This design comes from an exercise in tuning for small area on the open sky130 flow, not from production work. Function was checked by simulation only, so behaviour that the tests miss may differ from the original. The series may have gaps, and a smaller design here may also do less where the tests do not look.

Figure 1. Signal wires on met1 (run 1).
Scale: 2 px per um.
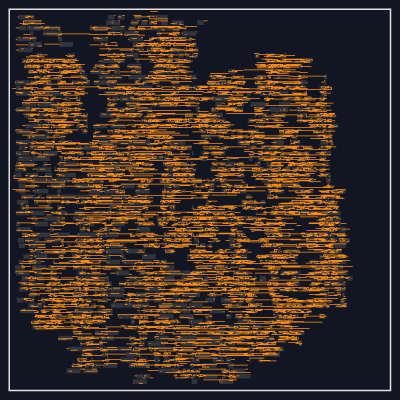
Figure 2. Met2 routing (run 1).
Scale: 2 px per um.
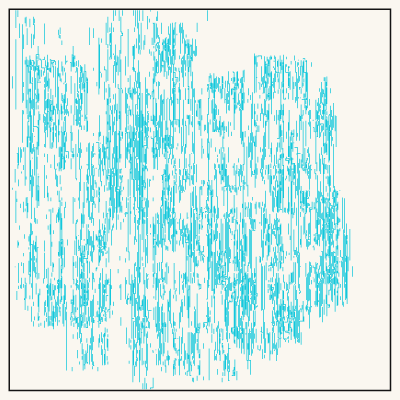
Figure 3. Metal 3 (run 1).
Scale: 3 px per um.
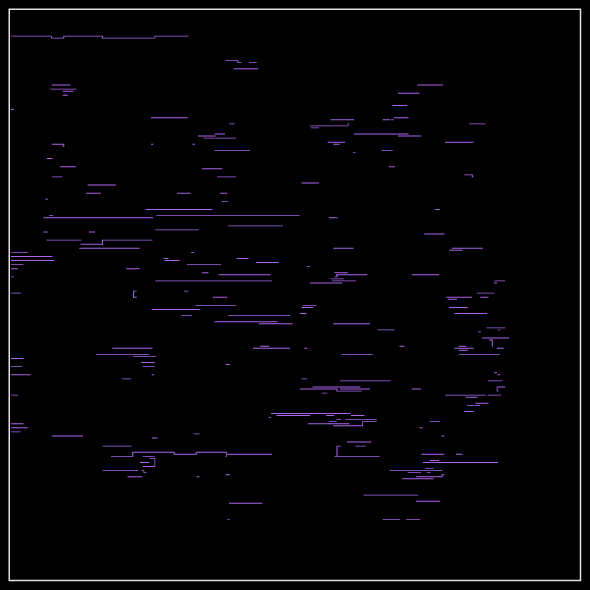
Figure 4. Metal 4 (run 1).
Scale: 2 px per um.
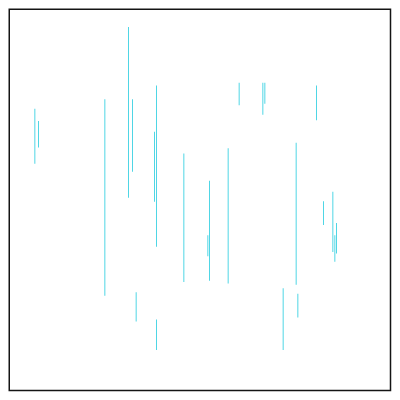
[design/flow/run.sh]
#!/bin/bash
# synth_recipe.tcl (not shown) runs the flow's synth.tcl, then flattens the netlist and writes it again
# the make line also repeats each setting of config.mk as NAME=value (left out here)
make -C /OpenROAD-flow-scripts/flow DESIGN_CONFIG=/design/flow/config.mk WORK_HOME=/design/flow/orfs CLKGATE_MAP_FILE= SYNTH_SCRIPT=/design/flow/synth_recipe.tcl finish
[design/flow/config.mk]
export PLATFORM = sky130hd
export DESIGN_NAME = ddr_main
export DESIGN_NICKNAME = ddr_main
export VERILOG_FILES = /design/flow/design.v
export SDC_FILE = /design/flow/constraint.sdc
export NUM_CORES = 4
export LEC_CHECK = 0
export CAP_MARGIN = 20
export CORE_MARGIN = 2
export CORE_UTILIZATION = 40
export SLEW_MARGIN = 20
[design/flow/constraint.sdc]
create_clock -name core_clock -period 16.0 [get_ports {clk}]
set_input_delay 3.2000 -clock core_clock [delete_from_list [all_inputs] [get_ports {clk}]]
set_output_delay 3.2000 -clock core_clock [all_outputs]
set_load 0.01 [all_outputs]
[design/flow/design.v]
`timescale 1ns / 1ps
module ddr_main
#(
parameter STATE_GAME = 0,
parameter STATE_PAUSE = 1,
parameter STATE_RESET = 2,
parameter STATE_BITS = 1,
parameter RANDOM_BITS = 6,
parameter NUM_ARROWS = 11,
parameter NUM_ARROWS_BITS = 4,
parameter ARROW_UP = 10,
parameter ARROW_DOWN = 11,
parameter ARROW_LEFT = 12,
parameter ARROW_RIGHT = 13,
parameter ARROW_UP_DOWN = 14,
parameter ARROW_UP_LEFT = 15,
parameter ARROW_UP_RIGHT = 16,
parameter ARROW_DOWN_LEFT = 17,
parameter ARROW_DOWN_RIGHT = 18,
parameter ARROW_LEFT_RIGHT = 19,
parameter ARROW_NONE = 20,
parameter SEG_ARROW_UP = 7'b1111110,
parameter SEG_ARROW_DOWN = 7'b1110111,
parameter SEG_ARROW_LEFT = 7'b1001111,
parameter SEG_ARROW_RIGHT = 7'b1111001,
parameter SEG_ARROW_UP_DOWN = SEG_ARROW_UP & SEG_ARROW_DOWN,
parameter SEG_ARROW_UP_LEFT = SEG_ARROW_UP & SEG_ARROW_LEFT,
parameter SEG_ARROW_UP_RIGHT = SEG_ARROW_UP & SEG_ARROW_RIGHT,
parameter SEG_ARROW_DOWN_LEFT = SEG_ARROW_DOWN & SEG_ARROW_LEFT,
parameter SEG_ARROW_DOWN_RIGHT = SEG_ARROW_DOWN & SEG_ARROW_RIGHT,
parameter SEG_ARROW_LEFT_RIGHT = SEG_ARROW_LEFT & SEG_ARROW_RIGHT,
parameter SEG_ARROW_NONE = 7'b1111111,
parameter SEG_ZERO = 7'b1000000,  
parameter SEG_ONE = 7'b1111001,  
parameter SEG_TWO = 7'b0100100,  
parameter SEG_THREE = 7'b0110000,  
parameter SEG_FOUR = 7'b0011001,  
parameter SEG_FIVE = 7'b0010010,  
parameter SEG_SIX = 7'b0000010,  
parameter SEG_SEVEN = 7'b1111000,  
parameter SEG_EIGHT = 7'b0000000,  
parameter SEG_NINE = 7'b0011000  
)
(
						clk, rst, btnU, btnD, btnL, btnR, sw,
						led, seg, an
    );
input clk;
input rst;
input btnU;
input btnD;
input btnL;
input btnR;
input [7:0] sw;
output [7:0] led;
output [6:0] seg;
output [3:0] an;
wire oneHz;
wire oneHz_tick;
wire display;
wire combo_en;
wire [13:0] score;
wire [13:0] comboCount;
wire [RANDOM_BITS:0] randomNum;
wire [NUM_ARROWS_BITS:0] randomArrow;
wire [STATE_BITS:0] state;
wire [NUM_ARROWS_BITS:0] curArrow0;
wire [NUM_ARROWS_BITS:0] curArrow1;
wire [NUM_ARROWS_BITS:0] curArrow2;
wire [NUM_ARROWS_BITS:0] curArrow3;
wire correctHit;
wire incorrectHit;
wire [3:0] multiplier;
wire partialArrow;
clock clkModule ( .clk(clk), .rst(rst), .state(state), .oneHz_CLK(oneHz), .oneHz_tick(oneHz_tick), .display_CLK(display));
stateGenerator stateModule (.output_state(state), .display_combo_en(combo_en), .clk(clk), .rst_in(rst), .pauseSwitch(sw[0]), .btnR(btnR), .btnL(btnL));
random randomModule(.clk(clk), .rst(rst), .tick(oneHz_tick), .sw(sw[7:1]), .random_num(randomNum), .random_arrow(randomArrow), .state(state));
score scoreModule (.clk(clk), .rst(rst), .state(state), .multiplier(multiplier), .comboCount(comboCount), .score(score), .correctHit(correctHit), .incorrectHit(incorrectHit));
arrow arrowModule(.state(state), .clk(clk), .rst(rst), .metronome_clk(oneHz), .next_arrow(randomArrow), .arrow0(curArrow0), .arrow1(curArrow1), .arrow2(curArrow2), .arrow3(curArrow3));
display displayModule (.seg(seg), .an(an), .clk(clk), .rst(rst), .en(display), .metronome_clk(oneHz), .state(state),  .cur_arrow0(curArrow0), .cur_arrow1(curArrow1), .cur_arrow2(curArrow2), .cur_arrow3(curArrow3), .score(score), .comboCount(comboCount), .combo_enable(combo_en));
collision collisionModule(.partialArrow(partialArrow), .clk(clk), .rst(rst), .state(state), .metronome_clk(oneHz), .btnU(btnU), .btnD(btnD), .btnL(btnL), .btnR(btnR), .arrow(curArrow3), .correctHit(correctHit), .incorrectHit(incorrectHit));
assign led[7] = multiplier[3];
assign led[6] = multiplier[2];
assign led[5] = multiplier[1];
assign led[4] = multiplier[0];
assign led[3] = correctHit;
assign led[2] = incorrectHit;
assign led[1] = state[1];
assign led[0] = state[0];
endmodule
`timescale 1ns / 1ps
module clock
#(
parameter STATE_GAME = 0,
parameter STATE_PAUSE = 1,
parameter STATE_RESET = 2,
parameter STATE_BITS = 1,
parameter RANDOM_BITS = 6,
parameter NUM_ARROWS = 11,
parameter NUM_ARROWS_BITS = 4,
parameter ARROW_UP = 10,
parameter ARROW_DOWN = 11,
parameter ARROW_LEFT = 12,
parameter ARROW_RIGHT = 13,
parameter ARROW_UP_DOWN = 14,
parameter ARROW_UP_LEFT = 15,
parameter ARROW_UP_RIGHT = 16,
parameter ARROW_DOWN_LEFT = 17,
parameter ARROW_DOWN_RIGHT = 18,
parameter ARROW_LEFT_RIGHT = 19,
parameter ARROW_NONE = 20,
parameter SEG_ARROW_UP = 7'b1111110,
parameter SEG_ARROW_DOWN = 7'b1110111,
parameter SEG_ARROW_LEFT = 7'b1001111,
parameter SEG_ARROW_RIGHT = 7'b1111001,
parameter SEG_ARROW_UP_DOWN = SEG_ARROW_UP & SEG_ARROW_DOWN,
parameter SEG_ARROW_UP_LEFT = SEG_ARROW_UP & SEG_ARROW_LEFT,
parameter SEG_ARROW_UP_RIGHT = SEG_ARROW_UP & SEG_ARROW_RIGHT,
parameter SEG_ARROW_DOWN_LEFT = SEG_ARROW_DOWN & SEG_ARROW_LEFT,
parameter SEG_ARROW_DOWN_RIGHT = SEG_ARROW_DOWN & SEG_ARROW_RIGHT,
parameter SEG_ARROW_LEFT_RIGHT = SEG_ARROW_LEFT & SEG_ARROW_RIGHT,
parameter SEG_ARROW_NONE = 7'b1111111,
parameter SEG_ZERO = 7'b1000000,  
parameter SEG_ONE = 7'b1111001,  
parameter SEG_TWO = 7'b0100100,  
parameter SEG_THREE = 7'b0110000,  
parameter SEG_FOUR = 7'b0011001,  
parameter SEG_FIVE = 7'b0010010,  
parameter SEG_SIX = 7'b0000010,  
parameter SEG_SEVEN = 7'b1111000,  
parameter SEG_EIGHT = 7'b0000000,  
parameter SEG_NINE = 7'b0011000  
)
(   
                    clk, rst, state,
                    oneHz_CLK,
                    oneHz_tick,
                    display_CLK
						  );
localparam DISPLAY_DIV = 1;
input clk;
input rst;
input [1:0] state;
output oneHz_CLK;
output oneHz_tick;
output display_CLK;
wire [8:0]  oneHz_counter;
reg [7:0]   oneHz_dv;
reg         oneHz_en;
reg         oneHz_rise;
reg         display_en;
wire [1:0] display_counter;
reg [0:0] display_dv;
assign display_counter = display_dv + 1;
assign oneHz_counter = oneHz_dv + 1;
always @ (posedge clk)
    if (rst || state == STATE_RESET)
		begin
			display_dv <= 0;
			oneHz_dv <= 0;
			oneHz_en <= 0;
			oneHz_rise <= 0;
			display_en <= 0;
        end
    else
		begin
			if(display_dv == DISPLAY_DIV)
				begin
					display_en <= 1;
					display_dv <= 0;
				end
			else
				begin
					display_en <= 0;
					display_dv <= display_counter[0:0];
				end
			if(display_en)
				begin
					oneHz_dv <= oneHz_counter[7:0];
					oneHz_en <= ~oneHz_counter[8];  
					oneHz_rise <= ~oneHz_counter[8] & ~oneHz_en;
				end
			else
				oneHz_rise <= 0;
		end
assign oneHz_CLK = oneHz_en;
assign oneHz_tick = oneHz_rise;
assign display_CLK = display_en;
endmodule
module stateGenerator
#(
parameter STATE_GAME = 0,
parameter STATE_PAUSE = 1,
parameter STATE_RESET = 2,
parameter STATE_BITS = 1,
parameter RANDOM_BITS = 6,
parameter NUM_ARROWS = 11,
parameter NUM_ARROWS_BITS = 4,
parameter ARROW_UP = 10,
parameter ARROW_DOWN = 11,
parameter ARROW_LEFT = 12,
parameter ARROW_RIGHT = 13,
parameter ARROW_UP_DOWN = 14,
parameter ARROW_UP_LEFT = 15,
parameter ARROW_UP_RIGHT = 16,
parameter ARROW_DOWN_LEFT = 17,
parameter ARROW_DOWN_RIGHT = 18,
parameter ARROW_LEFT_RIGHT = 19,
parameter ARROW_NONE = 20,
parameter SEG_ARROW_UP = 7'b1111110,
parameter SEG_ARROW_DOWN = 7'b1110111,
parameter SEG_ARROW_LEFT = 7'b1001111,
parameter SEG_ARROW_RIGHT = 7'b1111001,
parameter SEG_ARROW_UP_DOWN = SEG_ARROW_UP & SEG_ARROW_DOWN,
parameter SEG_ARROW_UP_LEFT = SEG_ARROW_UP & SEG_ARROW_LEFT,
parameter SEG_ARROW_UP_RIGHT = SEG_ARROW_UP & SEG_ARROW_RIGHT,
parameter SEG_ARROW_DOWN_LEFT = SEG_ARROW_DOWN & SEG_ARROW_LEFT,
parameter SEG_ARROW_DOWN_RIGHT = SEG_ARROW_DOWN & SEG_ARROW_RIGHT,
parameter SEG_ARROW_LEFT_RIGHT = SEG_ARROW_LEFT & SEG_ARROW_RIGHT,
parameter SEG_ARROW_NONE = 7'b1111111,
parameter SEG_ZERO = 7'b1000000,  
parameter SEG_ONE = 7'b1111001,  
parameter SEG_TWO = 7'b0100100,  
parameter SEG_THREE = 7'b0110000,  
parameter SEG_FOUR = 7'b0011001,  
parameter SEG_FIVE = 7'b0010010,  
parameter SEG_SIX = 7'b0000010,  
parameter SEG_SEVEN = 7'b1111000,  
parameter SEG_EIGHT = 7'b0000000,  
parameter SEG_NINE = 7'b0011000  
)
(
	output_state, display_combo_en,
	btnR, clk, rst_in, btnL, pauseSwitch
	);
output [STATE_BITS:0] output_state;
output display_combo_en;
input btnR;  
input btnL;  
input pauseSwitch;  
input clk;
input rst_in;
reg [STATE_BITS:0] state;
reg display_combo_reg;
wire 			rst;
reg [1:0]	arst_ff;
assign rst = arst_ff[0];
always @ (posedge clk)
	if (rst_in)
		arst_ff <= 2'b00;
	else if (btnR)
		arst_ff <= 2'b11;
	else
		arst_ff <= {1'b0, arst_ff[1]};
wire 			display_combo_i;
reg [1:0]	async_displayCombo_ff;
assign display_combo_i = async_displayCombo_ff[0];
always @ (posedge clk)
	if (rst_in)
		async_displayCombo_ff <= 2'b00;
	else if (btnL)
		async_displayCombo_ff <= 2'b11;
	else
		async_displayCombo_ff <= {1'b0, async_displayCombo_ff[1]};
always @ (posedge clk)
    if (rst_in)
        begin
            state <= STATE_RESET;
            display_combo_reg <= 0;
        end
    else
    begin
        if (pauseSwitch)  
            begin
                if (rst)
                    state <= STATE_RESET;
                else
                    state <= STATE_PAUSE;
            end
        else
            begin
                state <= STATE_GAME;
            end
        if (pauseSwitch && display_combo_i)
            display_combo_reg <= 1;
        else
            display_combo_reg <= 0;
    end
assign output_state = state;
assign display_combo_en = display_combo_reg;
endmodule
`timescale 1ns / 1ps
module random
#(
parameter STATE_GAME = 0,
parameter STATE_PAUSE = 1,
parameter STATE_RESET = 2,
parameter STATE_BITS = 1,
parameter RANDOM_BITS = 6,
parameter NUM_ARROWS = 11,
parameter NUM_ARROWS_BITS = 4,
parameter ARROW_UP = 10,
parameter ARROW_DOWN = 11,
parameter ARROW_LEFT = 12,
parameter ARROW_RIGHT = 13,
parameter ARROW_UP_DOWN = 14,
parameter ARROW_UP_LEFT = 15,
parameter ARROW_UP_RIGHT = 16,
parameter ARROW_DOWN_LEFT = 17,
parameter ARROW_DOWN_RIGHT = 18,
parameter ARROW_LEFT_RIGHT = 19,
parameter ARROW_NONE = 20,
parameter SEG_ARROW_UP = 7'b1111110,
parameter SEG_ARROW_DOWN = 7'b1110111,
parameter SEG_ARROW_LEFT = 7'b1001111,
parameter SEG_ARROW_RIGHT = 7'b1111001,
parameter SEG_ARROW_UP_DOWN = SEG_ARROW_UP & SEG_ARROW_DOWN,
parameter SEG_ARROW_UP_LEFT = SEG_ARROW_UP & SEG_ARROW_LEFT,
parameter SEG_ARROW_UP_RIGHT = SEG_ARROW_UP & SEG_ARROW_RIGHT,
parameter SEG_ARROW_DOWN_LEFT = SEG_ARROW_DOWN & SEG_ARROW_LEFT,
parameter SEG_ARROW_DOWN_RIGHT = SEG_ARROW_DOWN & SEG_ARROW_RIGHT,
parameter SEG_ARROW_LEFT_RIGHT = SEG_ARROW_LEFT & SEG_ARROW_RIGHT,
parameter SEG_ARROW_NONE = 7'b1111111,
parameter SEG_ZERO = 7'b1000000,  
parameter SEG_ONE = 7'b1111001,  
parameter SEG_TWO = 7'b0100100,  
parameter SEG_THREE = 7'b0110000,  
parameter SEG_FOUR = 7'b0011001,  
parameter SEG_FIVE = 7'b0010010,  
parameter SEG_SIX = 7'b0000010,  
parameter SEG_SEVEN = 7'b1111000,  
parameter SEG_EIGHT = 7'b0000000,  
parameter SEG_NINE = 7'b0011000  
)
(
    clk, rst, tick, sw, state,
    random_num,
    random_arrow
    );
input clk;
input rst;
input tick;
input [STATE_BITS:0] state;
input [RANDOM_BITS:0] sw;
output [RANDOM_BITS:0] random_num;
output [NUM_ARROWS_BITS:0] random_arrow;
reg [RANDOM_BITS:0] random_reg;
reg newBit;
always @ (posedge clk)
begin
    if(rst) begin
        random_reg <= 0;
        newBit <= 0;
    end
    else if(state == STATE_RESET) begin
        random_reg <= sw;
        newBit <= 0;
    end
    else if(tick) begin
        newBit <= random_num[RANDOM_BITS] + random_reg[RANDOM_BITS-1] + 1;
        random_reg <= {newBit, random_reg[RANDOM_BITS:1]};
    end
end
assign random_num = random_reg;
assign random_arrow = (random_reg % NUM_ARROWS) + 10;
endmodule
`timescale 1ns / 1ps
module arrow
#(
parameter STATE_GAME = 0,
parameter STATE_PAUSE = 1,
parameter STATE_RESET = 2,
parameter STATE_BITS = 1,
parameter RANDOM_BITS = 6,
parameter NUM_ARROWS = 11,
parameter NUM_ARROWS_BITS = 4,
parameter ARROW_UP = 10,
parameter ARROW_DOWN = 11,
parameter ARROW_LEFT = 12,
parameter ARROW_RIGHT = 13,
parameter ARROW_UP_DOWN = 14,
parameter ARROW_UP_LEFT = 15,
parameter ARROW_UP_RIGHT = 16,
parameter ARROW_DOWN_LEFT = 17,
parameter ARROW_DOWN_RIGHT = 18,
parameter ARROW_LEFT_RIGHT = 19,
parameter ARROW_NONE = 20,
parameter SEG_ARROW_UP = 7'b1111110,
parameter SEG_ARROW_DOWN = 7'b1110111,
parameter SEG_ARROW_LEFT = 7'b1001111,
parameter SEG_ARROW_RIGHT = 7'b1111001,
parameter SEG_ARROW_UP_DOWN = SEG_ARROW_UP & SEG_ARROW_DOWN,
parameter SEG_ARROW_UP_LEFT = SEG_ARROW_UP & SEG_ARROW_LEFT,
parameter SEG_ARROW_UP_RIGHT = SEG_ARROW_UP & SEG_ARROW_RIGHT,
parameter SEG_ARROW_DOWN_LEFT = SEG_ARROW_DOWN & SEG_ARROW_LEFT,
parameter SEG_ARROW_DOWN_RIGHT = SEG_ARROW_DOWN & SEG_ARROW_RIGHT,
parameter SEG_ARROW_LEFT_RIGHT = SEG_ARROW_LEFT & SEG_ARROW_RIGHT,
parameter SEG_ARROW_NONE = 7'b1111111,
parameter SEG_ZERO = 7'b1000000,  
parameter SEG_ONE = 7'b1111001,  
parameter SEG_TWO = 7'b0100100,  
parameter SEG_THREE = 7'b0110000,  
parameter SEG_FOUR = 7'b0011001,  
parameter SEG_FIVE = 7'b0010010,  
parameter SEG_SIX = 7'b0000010,  
parameter SEG_SEVEN = 7'b1111000,  
parameter SEG_EIGHT = 7'b0000000,  
parameter SEG_NINE = 7'b0011000  
)
(
    arrow0, arrow1, arrow2, arrow3,
    clk, rst, metronome_clk, next_arrow, state);
input clk;
input rst;
input metronome_clk;
input [NUM_ARROWS_BITS:0] next_arrow;
input [STATE_BITS:0] state;
output [NUM_ARROWS_BITS:0] arrow0;
output [NUM_ARROWS_BITS:0] arrow1;
output [NUM_ARROWS_BITS:0] arrow2;
output [NUM_ARROWS_BITS:0] arrow3;
reg [NUM_ARROWS_BITS:0] arrow0_reg;
reg [NUM_ARROWS_BITS:0] arrow1_reg;
reg [NUM_ARROWS_BITS:0] arrow2_reg;
reg [NUM_ARROWS_BITS:0] arrow3_reg;
reg [2:0] posedge_metronome_clk;
reg is_posedge_metronome_clk;
always @ (posedge clk) begin
    if (rst) begin
        posedge_metronome_clk <= 0;
        is_posedge_metronome_clk <= 0;
    end else begin
        posedge_metronome_clk <= {metronome_clk, posedge_metronome_clk[2:1]};
        is_posedge_metronome_clk <= ~posedge_metronome_clk[0] & posedge_metronome_clk[1];
    end
end
always @ (posedge clk) begin
    if (rst) begin
        arrow3_reg <= ARROW_NONE;
        arrow2_reg <= ARROW_NONE;
        arrow1_reg <= ARROW_NONE;
        arrow0_reg <= ARROW_NONE;
    end else
    case(state)
        STATE_GAME: begin
            if(is_posedge_metronome_clk) begin
            arrow3_reg <= arrow2_reg;
            arrow2_reg <= arrow1_reg;
            arrow1_reg <= arrow0_reg;
            arrow0_reg <= next_arrow;
            end
        end
        STATE_RESET: begin
            arrow3_reg <= ARROW_NONE;
            arrow2_reg <= ARROW_NONE;
            arrow1_reg <= ARROW_NONE;
            arrow0_reg <= ARROW_NONE;
        end
        default: ;
    endcase
end
assign arrow0 = arrow0_reg;
assign arrow1 = arrow1_reg;
assign arrow2 = arrow2_reg;
assign arrow3 = arrow3_reg;
endmodule
`timescale 1ns / 1ps
module score
#(
parameter STATE_GAME = 0,
parameter STATE_PAUSE = 1,
parameter STATE_RESET = 2,
parameter STATE_BITS = 1,
parameter RANDOM_BITS = 6,
parameter NUM_ARROWS = 11,
parameter NUM_ARROWS_BITS = 4,
parameter ARROW_UP = 10,
parameter ARROW_DOWN = 11,
parameter ARROW_LEFT = 12,
parameter ARROW_RIGHT = 13,
parameter ARROW_UP_DOWN = 14,
parameter ARROW_UP_LEFT = 15,
parameter ARROW_UP_RIGHT = 16,
parameter ARROW_DOWN_LEFT = 17,
parameter ARROW_DOWN_RIGHT = 18,
parameter ARROW_LEFT_RIGHT = 19,
parameter ARROW_NONE = 20,
parameter SEG_ARROW_UP = 7'b1111110,
parameter SEG_ARROW_DOWN = 7'b1110111,
parameter SEG_ARROW_LEFT = 7'b1001111,
parameter SEG_ARROW_RIGHT = 7'b1111001,
parameter SEG_ARROW_UP_DOWN = SEG_ARROW_UP & SEG_ARROW_DOWN,
parameter SEG_ARROW_UP_LEFT = SEG_ARROW_UP & SEG_ARROW_LEFT,
parameter SEG_ARROW_UP_RIGHT = SEG_ARROW_UP & SEG_ARROW_RIGHT,
parameter SEG_ARROW_DOWN_LEFT = SEG_ARROW_DOWN & SEG_ARROW_LEFT,
parameter SEG_ARROW_DOWN_RIGHT = SEG_ARROW_DOWN & SEG_ARROW_RIGHT,
parameter SEG_ARROW_LEFT_RIGHT = SEG_ARROW_LEFT & SEG_ARROW_RIGHT,
parameter SEG_ARROW_NONE = 7'b1111111,
parameter SEG_ZERO = 7'b1000000,  
parameter SEG_ONE = 7'b1111001,  
parameter SEG_TWO = 7'b0100100,  
parameter SEG_THREE = 7'b0110000,  
parameter SEG_FOUR = 7'b0011001,  
parameter SEG_FIVE = 7'b0010010,  
parameter SEG_SIX = 7'b0000010,  
parameter SEG_SEVEN = 7'b1111000,  
parameter SEG_EIGHT = 7'b0000000,  
parameter SEG_NINE = 7'b0011000  
)
(
    clk, rst, correctHit, incorrectHit, state,
    score, comboCount, multiplier);
input clk;
input rst;
input [STATE_BITS:0] state;
input correctHit;
input incorrectHit;
output [13:0] score;
output [13:0] comboCount;
output [3:0] multiplier;
reg [13:0] score_q;
reg [3:0] multiplier_q;
reg [13:0] combos_q;
reg [13:0] score_reg;
reg [3:0] multiplier_reg;
reg [13:0] combos;
reg [2:0] posedge_correctHit;
reg is_posedge_correctHit;
always @ (posedge clk) begin
    if (rst) begin
        posedge_correctHit <= 0;
        is_posedge_correctHit <= 0;
    end else begin
        posedge_correctHit <= {correctHit, posedge_correctHit[2:1]};
        is_posedge_correctHit <= ~posedge_correctHit[0] & posedge_correctHit[1];
    end
end
reg [2:0] posedge_incorrectHit;
reg is_posedge_incorrectHit;
always @ (posedge clk) begin
    if (rst) begin
        posedge_incorrectHit <= 0;
        is_posedge_incorrectHit <= 0;
    end else begin
        posedge_incorrectHit <= {incorrectHit, posedge_incorrectHit[2:1]};
        is_posedge_incorrectHit <= ~posedge_incorrectHit[0] & posedge_incorrectHit[1];
    end
end
always @(posedge clk) begin
    score_reg = score_q;
    multiplier_reg = multiplier_q;
    combos = combos_q;
    if (is_posedge_correctHit) begin
        if (combos >= 15)
            multiplier_reg = 8;
        else if (combos >= 10)
            multiplier_reg = 4;
        else if (combos >= 4)
            multiplier_reg = 2;
        else
            multiplier_reg = 1;
    end
    if (is_posedge_incorrectHit) begin
        multiplier_reg = 1;
        combos = 0;
    end
    case(state)
        STATE_RESET: begin  
            score_reg = 0;
            combos = 0;
            multiplier_reg = 1;
        end
        STATE_GAME: begin
            score_reg = score_reg + (is_posedge_correctHit * multiplier_reg);
            combos = combos + is_posedge_correctHit;
        end
        default: ;
    endcase
    if (rst) begin
        score_q <= 0;
        combos_q <= 0;
        multiplier_q <= 1;
    end else begin
        score_q <= score_reg;
        combos_q <= combos;
        multiplier_q <= multiplier_reg;
    end
end
assign score = score_q;
assign comboCount = combos_q;
assign multiplier = multiplier_q;
endmodule
`timescale 1ns / 1ps
module display
#(
parameter STATE_GAME = 0,
parameter STATE_PAUSE = 1,
parameter STATE_RESET = 2,
parameter STATE_BITS = 1,
parameter RANDOM_BITS = 6,
parameter NUM_ARROWS = 11,
parameter NUM_ARROWS_BITS = 4,
parameter ARROW_UP = 10,
parameter ARROW_DOWN = 11,
parameter ARROW_LEFT = 12,
parameter ARROW_RIGHT = 13,
parameter ARROW_UP_DOWN = 14,
parameter ARROW_UP_LEFT = 15,
parameter ARROW_UP_RIGHT = 16,
parameter ARROW_DOWN_LEFT = 17,
parameter ARROW_DOWN_RIGHT = 18,
parameter ARROW_LEFT_RIGHT = 19,
parameter ARROW_NONE = 20,
parameter SEG_ARROW_UP = 7'b1111110,
parameter SEG_ARROW_DOWN = 7'b1110111,
parameter SEG_ARROW_LEFT = 7'b1001111,
parameter SEG_ARROW_RIGHT = 7'b1111001,
parameter SEG_ARROW_UP_DOWN = SEG_ARROW_UP & SEG_ARROW_DOWN,
parameter SEG_ARROW_UP_LEFT = SEG_ARROW_UP & SEG_ARROW_LEFT,
parameter SEG_ARROW_UP_RIGHT = SEG_ARROW_UP & SEG_ARROW_RIGHT,
parameter SEG_ARROW_DOWN_LEFT = SEG_ARROW_DOWN & SEG_ARROW_LEFT,
parameter SEG_ARROW_DOWN_RIGHT = SEG_ARROW_DOWN & SEG_ARROW_RIGHT,
parameter SEG_ARROW_LEFT_RIGHT = SEG_ARROW_LEFT & SEG_ARROW_RIGHT,
parameter SEG_ARROW_NONE = 7'b1111111,
parameter SEG_ZERO = 7'b1000000,  
parameter SEG_ONE = 7'b1111001,  
parameter SEG_TWO = 7'b0100100,  
parameter SEG_THREE = 7'b0110000,  
parameter SEG_FOUR = 7'b0011001,  
parameter SEG_FIVE = 7'b0010010,  
parameter SEG_SIX = 7'b0000010,  
parameter SEG_SEVEN = 7'b1111000,  
parameter SEG_EIGHT = 7'b0000000,  
parameter SEG_NINE = 7'b0011000  
)
(
	seg, an,
	clk, rst, en, metronome_clk, state, cur_arrow0, cur_arrow1, cur_arrow2, cur_arrow3, score, comboCount, combo_enable);
input clk;
input rst;
input en;  
input metronome_clk;
input [STATE_BITS:0] state;
input [NUM_ARROWS_BITS:0] cur_arrow3;
input [NUM_ARROWS_BITS:0] cur_arrow2;
input [NUM_ARROWS_BITS:0] cur_arrow1;
input [NUM_ARROWS_BITS:0] cur_arrow0;
input [13:0] score;
input [13:0] comboCount;
input combo_enable;
reg [NUM_ARROWS_BITS:0] num0;
reg [NUM_ARROWS_BITS:0] num1;
reg [NUM_ARROWS_BITS:0] num2;
reg [NUM_ARROWS_BITS:0] num3;
output [6:0] seg;
output [3:0] an;
reg [1:0] numTracker;  
reg [NUM_ARROWS_BITS:0] numToDisplay;  
reg [3:0] anToDisplay;
reg [6:0] segToDisplay;
reg [2:0] posedge_metronome_clk;
reg is_posedge_metronome_clk;
always @ (posedge clk) begin
    if (rst) begin
        posedge_metronome_clk <= 0;
        is_posedge_metronome_clk <= 0;
    end else if (en) begin
        posedge_metronome_clk <= {metronome_clk, posedge_metronome_clk[2:1]};
        is_posedge_metronome_clk <= ~posedge_metronome_clk[1] & posedge_metronome_clk[2];
    end
end
always @(posedge clk) begin
  if (rst) begin
    num0 = ARROW_NONE;
    num1 = ARROW_NONE;
    num2 = ARROW_NONE;
    num3 = ARROW_NONE;
    numTracker = 0;
    numToDisplay = ARROW_NONE;
    anToDisplay = 4'b1111;
    segToDisplay = SEG_ARROW_NONE;
  end else if (en) begin
    case(state)
        STATE_GAME: begin
            if(is_posedge_metronome_clk) begin
                num3 = cur_arrow3;  
                num2 = cur_arrow2;
                num1 = cur_arrow1;
                num0 = cur_arrow0;
            end
        end
        STATE_PAUSE:
        begin
            if (combo_enable)
            begin
	            num0 = comboCount / 1000;
	            num1 = (comboCount % 1000) / 100;
	            num2 = (comboCount % 100) / 10;
	            num3 = comboCount % 10;
            end
            else
            begin
	            num0 = score / 1000;
	            num1 = (score % 1000) / 100;
	            num2 = (score % 100) / 10;
	            num3 = score % 10;
            end
        end
        default: ;
    endcase
	numTracker = numTracker + 1;
	case(numTracker)
		0: begin
			anToDisplay = 4'b0111;
			numToDisplay = num0;
		end
		1: begin
			anToDisplay = 4'b1011;
			numToDisplay = num1;
		end
		2: begin
			anToDisplay = 4'b1101;
			numToDisplay = num2;
		end
		3: begin
			anToDisplay = 4'b1110;
			numToDisplay = num3;
		end
		default: ;
	endcase
    case(numToDisplay)
        0: segToDisplay = SEG_ZERO;
        1: segToDisplay = SEG_ONE;
        2: segToDisplay = SEG_TWO;
        3: segToDisplay = SEG_THREE;
        4: segToDisplay = SEG_FOUR;
        5: segToDisplay = SEG_FIVE;
        6: segToDisplay = SEG_SIX;
        7: segToDisplay = SEG_SEVEN;
        8: segToDisplay = SEG_EIGHT;
        9: segToDisplay = SEG_NINE;
        10: segToDisplay = SEG_ARROW_UP;
        11: segToDisplay = SEG_ARROW_DOWN;
        12: segToDisplay = SEG_ARROW_LEFT;
        13: segToDisplay = SEG_ARROW_RIGHT;
        14: segToDisplay = SEG_ARROW_UP_DOWN;
        15: segToDisplay = SEG_ARROW_UP_LEFT;
        16: segToDisplay = SEG_ARROW_UP_RIGHT;
        17: segToDisplay = SEG_ARROW_DOWN_LEFT;
        18: segToDisplay = SEG_ARROW_DOWN_RIGHT;
        19: segToDisplay = SEG_ARROW_LEFT_RIGHT;
        20: segToDisplay = SEG_ARROW_NONE;
        default: ;
    endcase
  end
end
assign seg = segToDisplay;
assign an = anToDisplay;
endmodule
`timescale 1ns / 1ps
module collision
#(
parameter STATE_GAME = 0,
parameter STATE_PAUSE = 1,
parameter STATE_RESET = 2,
parameter STATE_BITS = 1,
parameter RANDOM_BITS = 6,
parameter NUM_ARROWS = 11,
parameter NUM_ARROWS_BITS = 4,
parameter ARROW_UP = 10,
parameter ARROW_DOWN = 11,
parameter ARROW_LEFT = 12,
parameter ARROW_RIGHT = 13,
parameter ARROW_UP_DOWN = 14,
parameter ARROW_UP_LEFT = 15,
parameter ARROW_UP_RIGHT = 16,
parameter ARROW_DOWN_LEFT = 17,
parameter ARROW_DOWN_RIGHT = 18,
parameter ARROW_LEFT_RIGHT = 19,
parameter ARROW_NONE = 20,
parameter SEG_ARROW_UP = 7'b1111110,
parameter SEG_ARROW_DOWN = 7'b1110111,
parameter SEG_ARROW_LEFT = 7'b1001111,
parameter SEG_ARROW_RIGHT = 7'b1111001,
parameter SEG_ARROW_UP_DOWN = SEG_ARROW_UP & SEG_ARROW_DOWN,
parameter SEG_ARROW_UP_LEFT = SEG_ARROW_UP & SEG_ARROW_LEFT,
parameter SEG_ARROW_UP_RIGHT = SEG_ARROW_UP & SEG_ARROW_RIGHT,
parameter SEG_ARROW_DOWN_LEFT = SEG_ARROW_DOWN & SEG_ARROW_LEFT,
parameter SEG_ARROW_DOWN_RIGHT = SEG_ARROW_DOWN & SEG_ARROW_RIGHT,
parameter SEG_ARROW_LEFT_RIGHT = SEG_ARROW_LEFT & SEG_ARROW_RIGHT,
parameter SEG_ARROW_NONE = 7'b1111111,
parameter SEG_ZERO = 7'b1000000,  
parameter SEG_ONE = 7'b1111001,  
parameter SEG_TWO = 7'b0100100,  
parameter SEG_THREE = 7'b0110000,  
parameter SEG_FOUR = 7'b0011001,  
parameter SEG_FIVE = 7'b0010010,  
parameter SEG_SIX = 7'b0000010,  
parameter SEG_SEVEN = 7'b1111000,  
parameter SEG_EIGHT = 7'b0000000,  
parameter SEG_NINE = 7'b0011000  
)
(
	clk, rst, metronome_clk, btnU, btnD, btnL, btnR, arrow, state,
	correctHit, incorrectHit, partialArrow
);
input clk;
input rst;
input metronome_clk;
input btnU;
input btnD;
input btnL;
input btnR;
input [STATE_BITS:0] state;
input [NUM_ARROWS_BITS:0] arrow;
output correctHit;
output incorrectHit;
output partialArrow;
reg [2:0] posedge_up;
reg is_posedge_up;
always @ (posedge clk) begin
    if (rst) begin
        posedge_up <= 0;
        is_posedge_up <= 0;
    end else begin
        posedge_up <= {btnU, posedge_up[2:1]};
        is_posedge_up <= ~posedge_up[0] & posedge_up[1];
    end
end
reg [2:0] posedge_down;
reg is_posedge_down;
always @ (posedge clk) begin
    if (rst) begin
        posedge_down <= 0;
        is_posedge_down <= 0;
    end else begin
        posedge_down <= {btnD, posedge_down[2:1]};
        is_posedge_down <= ~posedge_down[0] & posedge_down[1];
    end
end
reg [2:0] posedge_left;
reg is_posedge_left;
always @ (posedge clk) begin
    if (rst) begin
        posedge_left <= 0;
        is_posedge_left <= 0;
    end else begin
        posedge_left <= {btnL, posedge_left[2:1]};
        is_posedge_left <= ~posedge_left[0] & posedge_left[1];
    end
end
reg [2:0] posedge_right;
reg is_posedge_right;
always @ (posedge clk) begin
    if (rst) begin
        posedge_right <= 0;
        is_posedge_right <= 0;
    end else begin
        posedge_right <= {btnR, posedge_right[2:1]};
        is_posedge_right <= ~posedge_right[0] & posedge_right[1];
    end
end
reg [2:0] posedge_metronome_clk;
reg is_posedge_metronome_clk;
always @ (posedge clk) begin
    if (rst) begin
        posedge_metronome_clk <= 0;
        is_posedge_metronome_clk <= 0;
    end else begin
        posedge_metronome_clk <= {metronome_clk, posedge_metronome_clk[2:1]};
        is_posedge_metronome_clk <= ~posedge_metronome_clk[0] & posedge_metronome_clk[1];
    end
end
reg hasPressedPartialArrow_q;
reg [NUM_ARROWS_BITS:0] keysPressed_q;
reg correctHit_q;
reg incorrectHit_q;
reg hasPressedPartialArrow;
reg [NUM_ARROWS_BITS:0] keysPressed;
reg correctHit_reg;
reg incorrectHit_reg;
always @(posedge clk) begin
    hasPressedPartialArrow = hasPressedPartialArrow_q;
    keysPressed = keysPressed_q;
    correctHit_reg = correctHit_q;
    incorrectHit_reg = incorrectHit_q;
    if(is_posedge_metronome_clk) begin
        correctHit_reg = 0;
        incorrectHit_reg = 0;
		keysPressed = ARROW_NONE;
        hasPressedPartialArrow = 0;
    end
    if(state == STATE_GAME) begin
        if(metronome_clk && !correctHit_reg && !incorrectHit_reg) begin
            if(is_posedge_up) begin
                case(keysPressed) 
                    ARROW_NONE: keysPressed = ARROW_UP;
                    ARROW_LEFT: keysPressed = ARROW_UP_LEFT;
                    ARROW_RIGHT: keysPressed = ARROW_UP_RIGHT;
                    ARROW_DOWN: keysPressed = ARROW_UP_DOWN;
                    default: incorrectHit_reg = 1;
                endcase
            end
            if(is_posedge_down) begin
                case(keysPressed) 
                    ARROW_NONE: keysPressed = ARROW_DOWN;
                    ARROW_LEFT: keysPressed = ARROW_DOWN_LEFT;
                    ARROW_RIGHT: keysPressed = ARROW_DOWN_RIGHT;
                    ARROW_UP: keysPressed = ARROW_UP_DOWN;
                    default: incorrectHit_reg = 1;
                endcase
            end
            if(is_posedge_left) begin
                case(keysPressed) 
                    ARROW_NONE: keysPressed = ARROW_LEFT;
                    ARROW_RIGHT: keysPressed = ARROW_LEFT_RIGHT;
                    ARROW_UP: keysPressed = ARROW_UP_LEFT;
                    ARROW_DOWN: keysPressed = ARROW_DOWN_LEFT;
                    default: incorrectHit_reg = 1;
                endcase
            end
            if(is_posedge_right) begin
                case(keysPressed) 
                    ARROW_NONE: keysPressed = ARROW_RIGHT;
                    ARROW_LEFT: keysPressed = ARROW_LEFT_RIGHT;
                    ARROW_UP: keysPressed = ARROW_UP_RIGHT;
                    ARROW_DOWN: keysPressed = ARROW_DOWN_RIGHT;
                    default: incorrectHit_reg = 1;
                endcase
            end
            if(keysPressed == arrow) begin 
                correctHit_reg = 1;
                hasPressedPartialArrow = 0;
            end
            else if(keysPressed != ARROW_NONE) begin
                case(arrow) 
                    ARROW_UP_DOWN: begin
                        hasPressedPartialArrow = (keysPressed == ARROW_UP || keysPressed == ARROW_DOWN);
                    end
                    ARROW_UP_LEFT: begin
                        hasPressedPartialArrow = (keysPressed == ARROW_UP || keysPressed == ARROW_LEFT);
                    end
                    ARROW_UP_RIGHT: begin
                        hasPressedPartialArrow = (keysPressed == ARROW_UP || keysPressed == ARROW_RIGHT); 
                    end
                    ARROW_DOWN_LEFT: begin
                        hasPressedPartialArrow = (keysPressed == ARROW_DOWN || keysPressed == ARROW_LEFT); 
                    end
                    ARROW_DOWN_RIGHT: begin
                        hasPressedPartialArrow = (keysPressed == ARROW_DOWN || keysPressed == ARROW_RIGHT); 
                    end
                    ARROW_LEFT_RIGHT: begin
                        hasPressedPartialArrow = (keysPressed == ARROW_LEFT || keysPressed == ARROW_RIGHT); 
                    end
                    default:
                        hasPressedPartialArrow = 0;
                endcase
                if(!hasPressedPartialArrow && !correctHit_reg)
                    incorrectHit_reg = 1;
            end  
        end  
        else if(!metronome_clk) begin
            if(is_posedge_up || is_posedge_down || is_posedge_left || is_posedge_right) begin
                incorrectHit_reg = 1;
            end
            if(!incorrectHit_reg && !correctHit_reg) begin
                incorrectHit_reg = 1;
            end
        end
    end  
    if (rst) begin
        hasPressedPartialArrow_q <= 0;
        keysPressed_q <= ARROW_NONE;
        correctHit_q <= 0;
        incorrectHit_q <= 0;
    end else begin
        hasPressedPartialArrow_q <= hasPressedPartialArrow;
        keysPressed_q <= keysPressed;
        correctHit_q <= correctHit_reg;
        incorrectHit_q <= incorrectHit_reg;
    end
end
assign correctHit = correctHit_q;
assign incorrectHit = incorrectHit_q;
assign partialArrow = hasPressedPartialArrow_q;
endmodule
==> results.json, run 1 <==
{
  "ys_ff_latch": 148,
  "clock_power_share": 0.422,
  "fmax_mhz": 75.1,
  "antenna_cells": 0,
  "min_path_type": "reg2reg",
  "finClkSkew_ns": 0.00743,
  "status": "complete, no violations",
  "synth_top_cell_by_area": "dfxtp_1",
  "syn-num-nets": 1921,
  "seq_share": 0.199,
  "vias_per_cell": 6.09,
  "cts_root_buf": "clkbuf_16",
  "worstSetupPathType": "reg2reg",
  "ir_worst_vdd_mv": 0.103,
  "dpl.cell_count": 2278,
  "std_cell_rows": 68,
  "nNonClkBuffers": 50,
  "antenna_left": 0,
  "setup_viol": 0,
  "utilization": 0.436,
  "holdWs_ns": 0.382,
  "inv_count": 30,
  "yosys_warnings": 7,
  "holdBufCountCts": 0,
  "synth_top_family_by_area": "compound AO/OA/AOI/OAI gates",
  "place_ws_ns": 2.82,
  "drv_cap": 0,
  "comb-power_mw": 0.160,
  "top_power_group": "clock",
  "cts_tree": "done",
  "grt_pass1_vias": 13151,
  "synth_flop_cell": "dfxtp_1",
  "setup.worst_path.start": "stateModule.display_combo_reg",
  "worstPathArrival_ns": 13.65,
  "firstDrtPassIters": 5,
  "initial_core_util": 0.403,
  "wl_met2_mm": 18.5,
  "post_cts_buffers": 0,
  "clock_latency_ns": 0.43,
  "min_period_ns": 13.32,
  "timing.rr.end": "displayModule.segToDisplay[5]",
  "power_density_nw_per_um2": 63.0,
  "critPathTopFamily": "compound AO/OA/AOI/OAI gates",
  "syn_inst": 1886,
  "dpl.hpwl_mm": 28.1,
  "numPortBuffers": 32,
  "worst_slack_ns": 2.68,
  "holdPathEnd": "scoreModule.is_posedge_correctHit",
  "grt_busiest_layer": "met2",
  "stdcell_count": 2310,
  "die_h_um": 190
}
Back to the opening pictures, Figure 1:
longest straight run	40.9 um
main direction	horizontal

Back to the opening pictures, Figure 2:
share of all routed wire	48%
wire length on this layer	18500 um
nets with wire on the layer	1590
main direction	vertical
longest straight run	63.6 um
WL final: 38.6 mm
routed via count: 14076

Back to the opening pictures, Figure 3:
main direction	horizontal
nets with wire on the layer	143
longest straight run	47.4 um

Back to the opening pictures, Figure 4:
longest straight run	97.9 um
wire length on this layer	830 um
share of all routed wire	2.2%
main direction	vertical
nets with wire on the layer	22

==> run 2: a larger rewrite; changed files in full <==
==> design/flow/design.v <==
`timescale 1ns / 1ps
module ddr_main (
    input        clk,
    input        rst,
    input        btnU,
    input        btnD,
    input        btnL,
    input        btnR,
    input  [7:0] sw,
    output [7:0] led,
    output [6:0] seg,
    output [3:0] an
);
localparam [1:0] ST_GAME = 2'd0, ST_PAUSE = 2'd1, ST_RESET = 2'd2;
reg [1:0] state;
wire s_game  = (state == ST_GAME);
wire s_pause = (state == ST_PAUSE);
wire s_reset = (state == ST_RESET);
reg [2:0] pu, pd, pl, pr;
reg isU, isD, isL, isR;
always @(posedge clk)
    if (rst) begin
        pu <= 0; pd <= 0; pl <= 0; pr <= 0;
        isU <= 0; isD <= 0; isL <= 0; isR <= 0;
    end else begin
        pu <= {btnU, pu[2:1]};
        pd <= {btnD, pd[2:1]};
        pl <= {btnL, pl[2:1]};
        pr <= {btnR, pr[2:1]};
        isU <= ~pu[0] & pu[1];
        isD <= ~pd[0] & pd[1];
        isL <= ~pl[0] & pl[1];
        isR <= ~pr[0] & pr[1];
    end
wire game_rst   = pr[2] | pr[1];
wire combo_hold = pl[2] | pl[1];
reg combo_en;
always @(posedge clk)
    if (rst) begin
        state <= ST_RESET;
        combo_en <= 1'b0;
    end else begin
        state <= sw[0] ? (game_rst ? ST_RESET : ST_PAUSE) : ST_GAME;
        combo_en <= sw[0] & combo_hold;
    end
reg ddv, den;
reg [7:0] dv;
always @(posedge clk)
    if (rst || s_reset) begin
        ddv <= 1'b0;
        den <= 1'b0;
        dv <= 8'd0;
    end else begin
        ddv <= ~ddv;
        den <= ddv;
        if (den) dv <= dv + 8'd1;
    end
wire met  = |dv;                  
wire tick = (dv == 8'd1) & ddv;   
reg [6:0] rr;
reg nb;
always @(posedge clk)
    if (rst) begin
        rr <= 7'd0;
        nb <= 1'b0;
    end else if (s_reset) begin
        rr <= sw[7:1];
        nb <= 1'b0;
    end else if (tick) begin
        nb <= ~(rr[6] ^ rr[5]);
        rr <= {nb, rr[6:1]};
    end
reg [3:0] next_mask;
always @* begin
    case (rr % 7'd11)
        7'd0:  next_mask = 4'b1000;
        7'd1:  next_mask = 4'b0100;
        7'd2:  next_mask = 4'b0010;
        7'd3:  next_mask = 4'b0001;
        7'd4:  next_mask = 4'b1100;
        7'd5:  next_mask = 4'b1010;
        7'd6:  next_mask = 4'b1001;
        7'd7:  next_mask = 4'b0110;
        7'd8:  next_mask = 4'b0101;
        7'd9:  next_mask = 4'b0011;
        default: next_mask = 4'b0000;
    endcase
end
reg [2:0] pm;
reg isM;
always @(posedge clk)
    if (rst) begin
        pm <= 0;
        isM <= 0;
    end else begin
        pm <= {met, pm[2:1]};
        isM <= ~pm[0] & pm[1];
    end
reg [3:0] q0, q1, q2, q3;
always @(posedge clk)
    if (rst || s_reset) begin
        q0 <= 0; q1 <= 0; q2 <= 0; q3 <= 0;
    end else if (s_game && isM) begin
        q3 <= q2; q2 <= q1; q1 <= q0; q0 <= next_mask;
    end
reg [3:0] keys;
reg hitC, hitI;
reg [3:0] k;
reg c, i;
always @* begin
    k = keys; c = hitC; i = hitI;
    if (isM) begin
        k = 4'd0; c = 1'b0; i = 1'b0;
    end
    if (s_game) begin
        if (met && !c && !i) begin
            if (isU) begin if (!k[3] && !(k[2]&k[1]) && !(k[2]&k[0]) && !(k[1]&k[0])) k[3] = 1'b1; else i = 1'b1; end
            if (isD) begin if (!k[2] && !(k[3]&k[1]) && !(k[3]&k[0]) && !(k[1]&k[0])) k[2] = 1'b1; else i = 1'b1; end
            if (isL) begin if (!k[1] && !(k[3]&k[2]) && !(k[3]&k[0]) && !(k[2]&k[0])) k[1] = 1'b1; else i = 1'b1; end
            if (isR) begin if (!k[0] && !(k[3]&k[2]) && !(k[3]&k[1]) && !(k[2]&k[1])) k[0] = 1'b1; else i = 1'b1; end
            if (k == q3)
                c = 1'b1;
            else if (k != 4'd0 && (k & ~q3) != 4'd0)
                i = 1'b1;
        end else if (!met) begin
            if (isU | isD | isL | isR) i = 1'b1;
            if (!i && !c) i = 1'b1;
        end
    end
end
always @(posedge clk)
    if (rst) begin
        keys <= 0; hitC <= 0; hitI <= 0;
    end else begin
        keys <= k; hitC <= c; hitI <= i;
    end
reg [2:0] pc, pi;
reg isC, isI;
always @(posedge clk)
    if (rst) begin
        pc <= 0; pi <= 0; isC <= 0; isI <= 0;
    end else begin
        pc <= {hitC, pc[2:1]};
        pi <= {hitI, pi[2:1]};
        isC <= ~pc[0] & pc[1];
        isI <= ~pi[0] & pi[1];
    end
reg [4:0] sT, cT;
reg [3:0] sH, sE, sO, cH, cE, cO;
reg [1:0] mul;    
wire ge4  = (cT != 0) | (cH != 0) | (cE != 0) | (cO >= 4);
wire ge10 = (cT != 0) | (cH != 0) | (cE != 0);
wire ge15 = (cT != 0) | (cH != 0) | (cE >= 2) | ((cE == 1) & (cO >= 5));
reg [1:0] mul_n;
always @* begin
    mul_n = mul;
    if (isC) mul_n = ge15 ? 2'd3 : ge10 ? 2'd2 : ge4 ? 2'd1 : 2'd0;
    if (isI) mul_n = 2'd0;
end
wire [3:0] addv = isC ? (4'd1 << mul_n) : 4'd0;
wire [4:0] so_s = sO + addv;
wire       so_c = (so_s >= 10);
wire [3:0] so_n = so_c ? so_s - 5'd10 : so_s[3:0];
wire [3:0] se_s = sE + so_c;
wire       se_c = (se_s == 10);
wire [3:0] se_n = se_c ? 4'd0 : se_s;
wire [3:0] sh_s = sH + se_c;
wire       sh_c = (sh_s == 10);
wire [3:0] sh_n = sh_c ? 4'd0 : sh_s;
wire [4:0] st_n = sT + sh_c;
wire s_wrap = (st_n == 16) & (sh_n == 3) & ((se_n == 9) | ((se_n == 8) & (so_n >= 4)));
wire [3:0] sw_o = (se_n == 9) ? so_n + 4'd6 : so_n - 4'd4;
wire cwrap = (cT == 16) & (cH == 3) & (cE == 8) & (cO == 3);
wire co_c  = (cO == 9);
wire ce_c  = co_c & (cE == 9);
wire ch_c  = ce_c & (cH == 9);
always @(posedge clk)
    if (rst || s_reset) begin
        sT <= 0; sH <= 0; sE <= 0; sO <= 0;
        cT <= 0; cH <= 0; cE <= 0; cO <= 0;
        mul <= 2'd0;
    end else begin
        mul <= mul_n;
        if (s_game) begin
            if (s_wrap) begin
                sT <= 0; sH <= 0; sE <= 0; sO <= sw_o;
            end else begin
                sT <= st_n; sH <= sh_n; sE <= se_n; sO <= so_n;
            end
        end
        if (isI) begin
            cT <= 0; cH <= 0; cE <= 0; cO <= (s_game & isC) ? 4'd1 : 4'd0;
        end else if (s_game & isC) begin
            if (cwrap) begin
                cT <= 0; cH <= 0; cE <= 0; cO <= 0;
            end else begin
                cO <= co_c ? 4'd0 : cO + 4'd1;
                if (co_c) cE <= ce_c ? 4'd0 : cE + 4'd1;
                if (ce_c) cH <= ch_c ? 4'd0 : cH + 4'd1;
                if (ch_c) cT <= cT + 5'd1;
            end
        end
    end
reg dp2, dp1, disM;
always @(posedge clk)
    if (rst) begin
        dp2 <= 0; dp1 <= 0; disM <= 0;
    end else if (den) begin
        dp2 <= met;
        dp1 <= dp2;
        disM <= ~dp1 & dp2;
    end
reg dmode;            
reg [4:0] n0;
reg [3:0] n1, n2, n3;
reg [1:0] trk;
reg shown;
always @(posedge clk)
    if (rst) begin
        dmode <= 0; n0 <= 0; n1 <= 0; n2 <= 0; n3 <= 0;
        trk <= 0; shown <= 0;
    end else if (den) begin
        if (s_game && disM) begin
            dmode <= 1'b0;
            n0 <= {1'b0, q0}; n1 <= q1; n2 <= q2; n3 <= q3;
        end else if (s_pause) begin
            dmode <= 1'b1;
            if (combo_en) begin
                n0 <= cT; n1 <= cH; n2 <= cE; n3 <= cO;
            end else begin
                n0 <= sT; n1 <= sH; n2 <= sE; n3 <= sO;
            end
        end
        trk <= trk + 2'd1;
        shown <= 1'b1;
    end
reg [4:0] cur;
always @* begin
    case (trk)
        2'd0: cur = n0;
        2'd1: cur = {1'b0, n1};
        2'd2: cur = {1'b0, n2};
        default: cur = {1'b0, n3};
    endcase
end
reg [3:0] amask;
always @* begin
    if (!dmode) amask = cur[3:0];
    else case (cur)
        5'd10: amask = 4'b1000;
        5'd11: amask = 4'b0100;
        5'd12: amask = 4'b0010;
        5'd13: amask = 4'b0001;
        5'd14: amask = 4'b1100;
        5'd15: amask = 4'b1010;
        5'd16: amask = 4'b1001;
        default: amask = 4'b0000;
    endcase
end
reg [6:0] dseg;
always @* begin
    case (cur[3:0])
        4'd0: dseg = 7'b1000000;
        4'd1: dseg = 7'b1111001;
        4'd2: dseg = 7'b0100100;
        4'd3: dseg = 7'b0110000;
        4'd4: dseg = 7'b0011001;
        4'd5: dseg = 7'b0010010;
        4'd6: dseg = 7'b0000010;
        4'd7: dseg = 7'b1111000;
        4'd8: dseg = 7'b0000000;
        default: dseg = 7'b0011000;
    endcase
end
wire [6:0] aseg = {1'b1, ~amask[1], ~amask[1], ~amask[2], ~amask[0], ~amask[0], ~amask[3]};
wire is_digit = dmode & (cur < 5'd10);
assign seg = !shown ? 7'b1111111 : is_digit ? dseg : aseg;
assign an  = !shown ? 4'b1111 : ~(4'b1000 >> trk);
assign led = {4'b0001 << mul, hitC, hitI, state};
endmodule
==> design/flow/config.mk <==
export PLATFORM = sky130hd
export DESIGN_NAME = ddr_main
export DESIGN_NICKNAME = ddr_main
export VERILOG_FILES = /design/flow/design.v
export SDC_FILE = /design/flow/constraint.sdc
export NUM_CORES = 4
export LEC_CHECK = 0
export ABC_AREA = 1
export CAP_MARGIN = 20
export CORE_MARGIN = 2
export CORE_UTILIZATION = 60
export CTS_BUF_LIST = sky130_fd_sc_hd__clkbuf_8
export CTS_CLUSTER_DIAMETER = 200
export CTS_CLUSTER_SIZE = 40
export SLEW_MARGIN = 20
Figure 5. Metal 4 (run 2).
Scale: 3 px per um.
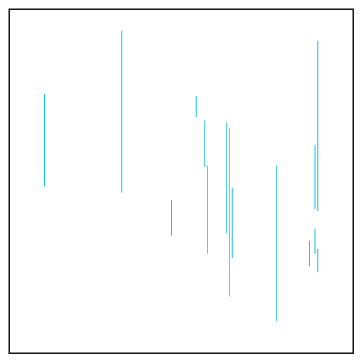
nets with wire on the layer	10
share of all routed wire	2.5%
wire length on this layer	416 um
longest straight run	56.4 um
WL final: 16.8 mm
routed via count: 6708

==> results.json, run 2 <==
{
  "status": "complete, no violations",
  "holdWs_ns": 0.387,
  "setup.worst_path.start": "cE[0]",
  "dpl.hpwl_mm": 12.4,
  "cts_root_buf": "clkbuf_8",
  "timing.rr.end": "sO[3]",
  "synth_flop_cell": "dfxtp_1",
  "finClkSkew_ns": 0.0134,
  "antenna_left": 0,
  "syn-num-nets": 1107,
  "die_h_um": 114,
  "min_path_type": "reg2reg",
  "yosys_warnings": 1,
  "dpl.cell_count": 1197,
  "holdPathEnd": "isL",
  "initial_core_util": 0.611,
  "numPortBuffers": 32,
  "post_cts_buffers": 0,
  "fmax_mhz": 134,
  "syn_inst": 1045,
  "synth_top_cell_by_area": "dfxtp_1",
  "clock_power_share": 0.388,
  "inv_count": 167,
  "worst_slack_ns": 8.51,
  "seq_share": 0.325,
  "stdcell_count": 1229,
  "critPathTopFamily": "simple AND/OR/NAND/NOR gates",
  "comb-power_mw": 0.0978,
  "grt_pass1_vias": 5986,
  "ir_worst_vdd_mv": 0.0782,
  "place_ws_ns": 8.68,
  "power_density_nw_per_um2": 87.8,
  "holdBufCountCts": 0,
  "setup_viol": 0,
  "utilization": 0.678,
  "std_cell_rows": 40,
  "wl_met2_mm": 7.93,
  "grt_busiest_layer": "met2",
  "nNonClkBuffers": 36,
  "ys_ff_latch": 131,
  "synth_top_family_by_area": "simple AND/OR/NAND/NOR gates",
  "worstSetupPathType": "reg2reg",
  "min_period_ns": 7.49
}
Figure 6. Signal wires on met1 (run 2).
Scale: 4 px per um.
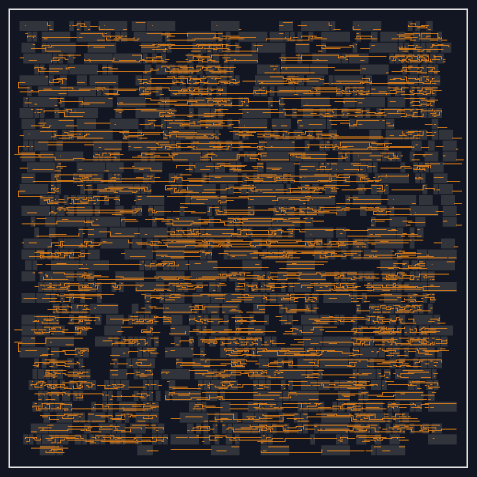
nets with wire on the layer	1060
main direction	horizontal
share of all routed wire	46%

==> run 2 -> run 3 <==
--- a/design/flow/config.mk
+++ b/design/flow/config.mk
@@ -10,6 +10,5 @@
 export CORE_MARGIN = 2
-export CORE_UTILIZATION = 60
-export CTS_BUF_LIST = sky130_fd_sc_hd__clkbuf_8
-export CTS_CLUSTER_DIAMETER = 200
-export CTS_CLUSTER_SIZE = 40
+export CORE_UTILIZATION = 70
+export CTS_CLUSTER_DIAMETER = 500
+export CTS_CLUSTER_SIZE = 100
 export SLEW_MARGIN = 20
Figure 7. Placement view (run 3).
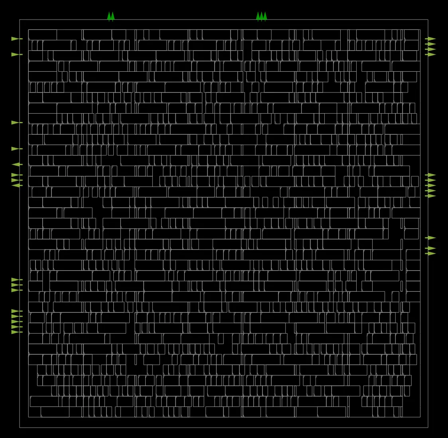
Seq area share: 0.319
fill cell count: 741
num sequential: 131
Finished Core Util: 0.804
core area: 10200 um2

==> results.json, run 3 <==
{
  "holdBufCountCts": 0,
  "synth_top_cell_by_area": "dfxtp_1",
  "inv_count": 167,
  "p_int_mw": 0.591,
  "clock_power_share": 0.458,
  "nNonClkBuffers": 35,
  "yosys_warnings": 1,
  "die_h_um": 106,
  "drt_wl_total_mm": 17.4,
  "stdcell_count": 1217,
  "initial_core_util": 0.712,
  "grt_pass1_vias": 6377,
  "syn_inst": 1045,
  "dpl.cell_count": 1185,
  "cp_slowest_cell": "o41ai_1",
  "drv_cap": 0,
  "syn-num-nets": 1107,
  "cts_root_buf": "clkbuf_8",
  "timing.rr.end": "sO[3]",
  "holdPathEnd": "isR",
  "synth_top_family_by_area": "simple AND/OR/NAND/NOR gates",
  "antenna_left": 0,
  "min_path_type": "reg2reg",
  "post_cts_buffers": 0,
  "status": "complete, no violations",
  "setup.worst_path.start": "cE[1]",
  "ys_ff_latch": 131,
  "antenna_cells": 0,
  "std_cell_rows": 37,
  "worst_slack_ns": 8.22,
  "cts_tree": "done",
  "clk_share": 0.0689,
  "ir_worst_vdd_mv": 0.0843,
  "dpl.hpwl_mm": 12.4,
  "vias_per_cell": 5.67,
  "wl_met2_mm": 8.46,
  "start_kind": "flop",
  "fmax_mhz": 128,
  "worstPathArrival_ns": 8.24,
  "critPathTopFamily": "simple AND/OR/NAND/NOR gates",
  "firstDrtPassIters": 7,
  "synth_area_leaders": "dfxtp_1 (36%), nand2_1 (9.5%), ha_1 (8.1%)",
  "place_ws_ns": 8.49,
  "numPortBuffers": 32,
  "synth_flop_cell": "dfxtp_1",
  "postPlaceCellArea_um2": 7660,
  "worstSetupPathType": "reg2reg",
  "power_density_nw_per_um2": 97.9,
  "finClkSkew_ns": 0.00483,
  "holdWs_ns": 0.389,
  "gp_congestion": 0.955,
  "comb-power_mw": 0.0986
}
Figure 8. Metal 3 (run 3).
Scale: 6 px per um.
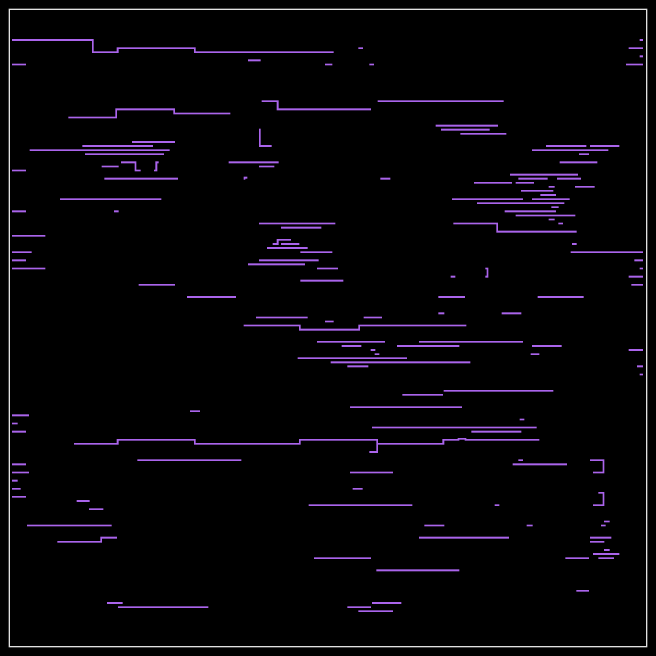
share of all routed wire	6.0%
main direction	horizontal
nets with wire on the layer	116
wire length on this layer	1050 um
longest straight run	27.1 um
met3 Use GR: 0.0619
routed via count: 6900

==> run 3 -> run 4 <==
--- a/design/flow/config.mk
+++ b/design/flow/config.mk
@@ -7,8 +7,5 @@
 export LEC_CHECK = 0
-export ABC_AREA = 1
 export CAP_MARGIN = 20
 export CORE_MARGIN = 2
-export CORE_UTILIZATION = 70
-export CTS_CLUSTER_DIAMETER = 500
-export CTS_CLUSTER_SIZE = 100
+export CORE_UTILIZATION = 40
 export SLEW_MARGIN = 20
Figure 9. Placement view (run 4).
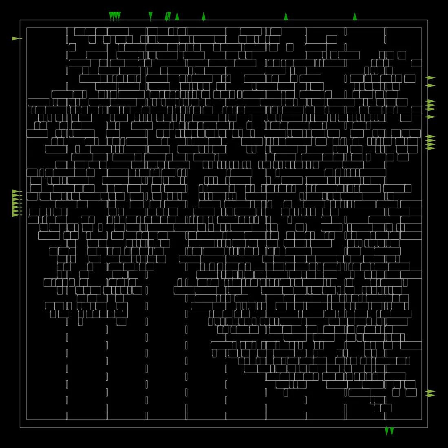
Finished Core Util: 0.457
Non-Filler Instances: 1181

==> results.json, run 4 <==
{
  "status": "complete, no violations",
  "worst_slack_ns": 8.73,
  "post_cts_buffers": 0,
  "min_period_ns": 7.27,
  "synth_top_cell_by_area": "dfxtp_1",
  "end_kind": "primary output",
  "synth_top_family_by_area": "simple AND/OR/NAND/NOR gates",
  "yosys_warnings": 1,
  "vias_per_cell": 5.37,
  "synth_flop_cell": "dfxtp_1",
  "numPortBuffers": 32,
  "ir_worst_vdd_mv": 0.0714,
  "die_h_um": 141,
  "setup.worst_path.start": "trk[0]",
  "cp_slowest_cell": "clkdlybuf4s50_1",
  "antenna_cells": 0,
  "grt_pass1_vias": 5948,
  "nFlopsAndLatches": 131,
  "timing.rr.end": "sO[2]",
  "holdBufCountCts": 0,
  "firstDrtPassIters": 7,
  "cts_root_buf": "clkbuf_16",
  "dpl.hpwl_mm": 12.1,
  "min_path_type": "reg2reg",
  "std_cell_rows": 50,
  "antenna_left": 0,
  "dpl.cell_count": 1149,
  "holdWs_ns": 0.378,
  "inv_count": 38,
  "comb-power_mw": 0.104,
  "finClkSkew_ns": 0.0193,
  "cts_tree": "done",
  "place_ws_ns": 9.22,
  "worstPathArrival_ns": 4.07,
  "power_density_nw_per_um2": 94.8,
  "worstSetupPathType": "reg2out",
  "syn-num-nets": 993,
  "clock_power_share": 0.445,
  "drv_cap": 0,
  "clock_latency_ns": 0.43,
  "postPlaceCellArea_um2": 7970,
  "ys_ff_latch": 131,
  "clk_share": 0.0650,
  "critPathTopFamily": "compound AO/OA/AOI/OAI gates",
  "holdPathEnd": "isR",
  "fmax_mhz": 138,
  "wl_met2_mm": 7.91,
  "initial_core_util": 0.405,
  "grt_busiest_layer": "met2",
  "synth_area_leaders": "dfxtp_1 (35%), ha_1 (7.8%), nor2_1 (6.1%)",
  "top_power_group": "clock"
}
Figure 10. Met2 routing (run 4).
Scale: 3 px per um.
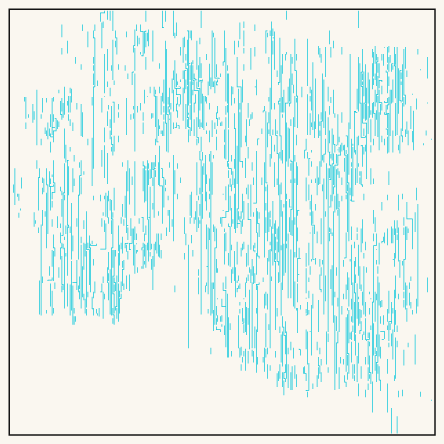
share of all routed wire	46%
main direction	vertical
longest straight run	62.9 um
WL final: 17.2 mm
routed via count: 6346
met2 usage: 0.289

==> run 4 -> run 5 <==
==> design/flow/flow/run.sh (new file) <==
#!/bin/bash
# Own layout flow: the standard synthesis, then an area re-mapping of the
# combinational logic (registers untouched), then the standard layout steps
# with the clock tree built without dummy loads.
set -euo pipefail
W=$(pwd)
R=$W/orfs/results/${FLOW_PLATFORM}/ddr_main/base
YOSYS=yosys
if ! command -v yosys >/dev/null 2>&1; then
  YOSYS=$FLOW_HOME/../tools/install/yosys/bin/yosys
fi

bash standard.sh synth > $W/log_synth.txt 2>&1
cp $R/1_2_yosys.v $W/standard_synth.v
REOPT_IN=$W/standard_synth.v REOPT_OUT=$W/reopt.v REOPT_ABC=$W/flow/area.abc \
  $YOSYS -c $W/flow/reopt.tcl > $W/log_reopt.txt 2>&1
cp $W/reopt.v $R/1_2_yosys.v
touch $R/1_2_yosys.v

CTS="-sink_clustering_enable -repair_clock_nets -dont_use_dummy_load"
CTS="$CTS -buf_list sky130_fd_sc_hd__clkbuf_8 -sink_clustering_size 40 -sink_clustering_max_diameter 200"
bash standard.sh "CTS_ARGS=$CTS" finish > $W/log_layout.txt 2>&1
==> design/flow/flow/area.abc (new file) <==
strash
balance; rewrite; refactor; balance; rewrite; rewrite -z; balance; refactor -z; rewrite -z; balance
balance; rewrite; refactor; balance; rewrite; rewrite -z; balance; refactor -z; rewrite -z; balance
dch -f
amap
==> design/flow/flow/reopt.tcl (new file) <==
# Re-map the combinational logic of the standard synthesis netlist for area.
# Registers (and every other cell that is not plain combinational logic) are
# kept as they are, with their instance names.
yosys -import
set lib $::env(FLOW_HOME)/platforms/sky130hd/lib/sky130_fd_sc_hd__tt_025C_1v80.lib
set net $::env(REOPT_IN)
set out $::env(REOPT_OUT)
set script $::env(REOPT_ABC)

read_liberty -ignore_miss_func $lib
foreach m {sky130_fd_sc_hd__dfxtp_1 sky130_fd_sc_hd__conb_1} {
  blackbox =$m
}
read_verilog $net
hierarchy -top ddr_main
flatten -wb
opt_clean -purge
tee -o $::env(REOPT_OUT).before.txt stat -liberty $lib
abc -liberty $lib -dont_use *probe* -dont_use *lpflow* -script $script
opt_clean -purge
splitnets
opt_clean -purge
hilomap -singleton -hicell sky130_fd_sc_hd__conb_1 HI -locell sky130_fd_sc_hd__conb_1 LO
insbuf -buf sky130_fd_sc_hd__buf_4 A X
opt_clean -purge
tee -o $::env(REOPT_OUT).after.txt stat -liberty $lib
check
write_verilog -noattr -nohex -nodec -selected $out
==> design/flow/standard.sh (new file) <==
#!/bin/bash
# synth_recipe.tcl (not shown) runs the flow's synth.tcl, then flattens the netlist and writes it again
# the make line also repeats each setting of config.mk as NAME=value (left out here)
make -C /OpenROAD-flow-scripts/flow DESIGN_CONFIG=/design/flow/config.mk WORK_HOME=/design/flow/orfs CLKGATE_MAP_FILE= SYNTH_SCRIPT=/design/flow/synth_recipe.tcl "${@:-finish}"
--- a/design/flow/config.mk
+++ b/design/flow/config.mk
@@ -9,3 +9,3 @@
 export CORE_MARGIN = 2
-export CORE_UTILIZATION = 40
+export CORE_UTILIZATION = 60
 export SLEW_MARGIN = 20
removed: design/flow/run.sh
Figure 11. Signal wires on met1 (run 5).
Scale: 4 px per um.
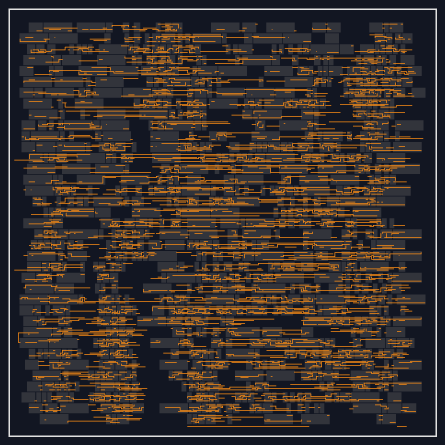
nets with wire on the layer	881
main direction	horizontal
wire length on this layer	6920 um
share of all routed wire	43%

==> results.json, run 5 <==
{
  "seq_share": 0.375,
  "start_kind": "flop",
  "place_ws_ns": 9.46,
  "fmax_mhz": 142,
  "wl_met2_mm": 7.60,
  "grt_pass1_vias": 5779,
  "clock_power_share": 0.325,
  "top_power_group": "registers",
  "worst_slack_ns": 8.95,
  "comb-power_mw": 0.0661,
  "firstDrtPassIters": 6,
  "die_h_um": 106,
  "holdWs_ns": 0.387,
  "dpl.hpwl_mm": 11.7,
  "clock_latency_ns": 0.44,
  "end_kind": "primary output",
  "core-area_um2": 10200,
  "vias_per_cell": 6.05,
  "gp_congestion": 0.939,
  "setup_viol": 0,
  "antenna_cells": 0,
  "nFlopsAndLatches": 131,
  "postPlaceCellArea_um2": 6770,
  "via_count": 6354,
  "utilization": 0.684,
  "timing.rr.end": "sO[2]",
  "critPathTopFamily": "compound AO/OA/AOI/OAI gates",
  "status": "complete, no violations",
  "finClkSkew_ns": 0.0299,
  "worstSetupPathType": "reg2out",
  "cts_root_buf": "clkbuf_8",
  "power_density_nw_per_um2": 85.8
}
Figure 12. Metal 3 (run 5).
Scale: 6 px per um.
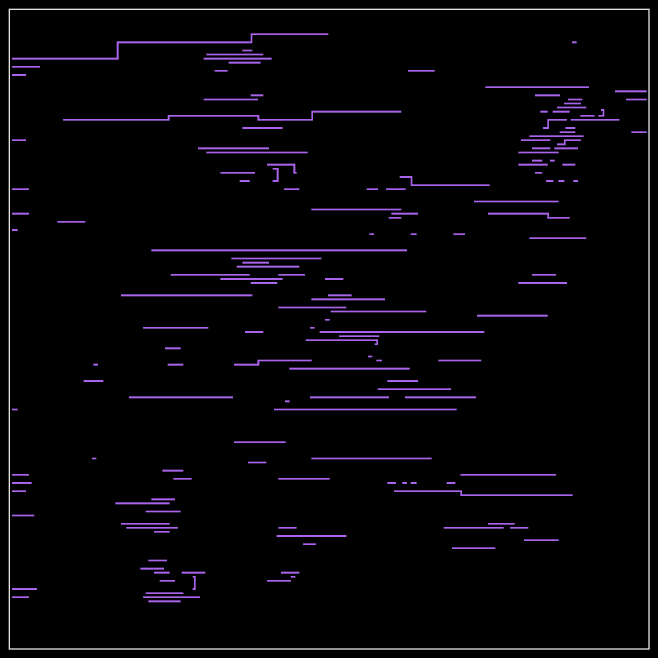
nets with wire on the layer	110
wire length on this layer	1040 um
longest straight run	42.3 um
share of all routed wire	6.5%

==> run 5 -> run 6 <==
--- a/design/flow/config.mk
+++ b/design/flow/config.mk
@@ -7,2 +7,3 @@
 export LEC_CHECK = 0
+export ABC_AREA = 1
 export CAP_MARGIN = 20
Figure 13. Met2 routing (run 6).
Scale: 4 px per um.
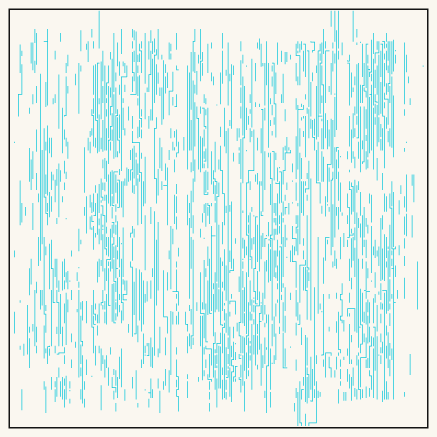
longest straight run	51.7 um
main direction	vertical
nets with wire on the layer	750
share of all routed wire	46%

==> results.json, run 6 <==
{
  "status": "complete, no violations",
  "end_kind": "primary output",
  "nFillCells": 843,
  "clk_share": 0.0347,
  "core-area_um2": 9770,
  "top_power_group": "registers",
  "holdBufCountCts": 0,
  "drv_cap": 0,
  "setup_viol": 0,
  "post_cts_buffers": 0,
  "min_period_ns": 7.06,
  "start_kind": "flop",
  "met2_usage": 0.459,
  "gp_congestion": 1.01,
  "syn-num-nets": 805,
  "worst_slack_ns": 8.94,
  "firstDrtPassIters": 5,
  "fmax_mhz": 142,
  "critPathTopFamily": "compound AO/OA/AOI/OAI gates",
  "std_cell_rows": 36,
  "drt_wl_total_mm": 14.8,
  "holdPathEnd": "isI",
  "grt_util_met3": 0.0664,
  "numPortBuffers": 32,
  "setup.worst_path.start": "trk[1]",
  "grt_pass1_vias": 5411,
  "yosys_warnings": 1,
  "utilization": 0.690,
  "place_ws_ns": 9.48,
  "postPlaceCellArea_um2": 6510,
  "cts_tree": "done",
  "cts_root_buf": "clkbuf_8",
  "clock_power_share": 0.337,
  "grt_busiest_layer": "met2",
  "syn_inst": 791,
  "worstSetupPathType": "reg2out"
}
Figure 14. Signal wires on met1 (run 6).
Scale: 4 px per um.
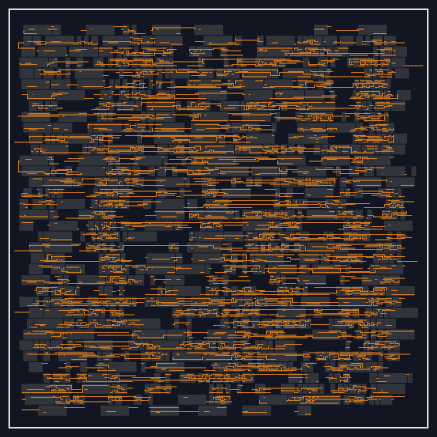
longest straight run	29.4 um
nets with wire on the layer	821

==> run 6 -> run 7 <==
--- a/design/flow/flow/run.sh
+++ b/design/flow/flow/run.sh
@@ -21,2 +21,3 @@
 CTS="$CTS -buf_list sky130_fd_sc_hd__clkbuf_8 -sink_clustering_size 40 -sink_clustering_max_diameter 200"
-bash standard.sh "CTS_ARGS=$CTS" finish > $W/log_layout.txt 2>&1
+BUF="-inputs -outputs -buffer_cell sky130_fd_sc_hd__buf_1"
+bash standard.sh "CTS_ARGS=$CTS" "BUFFER_PORTS_ARGS=$BUF" finish > $W/log_layout.txt 2>&1
Figure 15. Metal 3 (run 7).
Scale: 6 px per um.
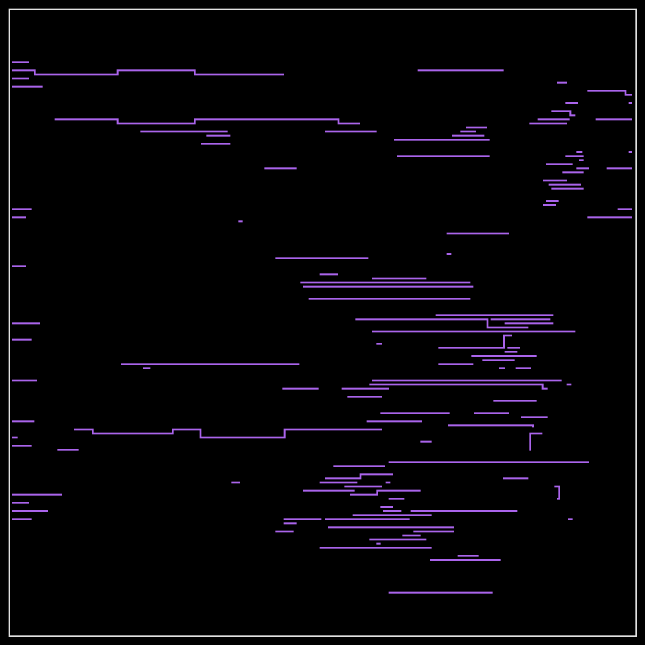
nets with wire on the layer	99
main direction	horizontal

==> results.json, run 7 <==
{
  "holdPathEnd": "isL",
  "status": "complete, no violations",
  "cts_tree": "done",
  "dpl.cell_count": 956,
  "die_h_um": 104,
  "finClkSkew_ns": 0.0259,
  "end_kind": "primary output",
  "clock_latency_ns": 0.44,
  "wl_met2_mm": 7.24,
  "critPathTopFamily": "compound AO/OA/AOI/OAI gates",
  "syn_inst": 791,
  "timing.rr.end": "sO[3]",
  "numPortBuffers": 32,
  "vias_per_cell": 6.06,
  "setup.worst_path.start": "trk[1]",
  "syn-num-nets": 805,
  "std_cell_rows": 36,
  "clock_power_share": 0.338,
  "start_kind": "flop",
  "worstSetupPathType": "reg2out",
  "ir_worst_vdd_mv": 0.0769,
  "gp_congestion": 0.945,
  "worst_slack_ns": 9.42,
  "postPlaceCellArea_um2": 6320,
  "grt_busiest_layer": "met2",
  "comb-power_mw": 0.0533,
  "p_int_mw": 0.442,
  "initial_core_util": 0.617,
  "grt_util_met3": 0.0576,
  "drv_cap": 0,
  "utilization": 0.671,
  "grt_pass1_vias": 5250,
  "power_density_nw_per_um2": 89.8,
  "min_period_ns": 6.58,
  "clk_share": 0.0357,
  "place_ws_ns": 9.93,
  "nFlopsAndLatches": 131,
  "setup_viol": 0
}
Figure 16. Metal 4 (run 7).
Scale: 4 px per um.
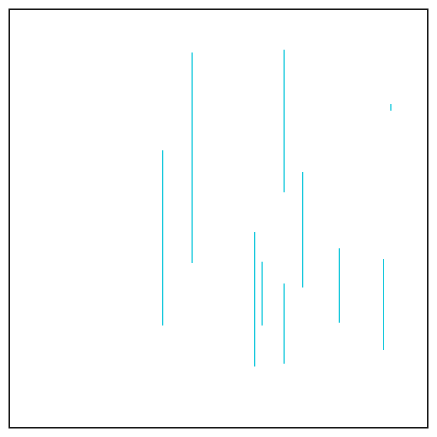
main direction	vertical
longest straight run	52.4 um
wire length on this layer	271 um

==> run 7 -> run 8 <==
--- a/design/flow/flow/run.sh
+++ b/design/flow/flow/run.sh
@@ -20,3 +20,3 @@
 CTS="-sink_clustering_enable -repair_clock_nets -dont_use_dummy_load"
-CTS="$CTS -buf_list sky130_fd_sc_hd__clkbuf_8 -sink_clustering_size 40 -sink_clustering_max_diameter 200"
+CTS="$CTS -buf_list sky130_fd_sc_hd__clkbuf_16 -sink_clustering_size 100 -sink_clustering_max_diameter 500"
 BUF="-inputs -outputs -buffer_cell sky130_fd_sc_hd__buf_1"
Figure 17. Met2 routing (run 8).
Scale: 4 px per um.
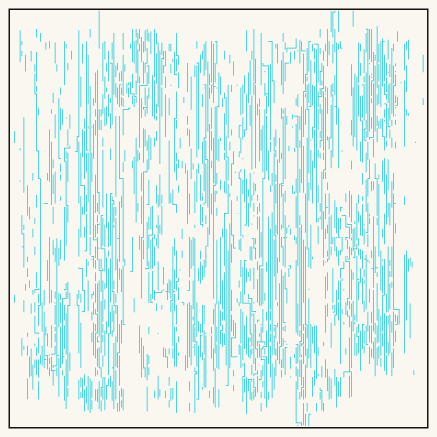
longest straight run	43.2 um
nets with wire on the layer	738
share of all routed wire	48%
met2 usage: 0.484
WL final: 15.4 mm

==> results.json, run 8 <==
{
  "status": "complete, no violations",
  "clock_power_share": 0.436,
  "holdPathEnd": "isL",
  "postPlaceCellArea_um2": 6320,
  "numPortBuffers": 32,
  "p_int_mw": 0.532,
  "top_power_group": "registers",
  "power_density_nw_per_um2": 103,
  "firstDrtPassIters": 7,
  "yosys_warnings": 1,
  "cp_slowest_cell": "a211oi_1",
  "vias_per_cell": 6.10,
  "comb-power_mw": 0.0535,
  "min_period_ns": 6.56,
  "grt_busiest_layer": "met2",
  "holdWs_ns": 0.382,
  "seq_share": 0.389,
  "dpl.hpwl_mm": 11.2,
  "antenna_cells": 0,
  "end_kind": "primary output",
  "cts_tree": "done",
  "inv_count": 117,
  "nFillCells": 841,
  "die_h_um": 104,
  "utilization": 0.690,
  "clk_share": 0.0631,
  "dpl.cell_count": 956,
  "worstPathArrival_ns": 3.36,
  "wl_met2_mm": 7.33,
  "initial_core_util": 0.617,
  "syn_inst": 791,
  "gp_congestion": 0.945,
  "holdBufCountCts": 0,
  "grt_pass1_vias": 5399,
  "start_kind": "flop",
  "timing.rr.end": "sO[3]",
  "setup_viol": 0,
  "drv_cap": 0
}
Figure 18. Signal wires on met1 (run 8).
Scale: 4 px per um.
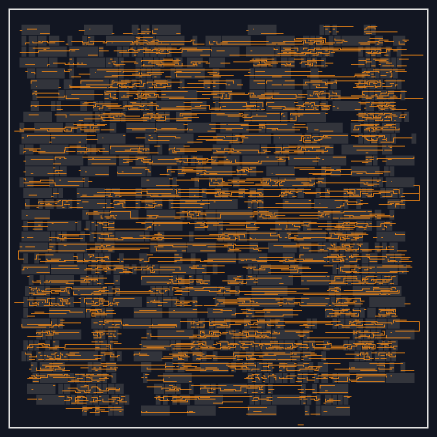
nets with wire on the layer	820
longest straight run	45.5 um
main direction	horizontal
wire length on this layer	6870 um
routed via count: 5937
global-route met1 utilization: 0.378

==> run 9: a larger rewrite; changed files in full <==
==> design/flow/design.v <==
`timescale 1ns / 1ps
module ddr_main (
    input        clk,
    input        rst,
    input        btnU,
    input        btnD,
    input        btnL,
    input        btnR,
    input  [7:0] sw,
    output [7:0] led,
    output [6:0] seg,
    output [3:0] an
);
localparam [1:0] ST_GAME = 2'd0, ST_PAUSE = 2'd1, ST_RESET = 2'd2;
reg [1:0] state;
wire s_game  = (state == ST_GAME);
wire s_pause = (state == ST_PAUSE);
wire s_reset = (state == ST_RESET);
reg [2:1] pu, pd, pl, pr;    
reg pu0, pd0, pl0, pr0;      
reg isU, isD, isL, isR;      
always @(posedge clk)
    if (rst) begin
        pu <= 0; pd <= 0; pl <= 0; pr <= 0;
    end else begin
        pu <= {btnU, pu[2]};
        pd <= {btnD, pd[2]};
        pl <= {btnL, pl[2]};
        pr <= {btnR, pr[2]};
    end
always @(posedge clk) begin
    pu0 <= pu[1]; pd0 <= pd[1]; pl0 <= pl[1]; pr0 <= pr[1];
    isU <= ~pu0 & pu[1];
    isD <= ~pd0 & pd[1];
    isL <= ~pl0 & pl[1];
    isR <= ~pr0 & pr[1];
end
wire game_rst   = pr[2] | pr[1];
wire combo_hold = pl[2] | pl[1];
reg combo_en;    
always @(posedge clk) begin
    if (rst)
        state <= ST_RESET;
    else
        state <= sw[0] ? (game_rst ? ST_RESET : ST_PAUSE) : ST_GAME;
    combo_en <= sw[0] & combo_hold;
end
reg ddv, den;
reg [7:0] dv;
always @(posedge clk) begin
    if (rst || s_reset) begin
        den <= 1'b0;
        dv <= 8'd0;
    end else begin
        den <= ddv;
        if (den) dv <= dv + 8'd1;
    end
    ddv <= ~s_reset & ~ddv;
end
wire met  = |dv;                  
wire tick = (dv == 8'd1) & ddv;   
reg [6:0] rr;
reg nb;
always @(posedge clk)
    if (s_reset) begin
        rr <= sw[7:1];
        nb <= 1'b0;
    end else if (tick) begin
        nb <= ~(rr[6] ^ rr[5]);
        rr <= {nb, rr[6:1]};
    end
reg [3:0] next_mask;
always @* begin
    case (rr % 7'd11)
        7'd0:  next_mask = 4'b1000;
        7'd1:  next_mask = 4'b0100;
        7'd2:  next_mask = 4'b0010;
        7'd3:  next_mask = 4'b0001;
        7'd4:  next_mask = 4'b1100;
        7'd5:  next_mask = 4'b1010;
        7'd6:  next_mask = 4'b1001;
        7'd7:  next_mask = 4'b0110;
        7'd8:  next_mask = 4'b0101;
        7'd9:  next_mask = 4'b0011;
        default: next_mask = 4'b0000;
    endcase
end
reg [2:1] pm;    
reg pm0, isM;    
always @(posedge clk) begin
    if (rst)
        pm <= 0;
    else
        pm <= {met, pm[2]};
    pm0 <= pm[1];
    isM <= ~pm0 & pm[1];
end
reg [3:0] q0, q1, q2, q3;
always @(posedge clk)
    if (s_reset) begin
        q0 <= 0; q1 <= 0; q2 <= 0; q3 <= 0;
    end else if (s_game && isM) begin
        q3 <= q2; q2 <= q1; q1 <= q0; q0 <= next_mask;
    end
reg [3:0] keys;
reg hitC, hitI;
reg [3:0] k;
reg c, i;
always @* begin
    k = keys; c = hitC; i = hitI;
    if (isM) begin
        k = 4'd0; c = 1'b0; i = 1'b0;
    end
    if (s_game) begin
        if (met && !c && !i) begin
            if (isU) begin if (!k[3] && !(k[2]&k[1]) && !(k[2]&k[0]) && !(k[1]&k[0])) k[3] = 1'b1; else i = 1'b1; end
            if (isD) begin if (!k[2] && !(k[3]&k[1]) && !(k[3]&k[0]) && !(k[1]&k[0])) k[2] = 1'b1; else i = 1'b1; end
            if (isL) begin if (!k[1] && !(k[3]&k[2]) && !(k[3]&k[0]) && !(k[2]&k[0])) k[1] = 1'b1; else i = 1'b1; end
            if (isR) begin if (!k[0] && !(k[3]&k[2]) && !(k[3]&k[1]) && !(k[2]&k[1])) k[0] = 1'b1; else i = 1'b1; end
            if (k == q3)
                c = 1'b1;
            else if (k != 4'd0 && (k & ~q3) != 4'd0)
                i = 1'b1;
        end else if (!met) begin
            if (isU | isD | isL | isR) i = 1'b1;
            if (!i && !c) i = 1'b1;
        end
    end
end
always @(posedge clk)
    if (rst) begin
        keys <= 0; hitC <= 0; hitI <= 0;
    end else begin
        keys <= k; hitC <= c; hitI <= i;
    end
reg [2:1] pc, pi;     
reg pc0, pi0, isC, isI;   
always @(posedge clk) begin
    if (rst) begin
        pc <= 0; pi <= 0;
    end else begin
        pc <= {hitC, pc[2]};
        pi <= {hitI, pi[2]};
    end
    pc0 <= pc[1]; pi0 <= pi[1];
    isC <= ~pc0 & pc[1];
    isI <= ~pi0 & pi[1];
end
reg [4:0] sT, cT;
reg [3:0] sH, sE, sO, cH, cE, cO;
reg [1:0] mul;    
wire c_hi = (|cT) | (|cH);
wire ge4  = c_hi | (|cE) | cO[3] | cO[2];
wire ge10 = c_hi | (|cE);
wire ge15 = c_hi | cE[3] | cE[2] | cE[1] | (cE[0] & (cO[3] | (cO[2] & (cO[1] | cO[0]))));
reg [1:0] mul_n;
always @* begin
    mul_n = mul;
    if (isC) mul_n = ge15 ? 2'd3 : ge10 ? 2'd2 : ge4 ? 2'd1 : 2'd0;
    if (isI) mul_n = 2'd0;
end
function [4:0] binc;
    input [3:0] d;
    input e;
    begin
        binc[0] = d[0] ^ e;
        binc[1] = d[1] ^ (e & d[0] & ~d[3]);
        binc[2] = d[2] ^ (e & d[0] & d[1]);
        binc[3] = (d[3] & ~(e & d[0])) | (e & d[0] & d[1] & d[2]);
        binc[4] = e & d[0] & d[3];
    end
endfunction
function [4:0] tinc;
    input [4:0] t;
    input e;
    begin
        tinc[0] = t[0] ^ e;
        tinc[1] = t[1] ^ (e & t[0]);
        tinc[2] = t[2] ^ (e & t[0] & t[1]);
        tinc[3] = t[3] ^ (e & t[0] & t[1] & t[2]);
        tinc[4] = t[4] | (e & t[0] & t[1] & t[2] & t[3]);
    end
endfunction
wire       sadd = s_game & isC;
wire [3:0] addv = sadd ? (4'd1 << mul_n) : 4'd0;
wire [4:0] so_s = sO + addv;
wire       so_c = (so_s >= 5'd10);
wire [3:0] so_n = so_c ? so_s[3:0] - 4'd10 : so_s[3:0];
wire [4:0] se_i = binc(sE, so_c);
wire [4:0] sh_i = binc(sH, se_i[4]);
wire [4:0] st_n = tinc(sT, sh_i[4]);
wire [3:0] se_n = se_i[3:0];
wire [3:0] sh_n = sh_i[3:0];
wire s_wrap = st_n[4] & (sh_n == 4'd3) & se_n[3] & (se_n[0] | so_n[3] | so_n[2]);
wire [3:0] sw_o = se_n[0] ? so_n + 4'd6 : so_n - 4'd4;
wire cinc = s_game & isC;
wire cwrap = cT[4] & (cH == 4'd3) & (cE == 4'd8) & (cO == 4'd3);
wire [4:0] co_i = binc(cO, cinc);
wire [4:0] ce_i = binc(cE, co_i[4]);
wire [4:0] ch_i = binc(cH, ce_i[4]);
wire [4:0] ct_n = tinc(cT, ch_i[4]);
always @(posedge clk)
    if (rst || s_reset)
        mul <= 2'd0;
    else
        mul <= mul_n;
always @(posedge clk)
    if (s_reset) begin
        sT <= 0; sH <= 0; sE <= 0; sO <= 0;
        cT <= 0; cH <= 0; cE <= 0; cO <= 0;
    end else begin
        if (s_wrap) begin
            sT <= 0; sH <= 0; sE <= 0; sO <= sw_o;
        end else begin
            sT <= st_n; sH <= sh_n; sE <= se_n; sO <= so_n;
        end
        if (isI) begin
            cT <= 0; cH <= 0; cE <= 0; cO <= {3'b000, cinc};
        end else if (cinc & cwrap) begin
            cT <= 0; cH <= 0; cE <= 0; cO <= 0;
        end else begin
            cT <= ct_n; cH <= ch_i[3:0]; cE <= ce_i[3:0]; cO <= co_i[3:0];
        end
    end
reg dp2, dp1;    
reg disM;        
always @(posedge clk)
    if (rst) begin
        dp2 <= 0; dp1 <= 0;
    end else if (den) begin
        dp2 <= met;
        dp1 <= dp2;
    end
always @(posedge clk)
    if (den) disM <= ~dp1 & dp2;
reg dmode;            
reg [4:0] n0;
reg [3:0] n1, n2, n3;
reg [1:0] trk;
reg shown;
always @(posedge clk)
    if (rst) begin
        dmode <= 0; n0 <= 0; n1 <= 0; n2 <= 0; n3 <= 0;
        trk <= 0; shown <= 0;
    end else if (den) begin
        if (s_game && disM) begin
            dmode <= 1'b0;
            n0 <= {1'b0, q0}; n1 <= q1; n2 <= q2; n3 <= q3;
        end else if (s_pause) begin
            dmode <= 1'b1;
            if (combo_en) begin
                n0 <= cT; n1 <= cH; n2 <= cE; n3 <= cO;
            end else begin
                n0 <= sT; n1 <= sH; n2 <= sE; n3 <= sO;
            end
        end
        trk <= trk + 2'd1;
        shown <= 1'b1;
    end
reg [4:0] cur;
always @* begin
    case (trk)
        2'd0: cur = n0;
        2'd1: cur = {1'b0, n1};
        2'd2: cur = {1'b0, n2};
        default: cur = {1'b0, n3};
    endcase
end
reg [3:0] amask;
always @* begin
    if (!dmode) amask = cur[3:0];
    else case (cur)
        5'd10: amask = 4'b1000;
        5'd11: amask = 4'b0100;
        5'd12: amask = 4'b0010;
        5'd13: amask = 4'b0001;
        5'd14: amask = 4'b1100;
        5'd15: amask = 4'b1010;
        5'd16: amask = 4'b1001;
        default: amask = 4'b0000;
    endcase
end
reg [6:0] dseg;
always @* begin
    case (cur[3:0])
        4'd0: dseg = 7'b1000000;
        4'd1: dseg = 7'b1111001;
        4'd2: dseg = 7'b0100100;
        4'd3: dseg = 7'b0110000;
        4'd4: dseg = 7'b0011001;
        4'd5: dseg = 7'b0010010;
        4'd6: dseg = 7'b0000010;
        4'd7: dseg = 7'b1111000;
        4'd8: dseg = 7'b0000000;
        default: dseg = 7'b0011000;
    endcase
end
wire [6:0] aseg = {1'b1, ~amask[1], ~amask[1], ~amask[2], ~amask[0], ~amask[0], ~amask[3]};
wire is_digit = dmode & (cur < 5'd10);
assign seg = is_digit ? dseg : aseg;
assign an  = !shown ? 4'b1111 : ~(4'b1000 >> trk);
assign led = {4'b0001 << mul, hitC, hitI, state};
endmodule
==> design/flow/flow/run.sh <==
#!/bin/bash
# Own layout flow: the standard synthesis, then an area re-mapping of the
# combinational logic (registers untouched), then the standard layout steps
# with the clock tree built without dummy loads.
set -euo pipefail
W=$(pwd)
R=$W/orfs/results/${FLOW_PLATFORM}/ddr_main/base
YOSYS=yosys
if ! command -v yosys >/dev/null 2>&1; then
  YOSYS=$FLOW_HOME/../tools/install/yosys/bin/yosys
fi

bash standard.sh synth > $W/log_synth.txt 2>&1
cp $R/1_2_yosys.v $W/standard_synth.v
REOPT_IN=$W/standard_synth.v REOPT_OUT=$W/reopt.v REOPT_ABC=$W/flow/area.abc \
  $YOSYS -c $W/flow/reopt.tcl > $W/log_reopt.txt 2>&1
cp $W/reopt.v $R/1_2_yosys.v
touch $R/1_2_yosys.v

CTS="-sink_clustering_enable -repair_clock_nets -dont_use_dummy_load"
CTS="$CTS -buf_list sky130_fd_sc_hd__clkbuf_8 -sink_clustering_size 40 -sink_clustering_max_diameter 200"
BUF="-inputs -outputs -buffer_cell sky130_fd_sc_hd__buf_1"
bash standard.sh "CTS_ARGS=$CTS" "BUFFER_PORTS_ARGS=$BUF" finish > $W/log_layout.txt 2>&1
==> design/flow/flow/reopt.tcl <==
# Re-map the combinational logic of the standard synthesis netlist for area.
# Registers (and every other cell that is not plain combinational logic) are
# kept as they are, with their instance names.
yosys -import
set lib $::env(FLOW_HOME)/platforms/sky130hd/lib/sky130_fd_sc_hd__tt_025C_1v80.lib
set net $::env(REOPT_IN)
set out $::env(REOPT_OUT)
set script $::env(REOPT_ABC)

read_liberty -ignore_miss_func $lib
# keep every flip-flop, latch, delay cell and tie cell as it is
blackbox =sky130_fd_sc_hd__*df* =sky130_fd_sc_hd__*dl* =sky130_fd_sc_hd__conb_1
read_verilog $net
hierarchy -top ddr_main
flatten -wb
opt_clean -purge
tee -o $::env(REOPT_OUT).before.txt stat -liberty $lib
abc -liberty $lib -dont_use *probe* -dont_use *lpflow* -script $script
opt_clean -purge
splitnets
opt_clean -purge
hilomap -singleton -hicell sky130_fd_sc_hd__conb_1 HI -locell sky130_fd_sc_hd__conb_1 LO
insbuf -buf sky130_fd_sc_hd__buf_4 A X
opt_clean -purge
tee -o $::env(REOPT_OUT).after.txt stat -liberty $lib
check
write_verilog -noattr -nohex -nodec -selected $out
==> design/flow/config.mk <==
export PLATFORM = sky130hd
export DESIGN_NAME = ddr_main
export DESIGN_NICKNAME = ddr_main
export VERILOG_FILES = /design/flow/design.v
export SDC_FILE = /design/flow/constraint.sdc
export NUM_CORES = 4
export LEC_CHECK = 0
export ABC_AREA = 1
export CAP_MARGIN = 20
export CORE_MARGIN = 2
export CORE_UTILIZATION = 80
export SLEW_MARGIN = 20
Figure 19. Placement view (run 9).
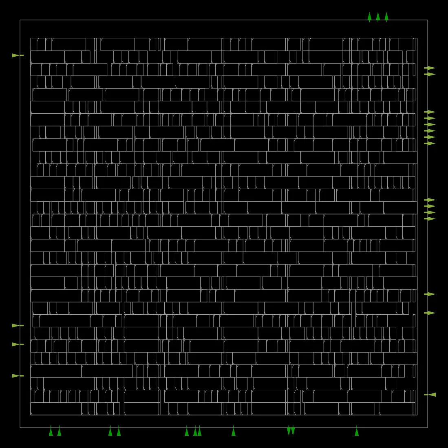
Rows: 30
Seq area share: 0.440
Non-Filler Instances: 844

==> results.json, run 9 <==
{
  "drv_cap": 0,
  "maxUsedRoutingLayer": "met4",
  "gp_congestion": 1.00,
  "top_power_group": "registers",
  "timing.rr.end": "sH[2]",
  "inv_count": 83,
  "critPathTopFamily": "compound AO/OA/AOI/OAI gates",
  "post_cts_buffers": 0,
  "vias_per_cell": 6.65,
  "yosys_warnings": 1,
  "antenna_left": 0,
  "comb-power_mw": 0.0884,
  "finClkSkew_ns": 0.0197,
  "nFlopsAndLatches": 131,
  "syn-num-nets": 714,
  "status": "complete, no violations",
  "grt_busiest_layer": "met2",
  "cp_slowest_cell": "dfxtp_1",
  "grt_pass1_vias": 5188,
  "worstPathArrival_ns": 3.28,
  "antenna_cells": 0,
  "die_h_um": 88.3,
  "min_period_ns": 6.48,
  "firstDrtPassIters": 9,
  "r2r_start": "isC",
  "holdBufCountCts": 0,
  "setup.worst_path.start": "trk[0]",
  "start_kind": "flop",
  "core-area_um2": 6830,
  "wl_met2_mm": 7.01,
  "utilization": 0.900,
  "end_kind": "primary output",
  "grt_util_met1": 0.457,
  "place_ws_ns": 10.09,
  "initial_core_util": 0.831,
  "ir_worst_vdd_mv": 0.0956,
  "holdPathEnd": "pm0",
  "fmax_mhz": 154,
  "nFillCells": 334,
  "clk_share": 0.0381,
  "dpl.cell_count": 827,
  "min_path_type": "reg2reg",
  "power_density_nw_per_um2": 103,
  "met2_usage": 0.661,
  "postPlaceCellArea_um2": 5910,
  "worst_slack_ns": 9.52,
  "via_count": 5613,
  "drt_wl_total_mm": 14.9,
  "clock_latency_ns": 0.44,
  "grt_util_met3": 0.136,
  "p_int_mw": 0.460,
  "holdWs_ns": 0.352,
  "numPortBuffers": 32,
  "worstSetupPathType": "reg2out",
  "multi_input_area_share": 0.429
}
Figure 20. Met2 routing (run 9).
Scale: 6 px per um.
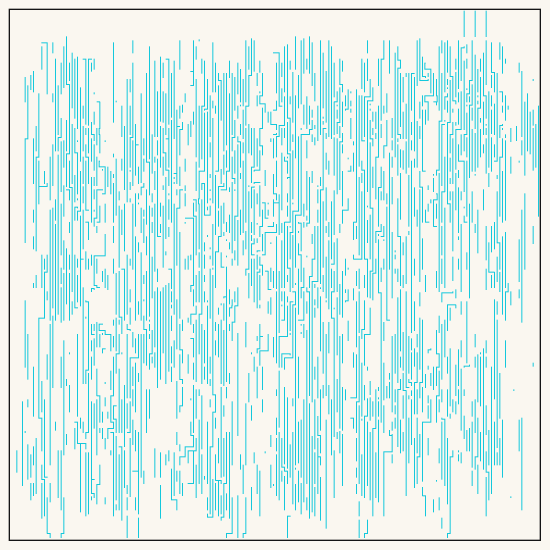
share of all routed wire	47%
longest straight run	28.6 um
main direction	vertical

==> run 9 -> run 10 <==
--- a/design/flow/config.mk
+++ b/design/flow/config.mk
@@ -10,3 +10,3 @@
 export CORE_MARGIN = 2
-export CORE_UTILIZATION = 80
+export CORE_UTILIZATION = 60
 export SLEW_MARGIN = 20
Figure 21. Signal wires on met1 (run 10).
Scale: 4 px per um.
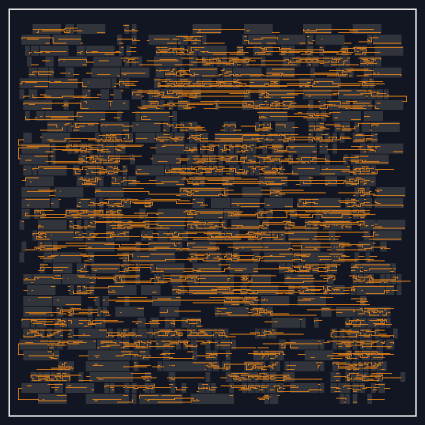
wire length on this layer	6090 um
longest straight run	36.3 um
main direction	horizontal
nets with wire on the layer	725
share of all routed wire	46%

==> results.json, run 10 <==
{
  "worstSetupPathType": "reg2out",
  "antenna_left": 0,
  "grt_pass1_vias": 4856,
  "vias_per_cell": 6.09,
  "nFlopsAndLatches": 131,
  "nFillCells": 813,
  "timing.rr.end": "sT[2]",
  "grt_util_met3": 0.0676,
  "clock_latency_ns": 0.44,
  "comb-power_mw": 0.0833,
  "syn_inst": 700,
  "end_kind": "primary output",
  "holdBufCountCts": 0,
  "dpl.cell_count": 842,
  "antenna_cells": 0,
  "yosys_warnings": 1,
  "cts_root_buf": "clkbuf_8",
  "grt_util_met1": 0.361,
  "top_power_group": "registers",
  "min_path_type": "reg2reg",
  "inv_count": 83,
  "numPortBuffers": 32,
  "ir_worst_vdd_mv": 0.0978,
  "via_count": 5228,
  "clock_power_share": 0.317,
  "gp_congestion": 0.996,
  "min_period_ns": 6.33,
  "initial_core_util": 0.618,
  "setup_viol": 0,
  "maxUsedRoutingLayer": "met4",
  "status": "complete, no violations",
  "holdWs_ns": 0.334,
  "core-area_um2": 9200,
  "nNonClkBuffers": 35,
  "syn-num-nets": 714,
  "start_kind": "flop",
  "grt_busiest_layer": "met2",
  "fmax_mhz": 158,
  "multi_input_area_share": 0.427,
  "dpl.hpwl_mm": 9.66
}
Figure 22. Placement view (run 10).
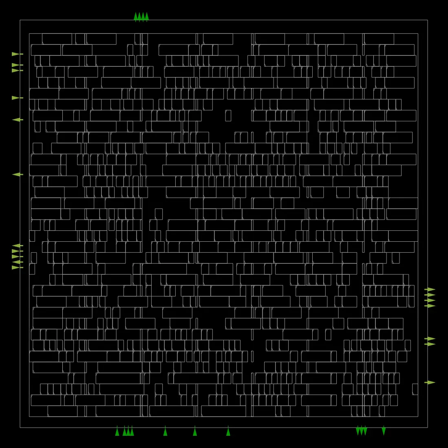
Seq area share: 0.438
Tap Count: 111
Rows: 35

==> separate check: timing with driven ports <==
No port has a modelled driver above. Below, the same layouts with a new extraction and two added sets of constraints.
Step 1, drivers: a clkbuf_16 drives clk and a buf_2 each remaining input, both assumed.
Step 2 adds t to the input delays and takes it off the output delays; t is the mean of the earliest and latest rising clock arrival at the registers after step 1. Input paths then give back, and output paths get back, about the clock's delay inside the block.
a / b / c = no drivers / after step 1 / after step 2; a / b = the first two.
run	t, ns	slack for setup (ns)	hold slack, ns	worst data-port slew with drivers (ns)
run 1	0.477	2.676 / 2.676 / 2.676	0.382 / 0.382 / 0.382	0.03
run 2	0.497	8.515 / 8.515 / 8.515	0.387 / 0.387 / 0.387	0.03
run 3	0.567	8.216 / 8.216 / 8.216	0.389 / 0.389 / 0.389	0.03
run 4	0.463	8.730 / 8.684 / 9.147	0.378 / 0.378 / 0.378	0.04
run 5	0.468	8.948 / 8.911 / 9.379	0.387 / 0.387 / 0.387	0.03
run 6	0.479	8.940 / 8.904 / 9.383	0.381 / 0.381 / 0.381	0.03
run 7	0.465	9.424 / 9.386 / 9.850	0.383 / 0.383 / 0.383	0.03
run 8	0.444	9.442 / 9.401 / 9.844	0.382 / 0.382 / 0.382	0.03
run 9	0.466	9.521 / 9.488 / 9.953	0.352 / 0.352 / 0.352	0.03
run 10	0.463	9.674 / 9.641 / 10.104	0.334 / 0.334 / 0.334	0.04
After both steps every run listed still meets setup and hold.
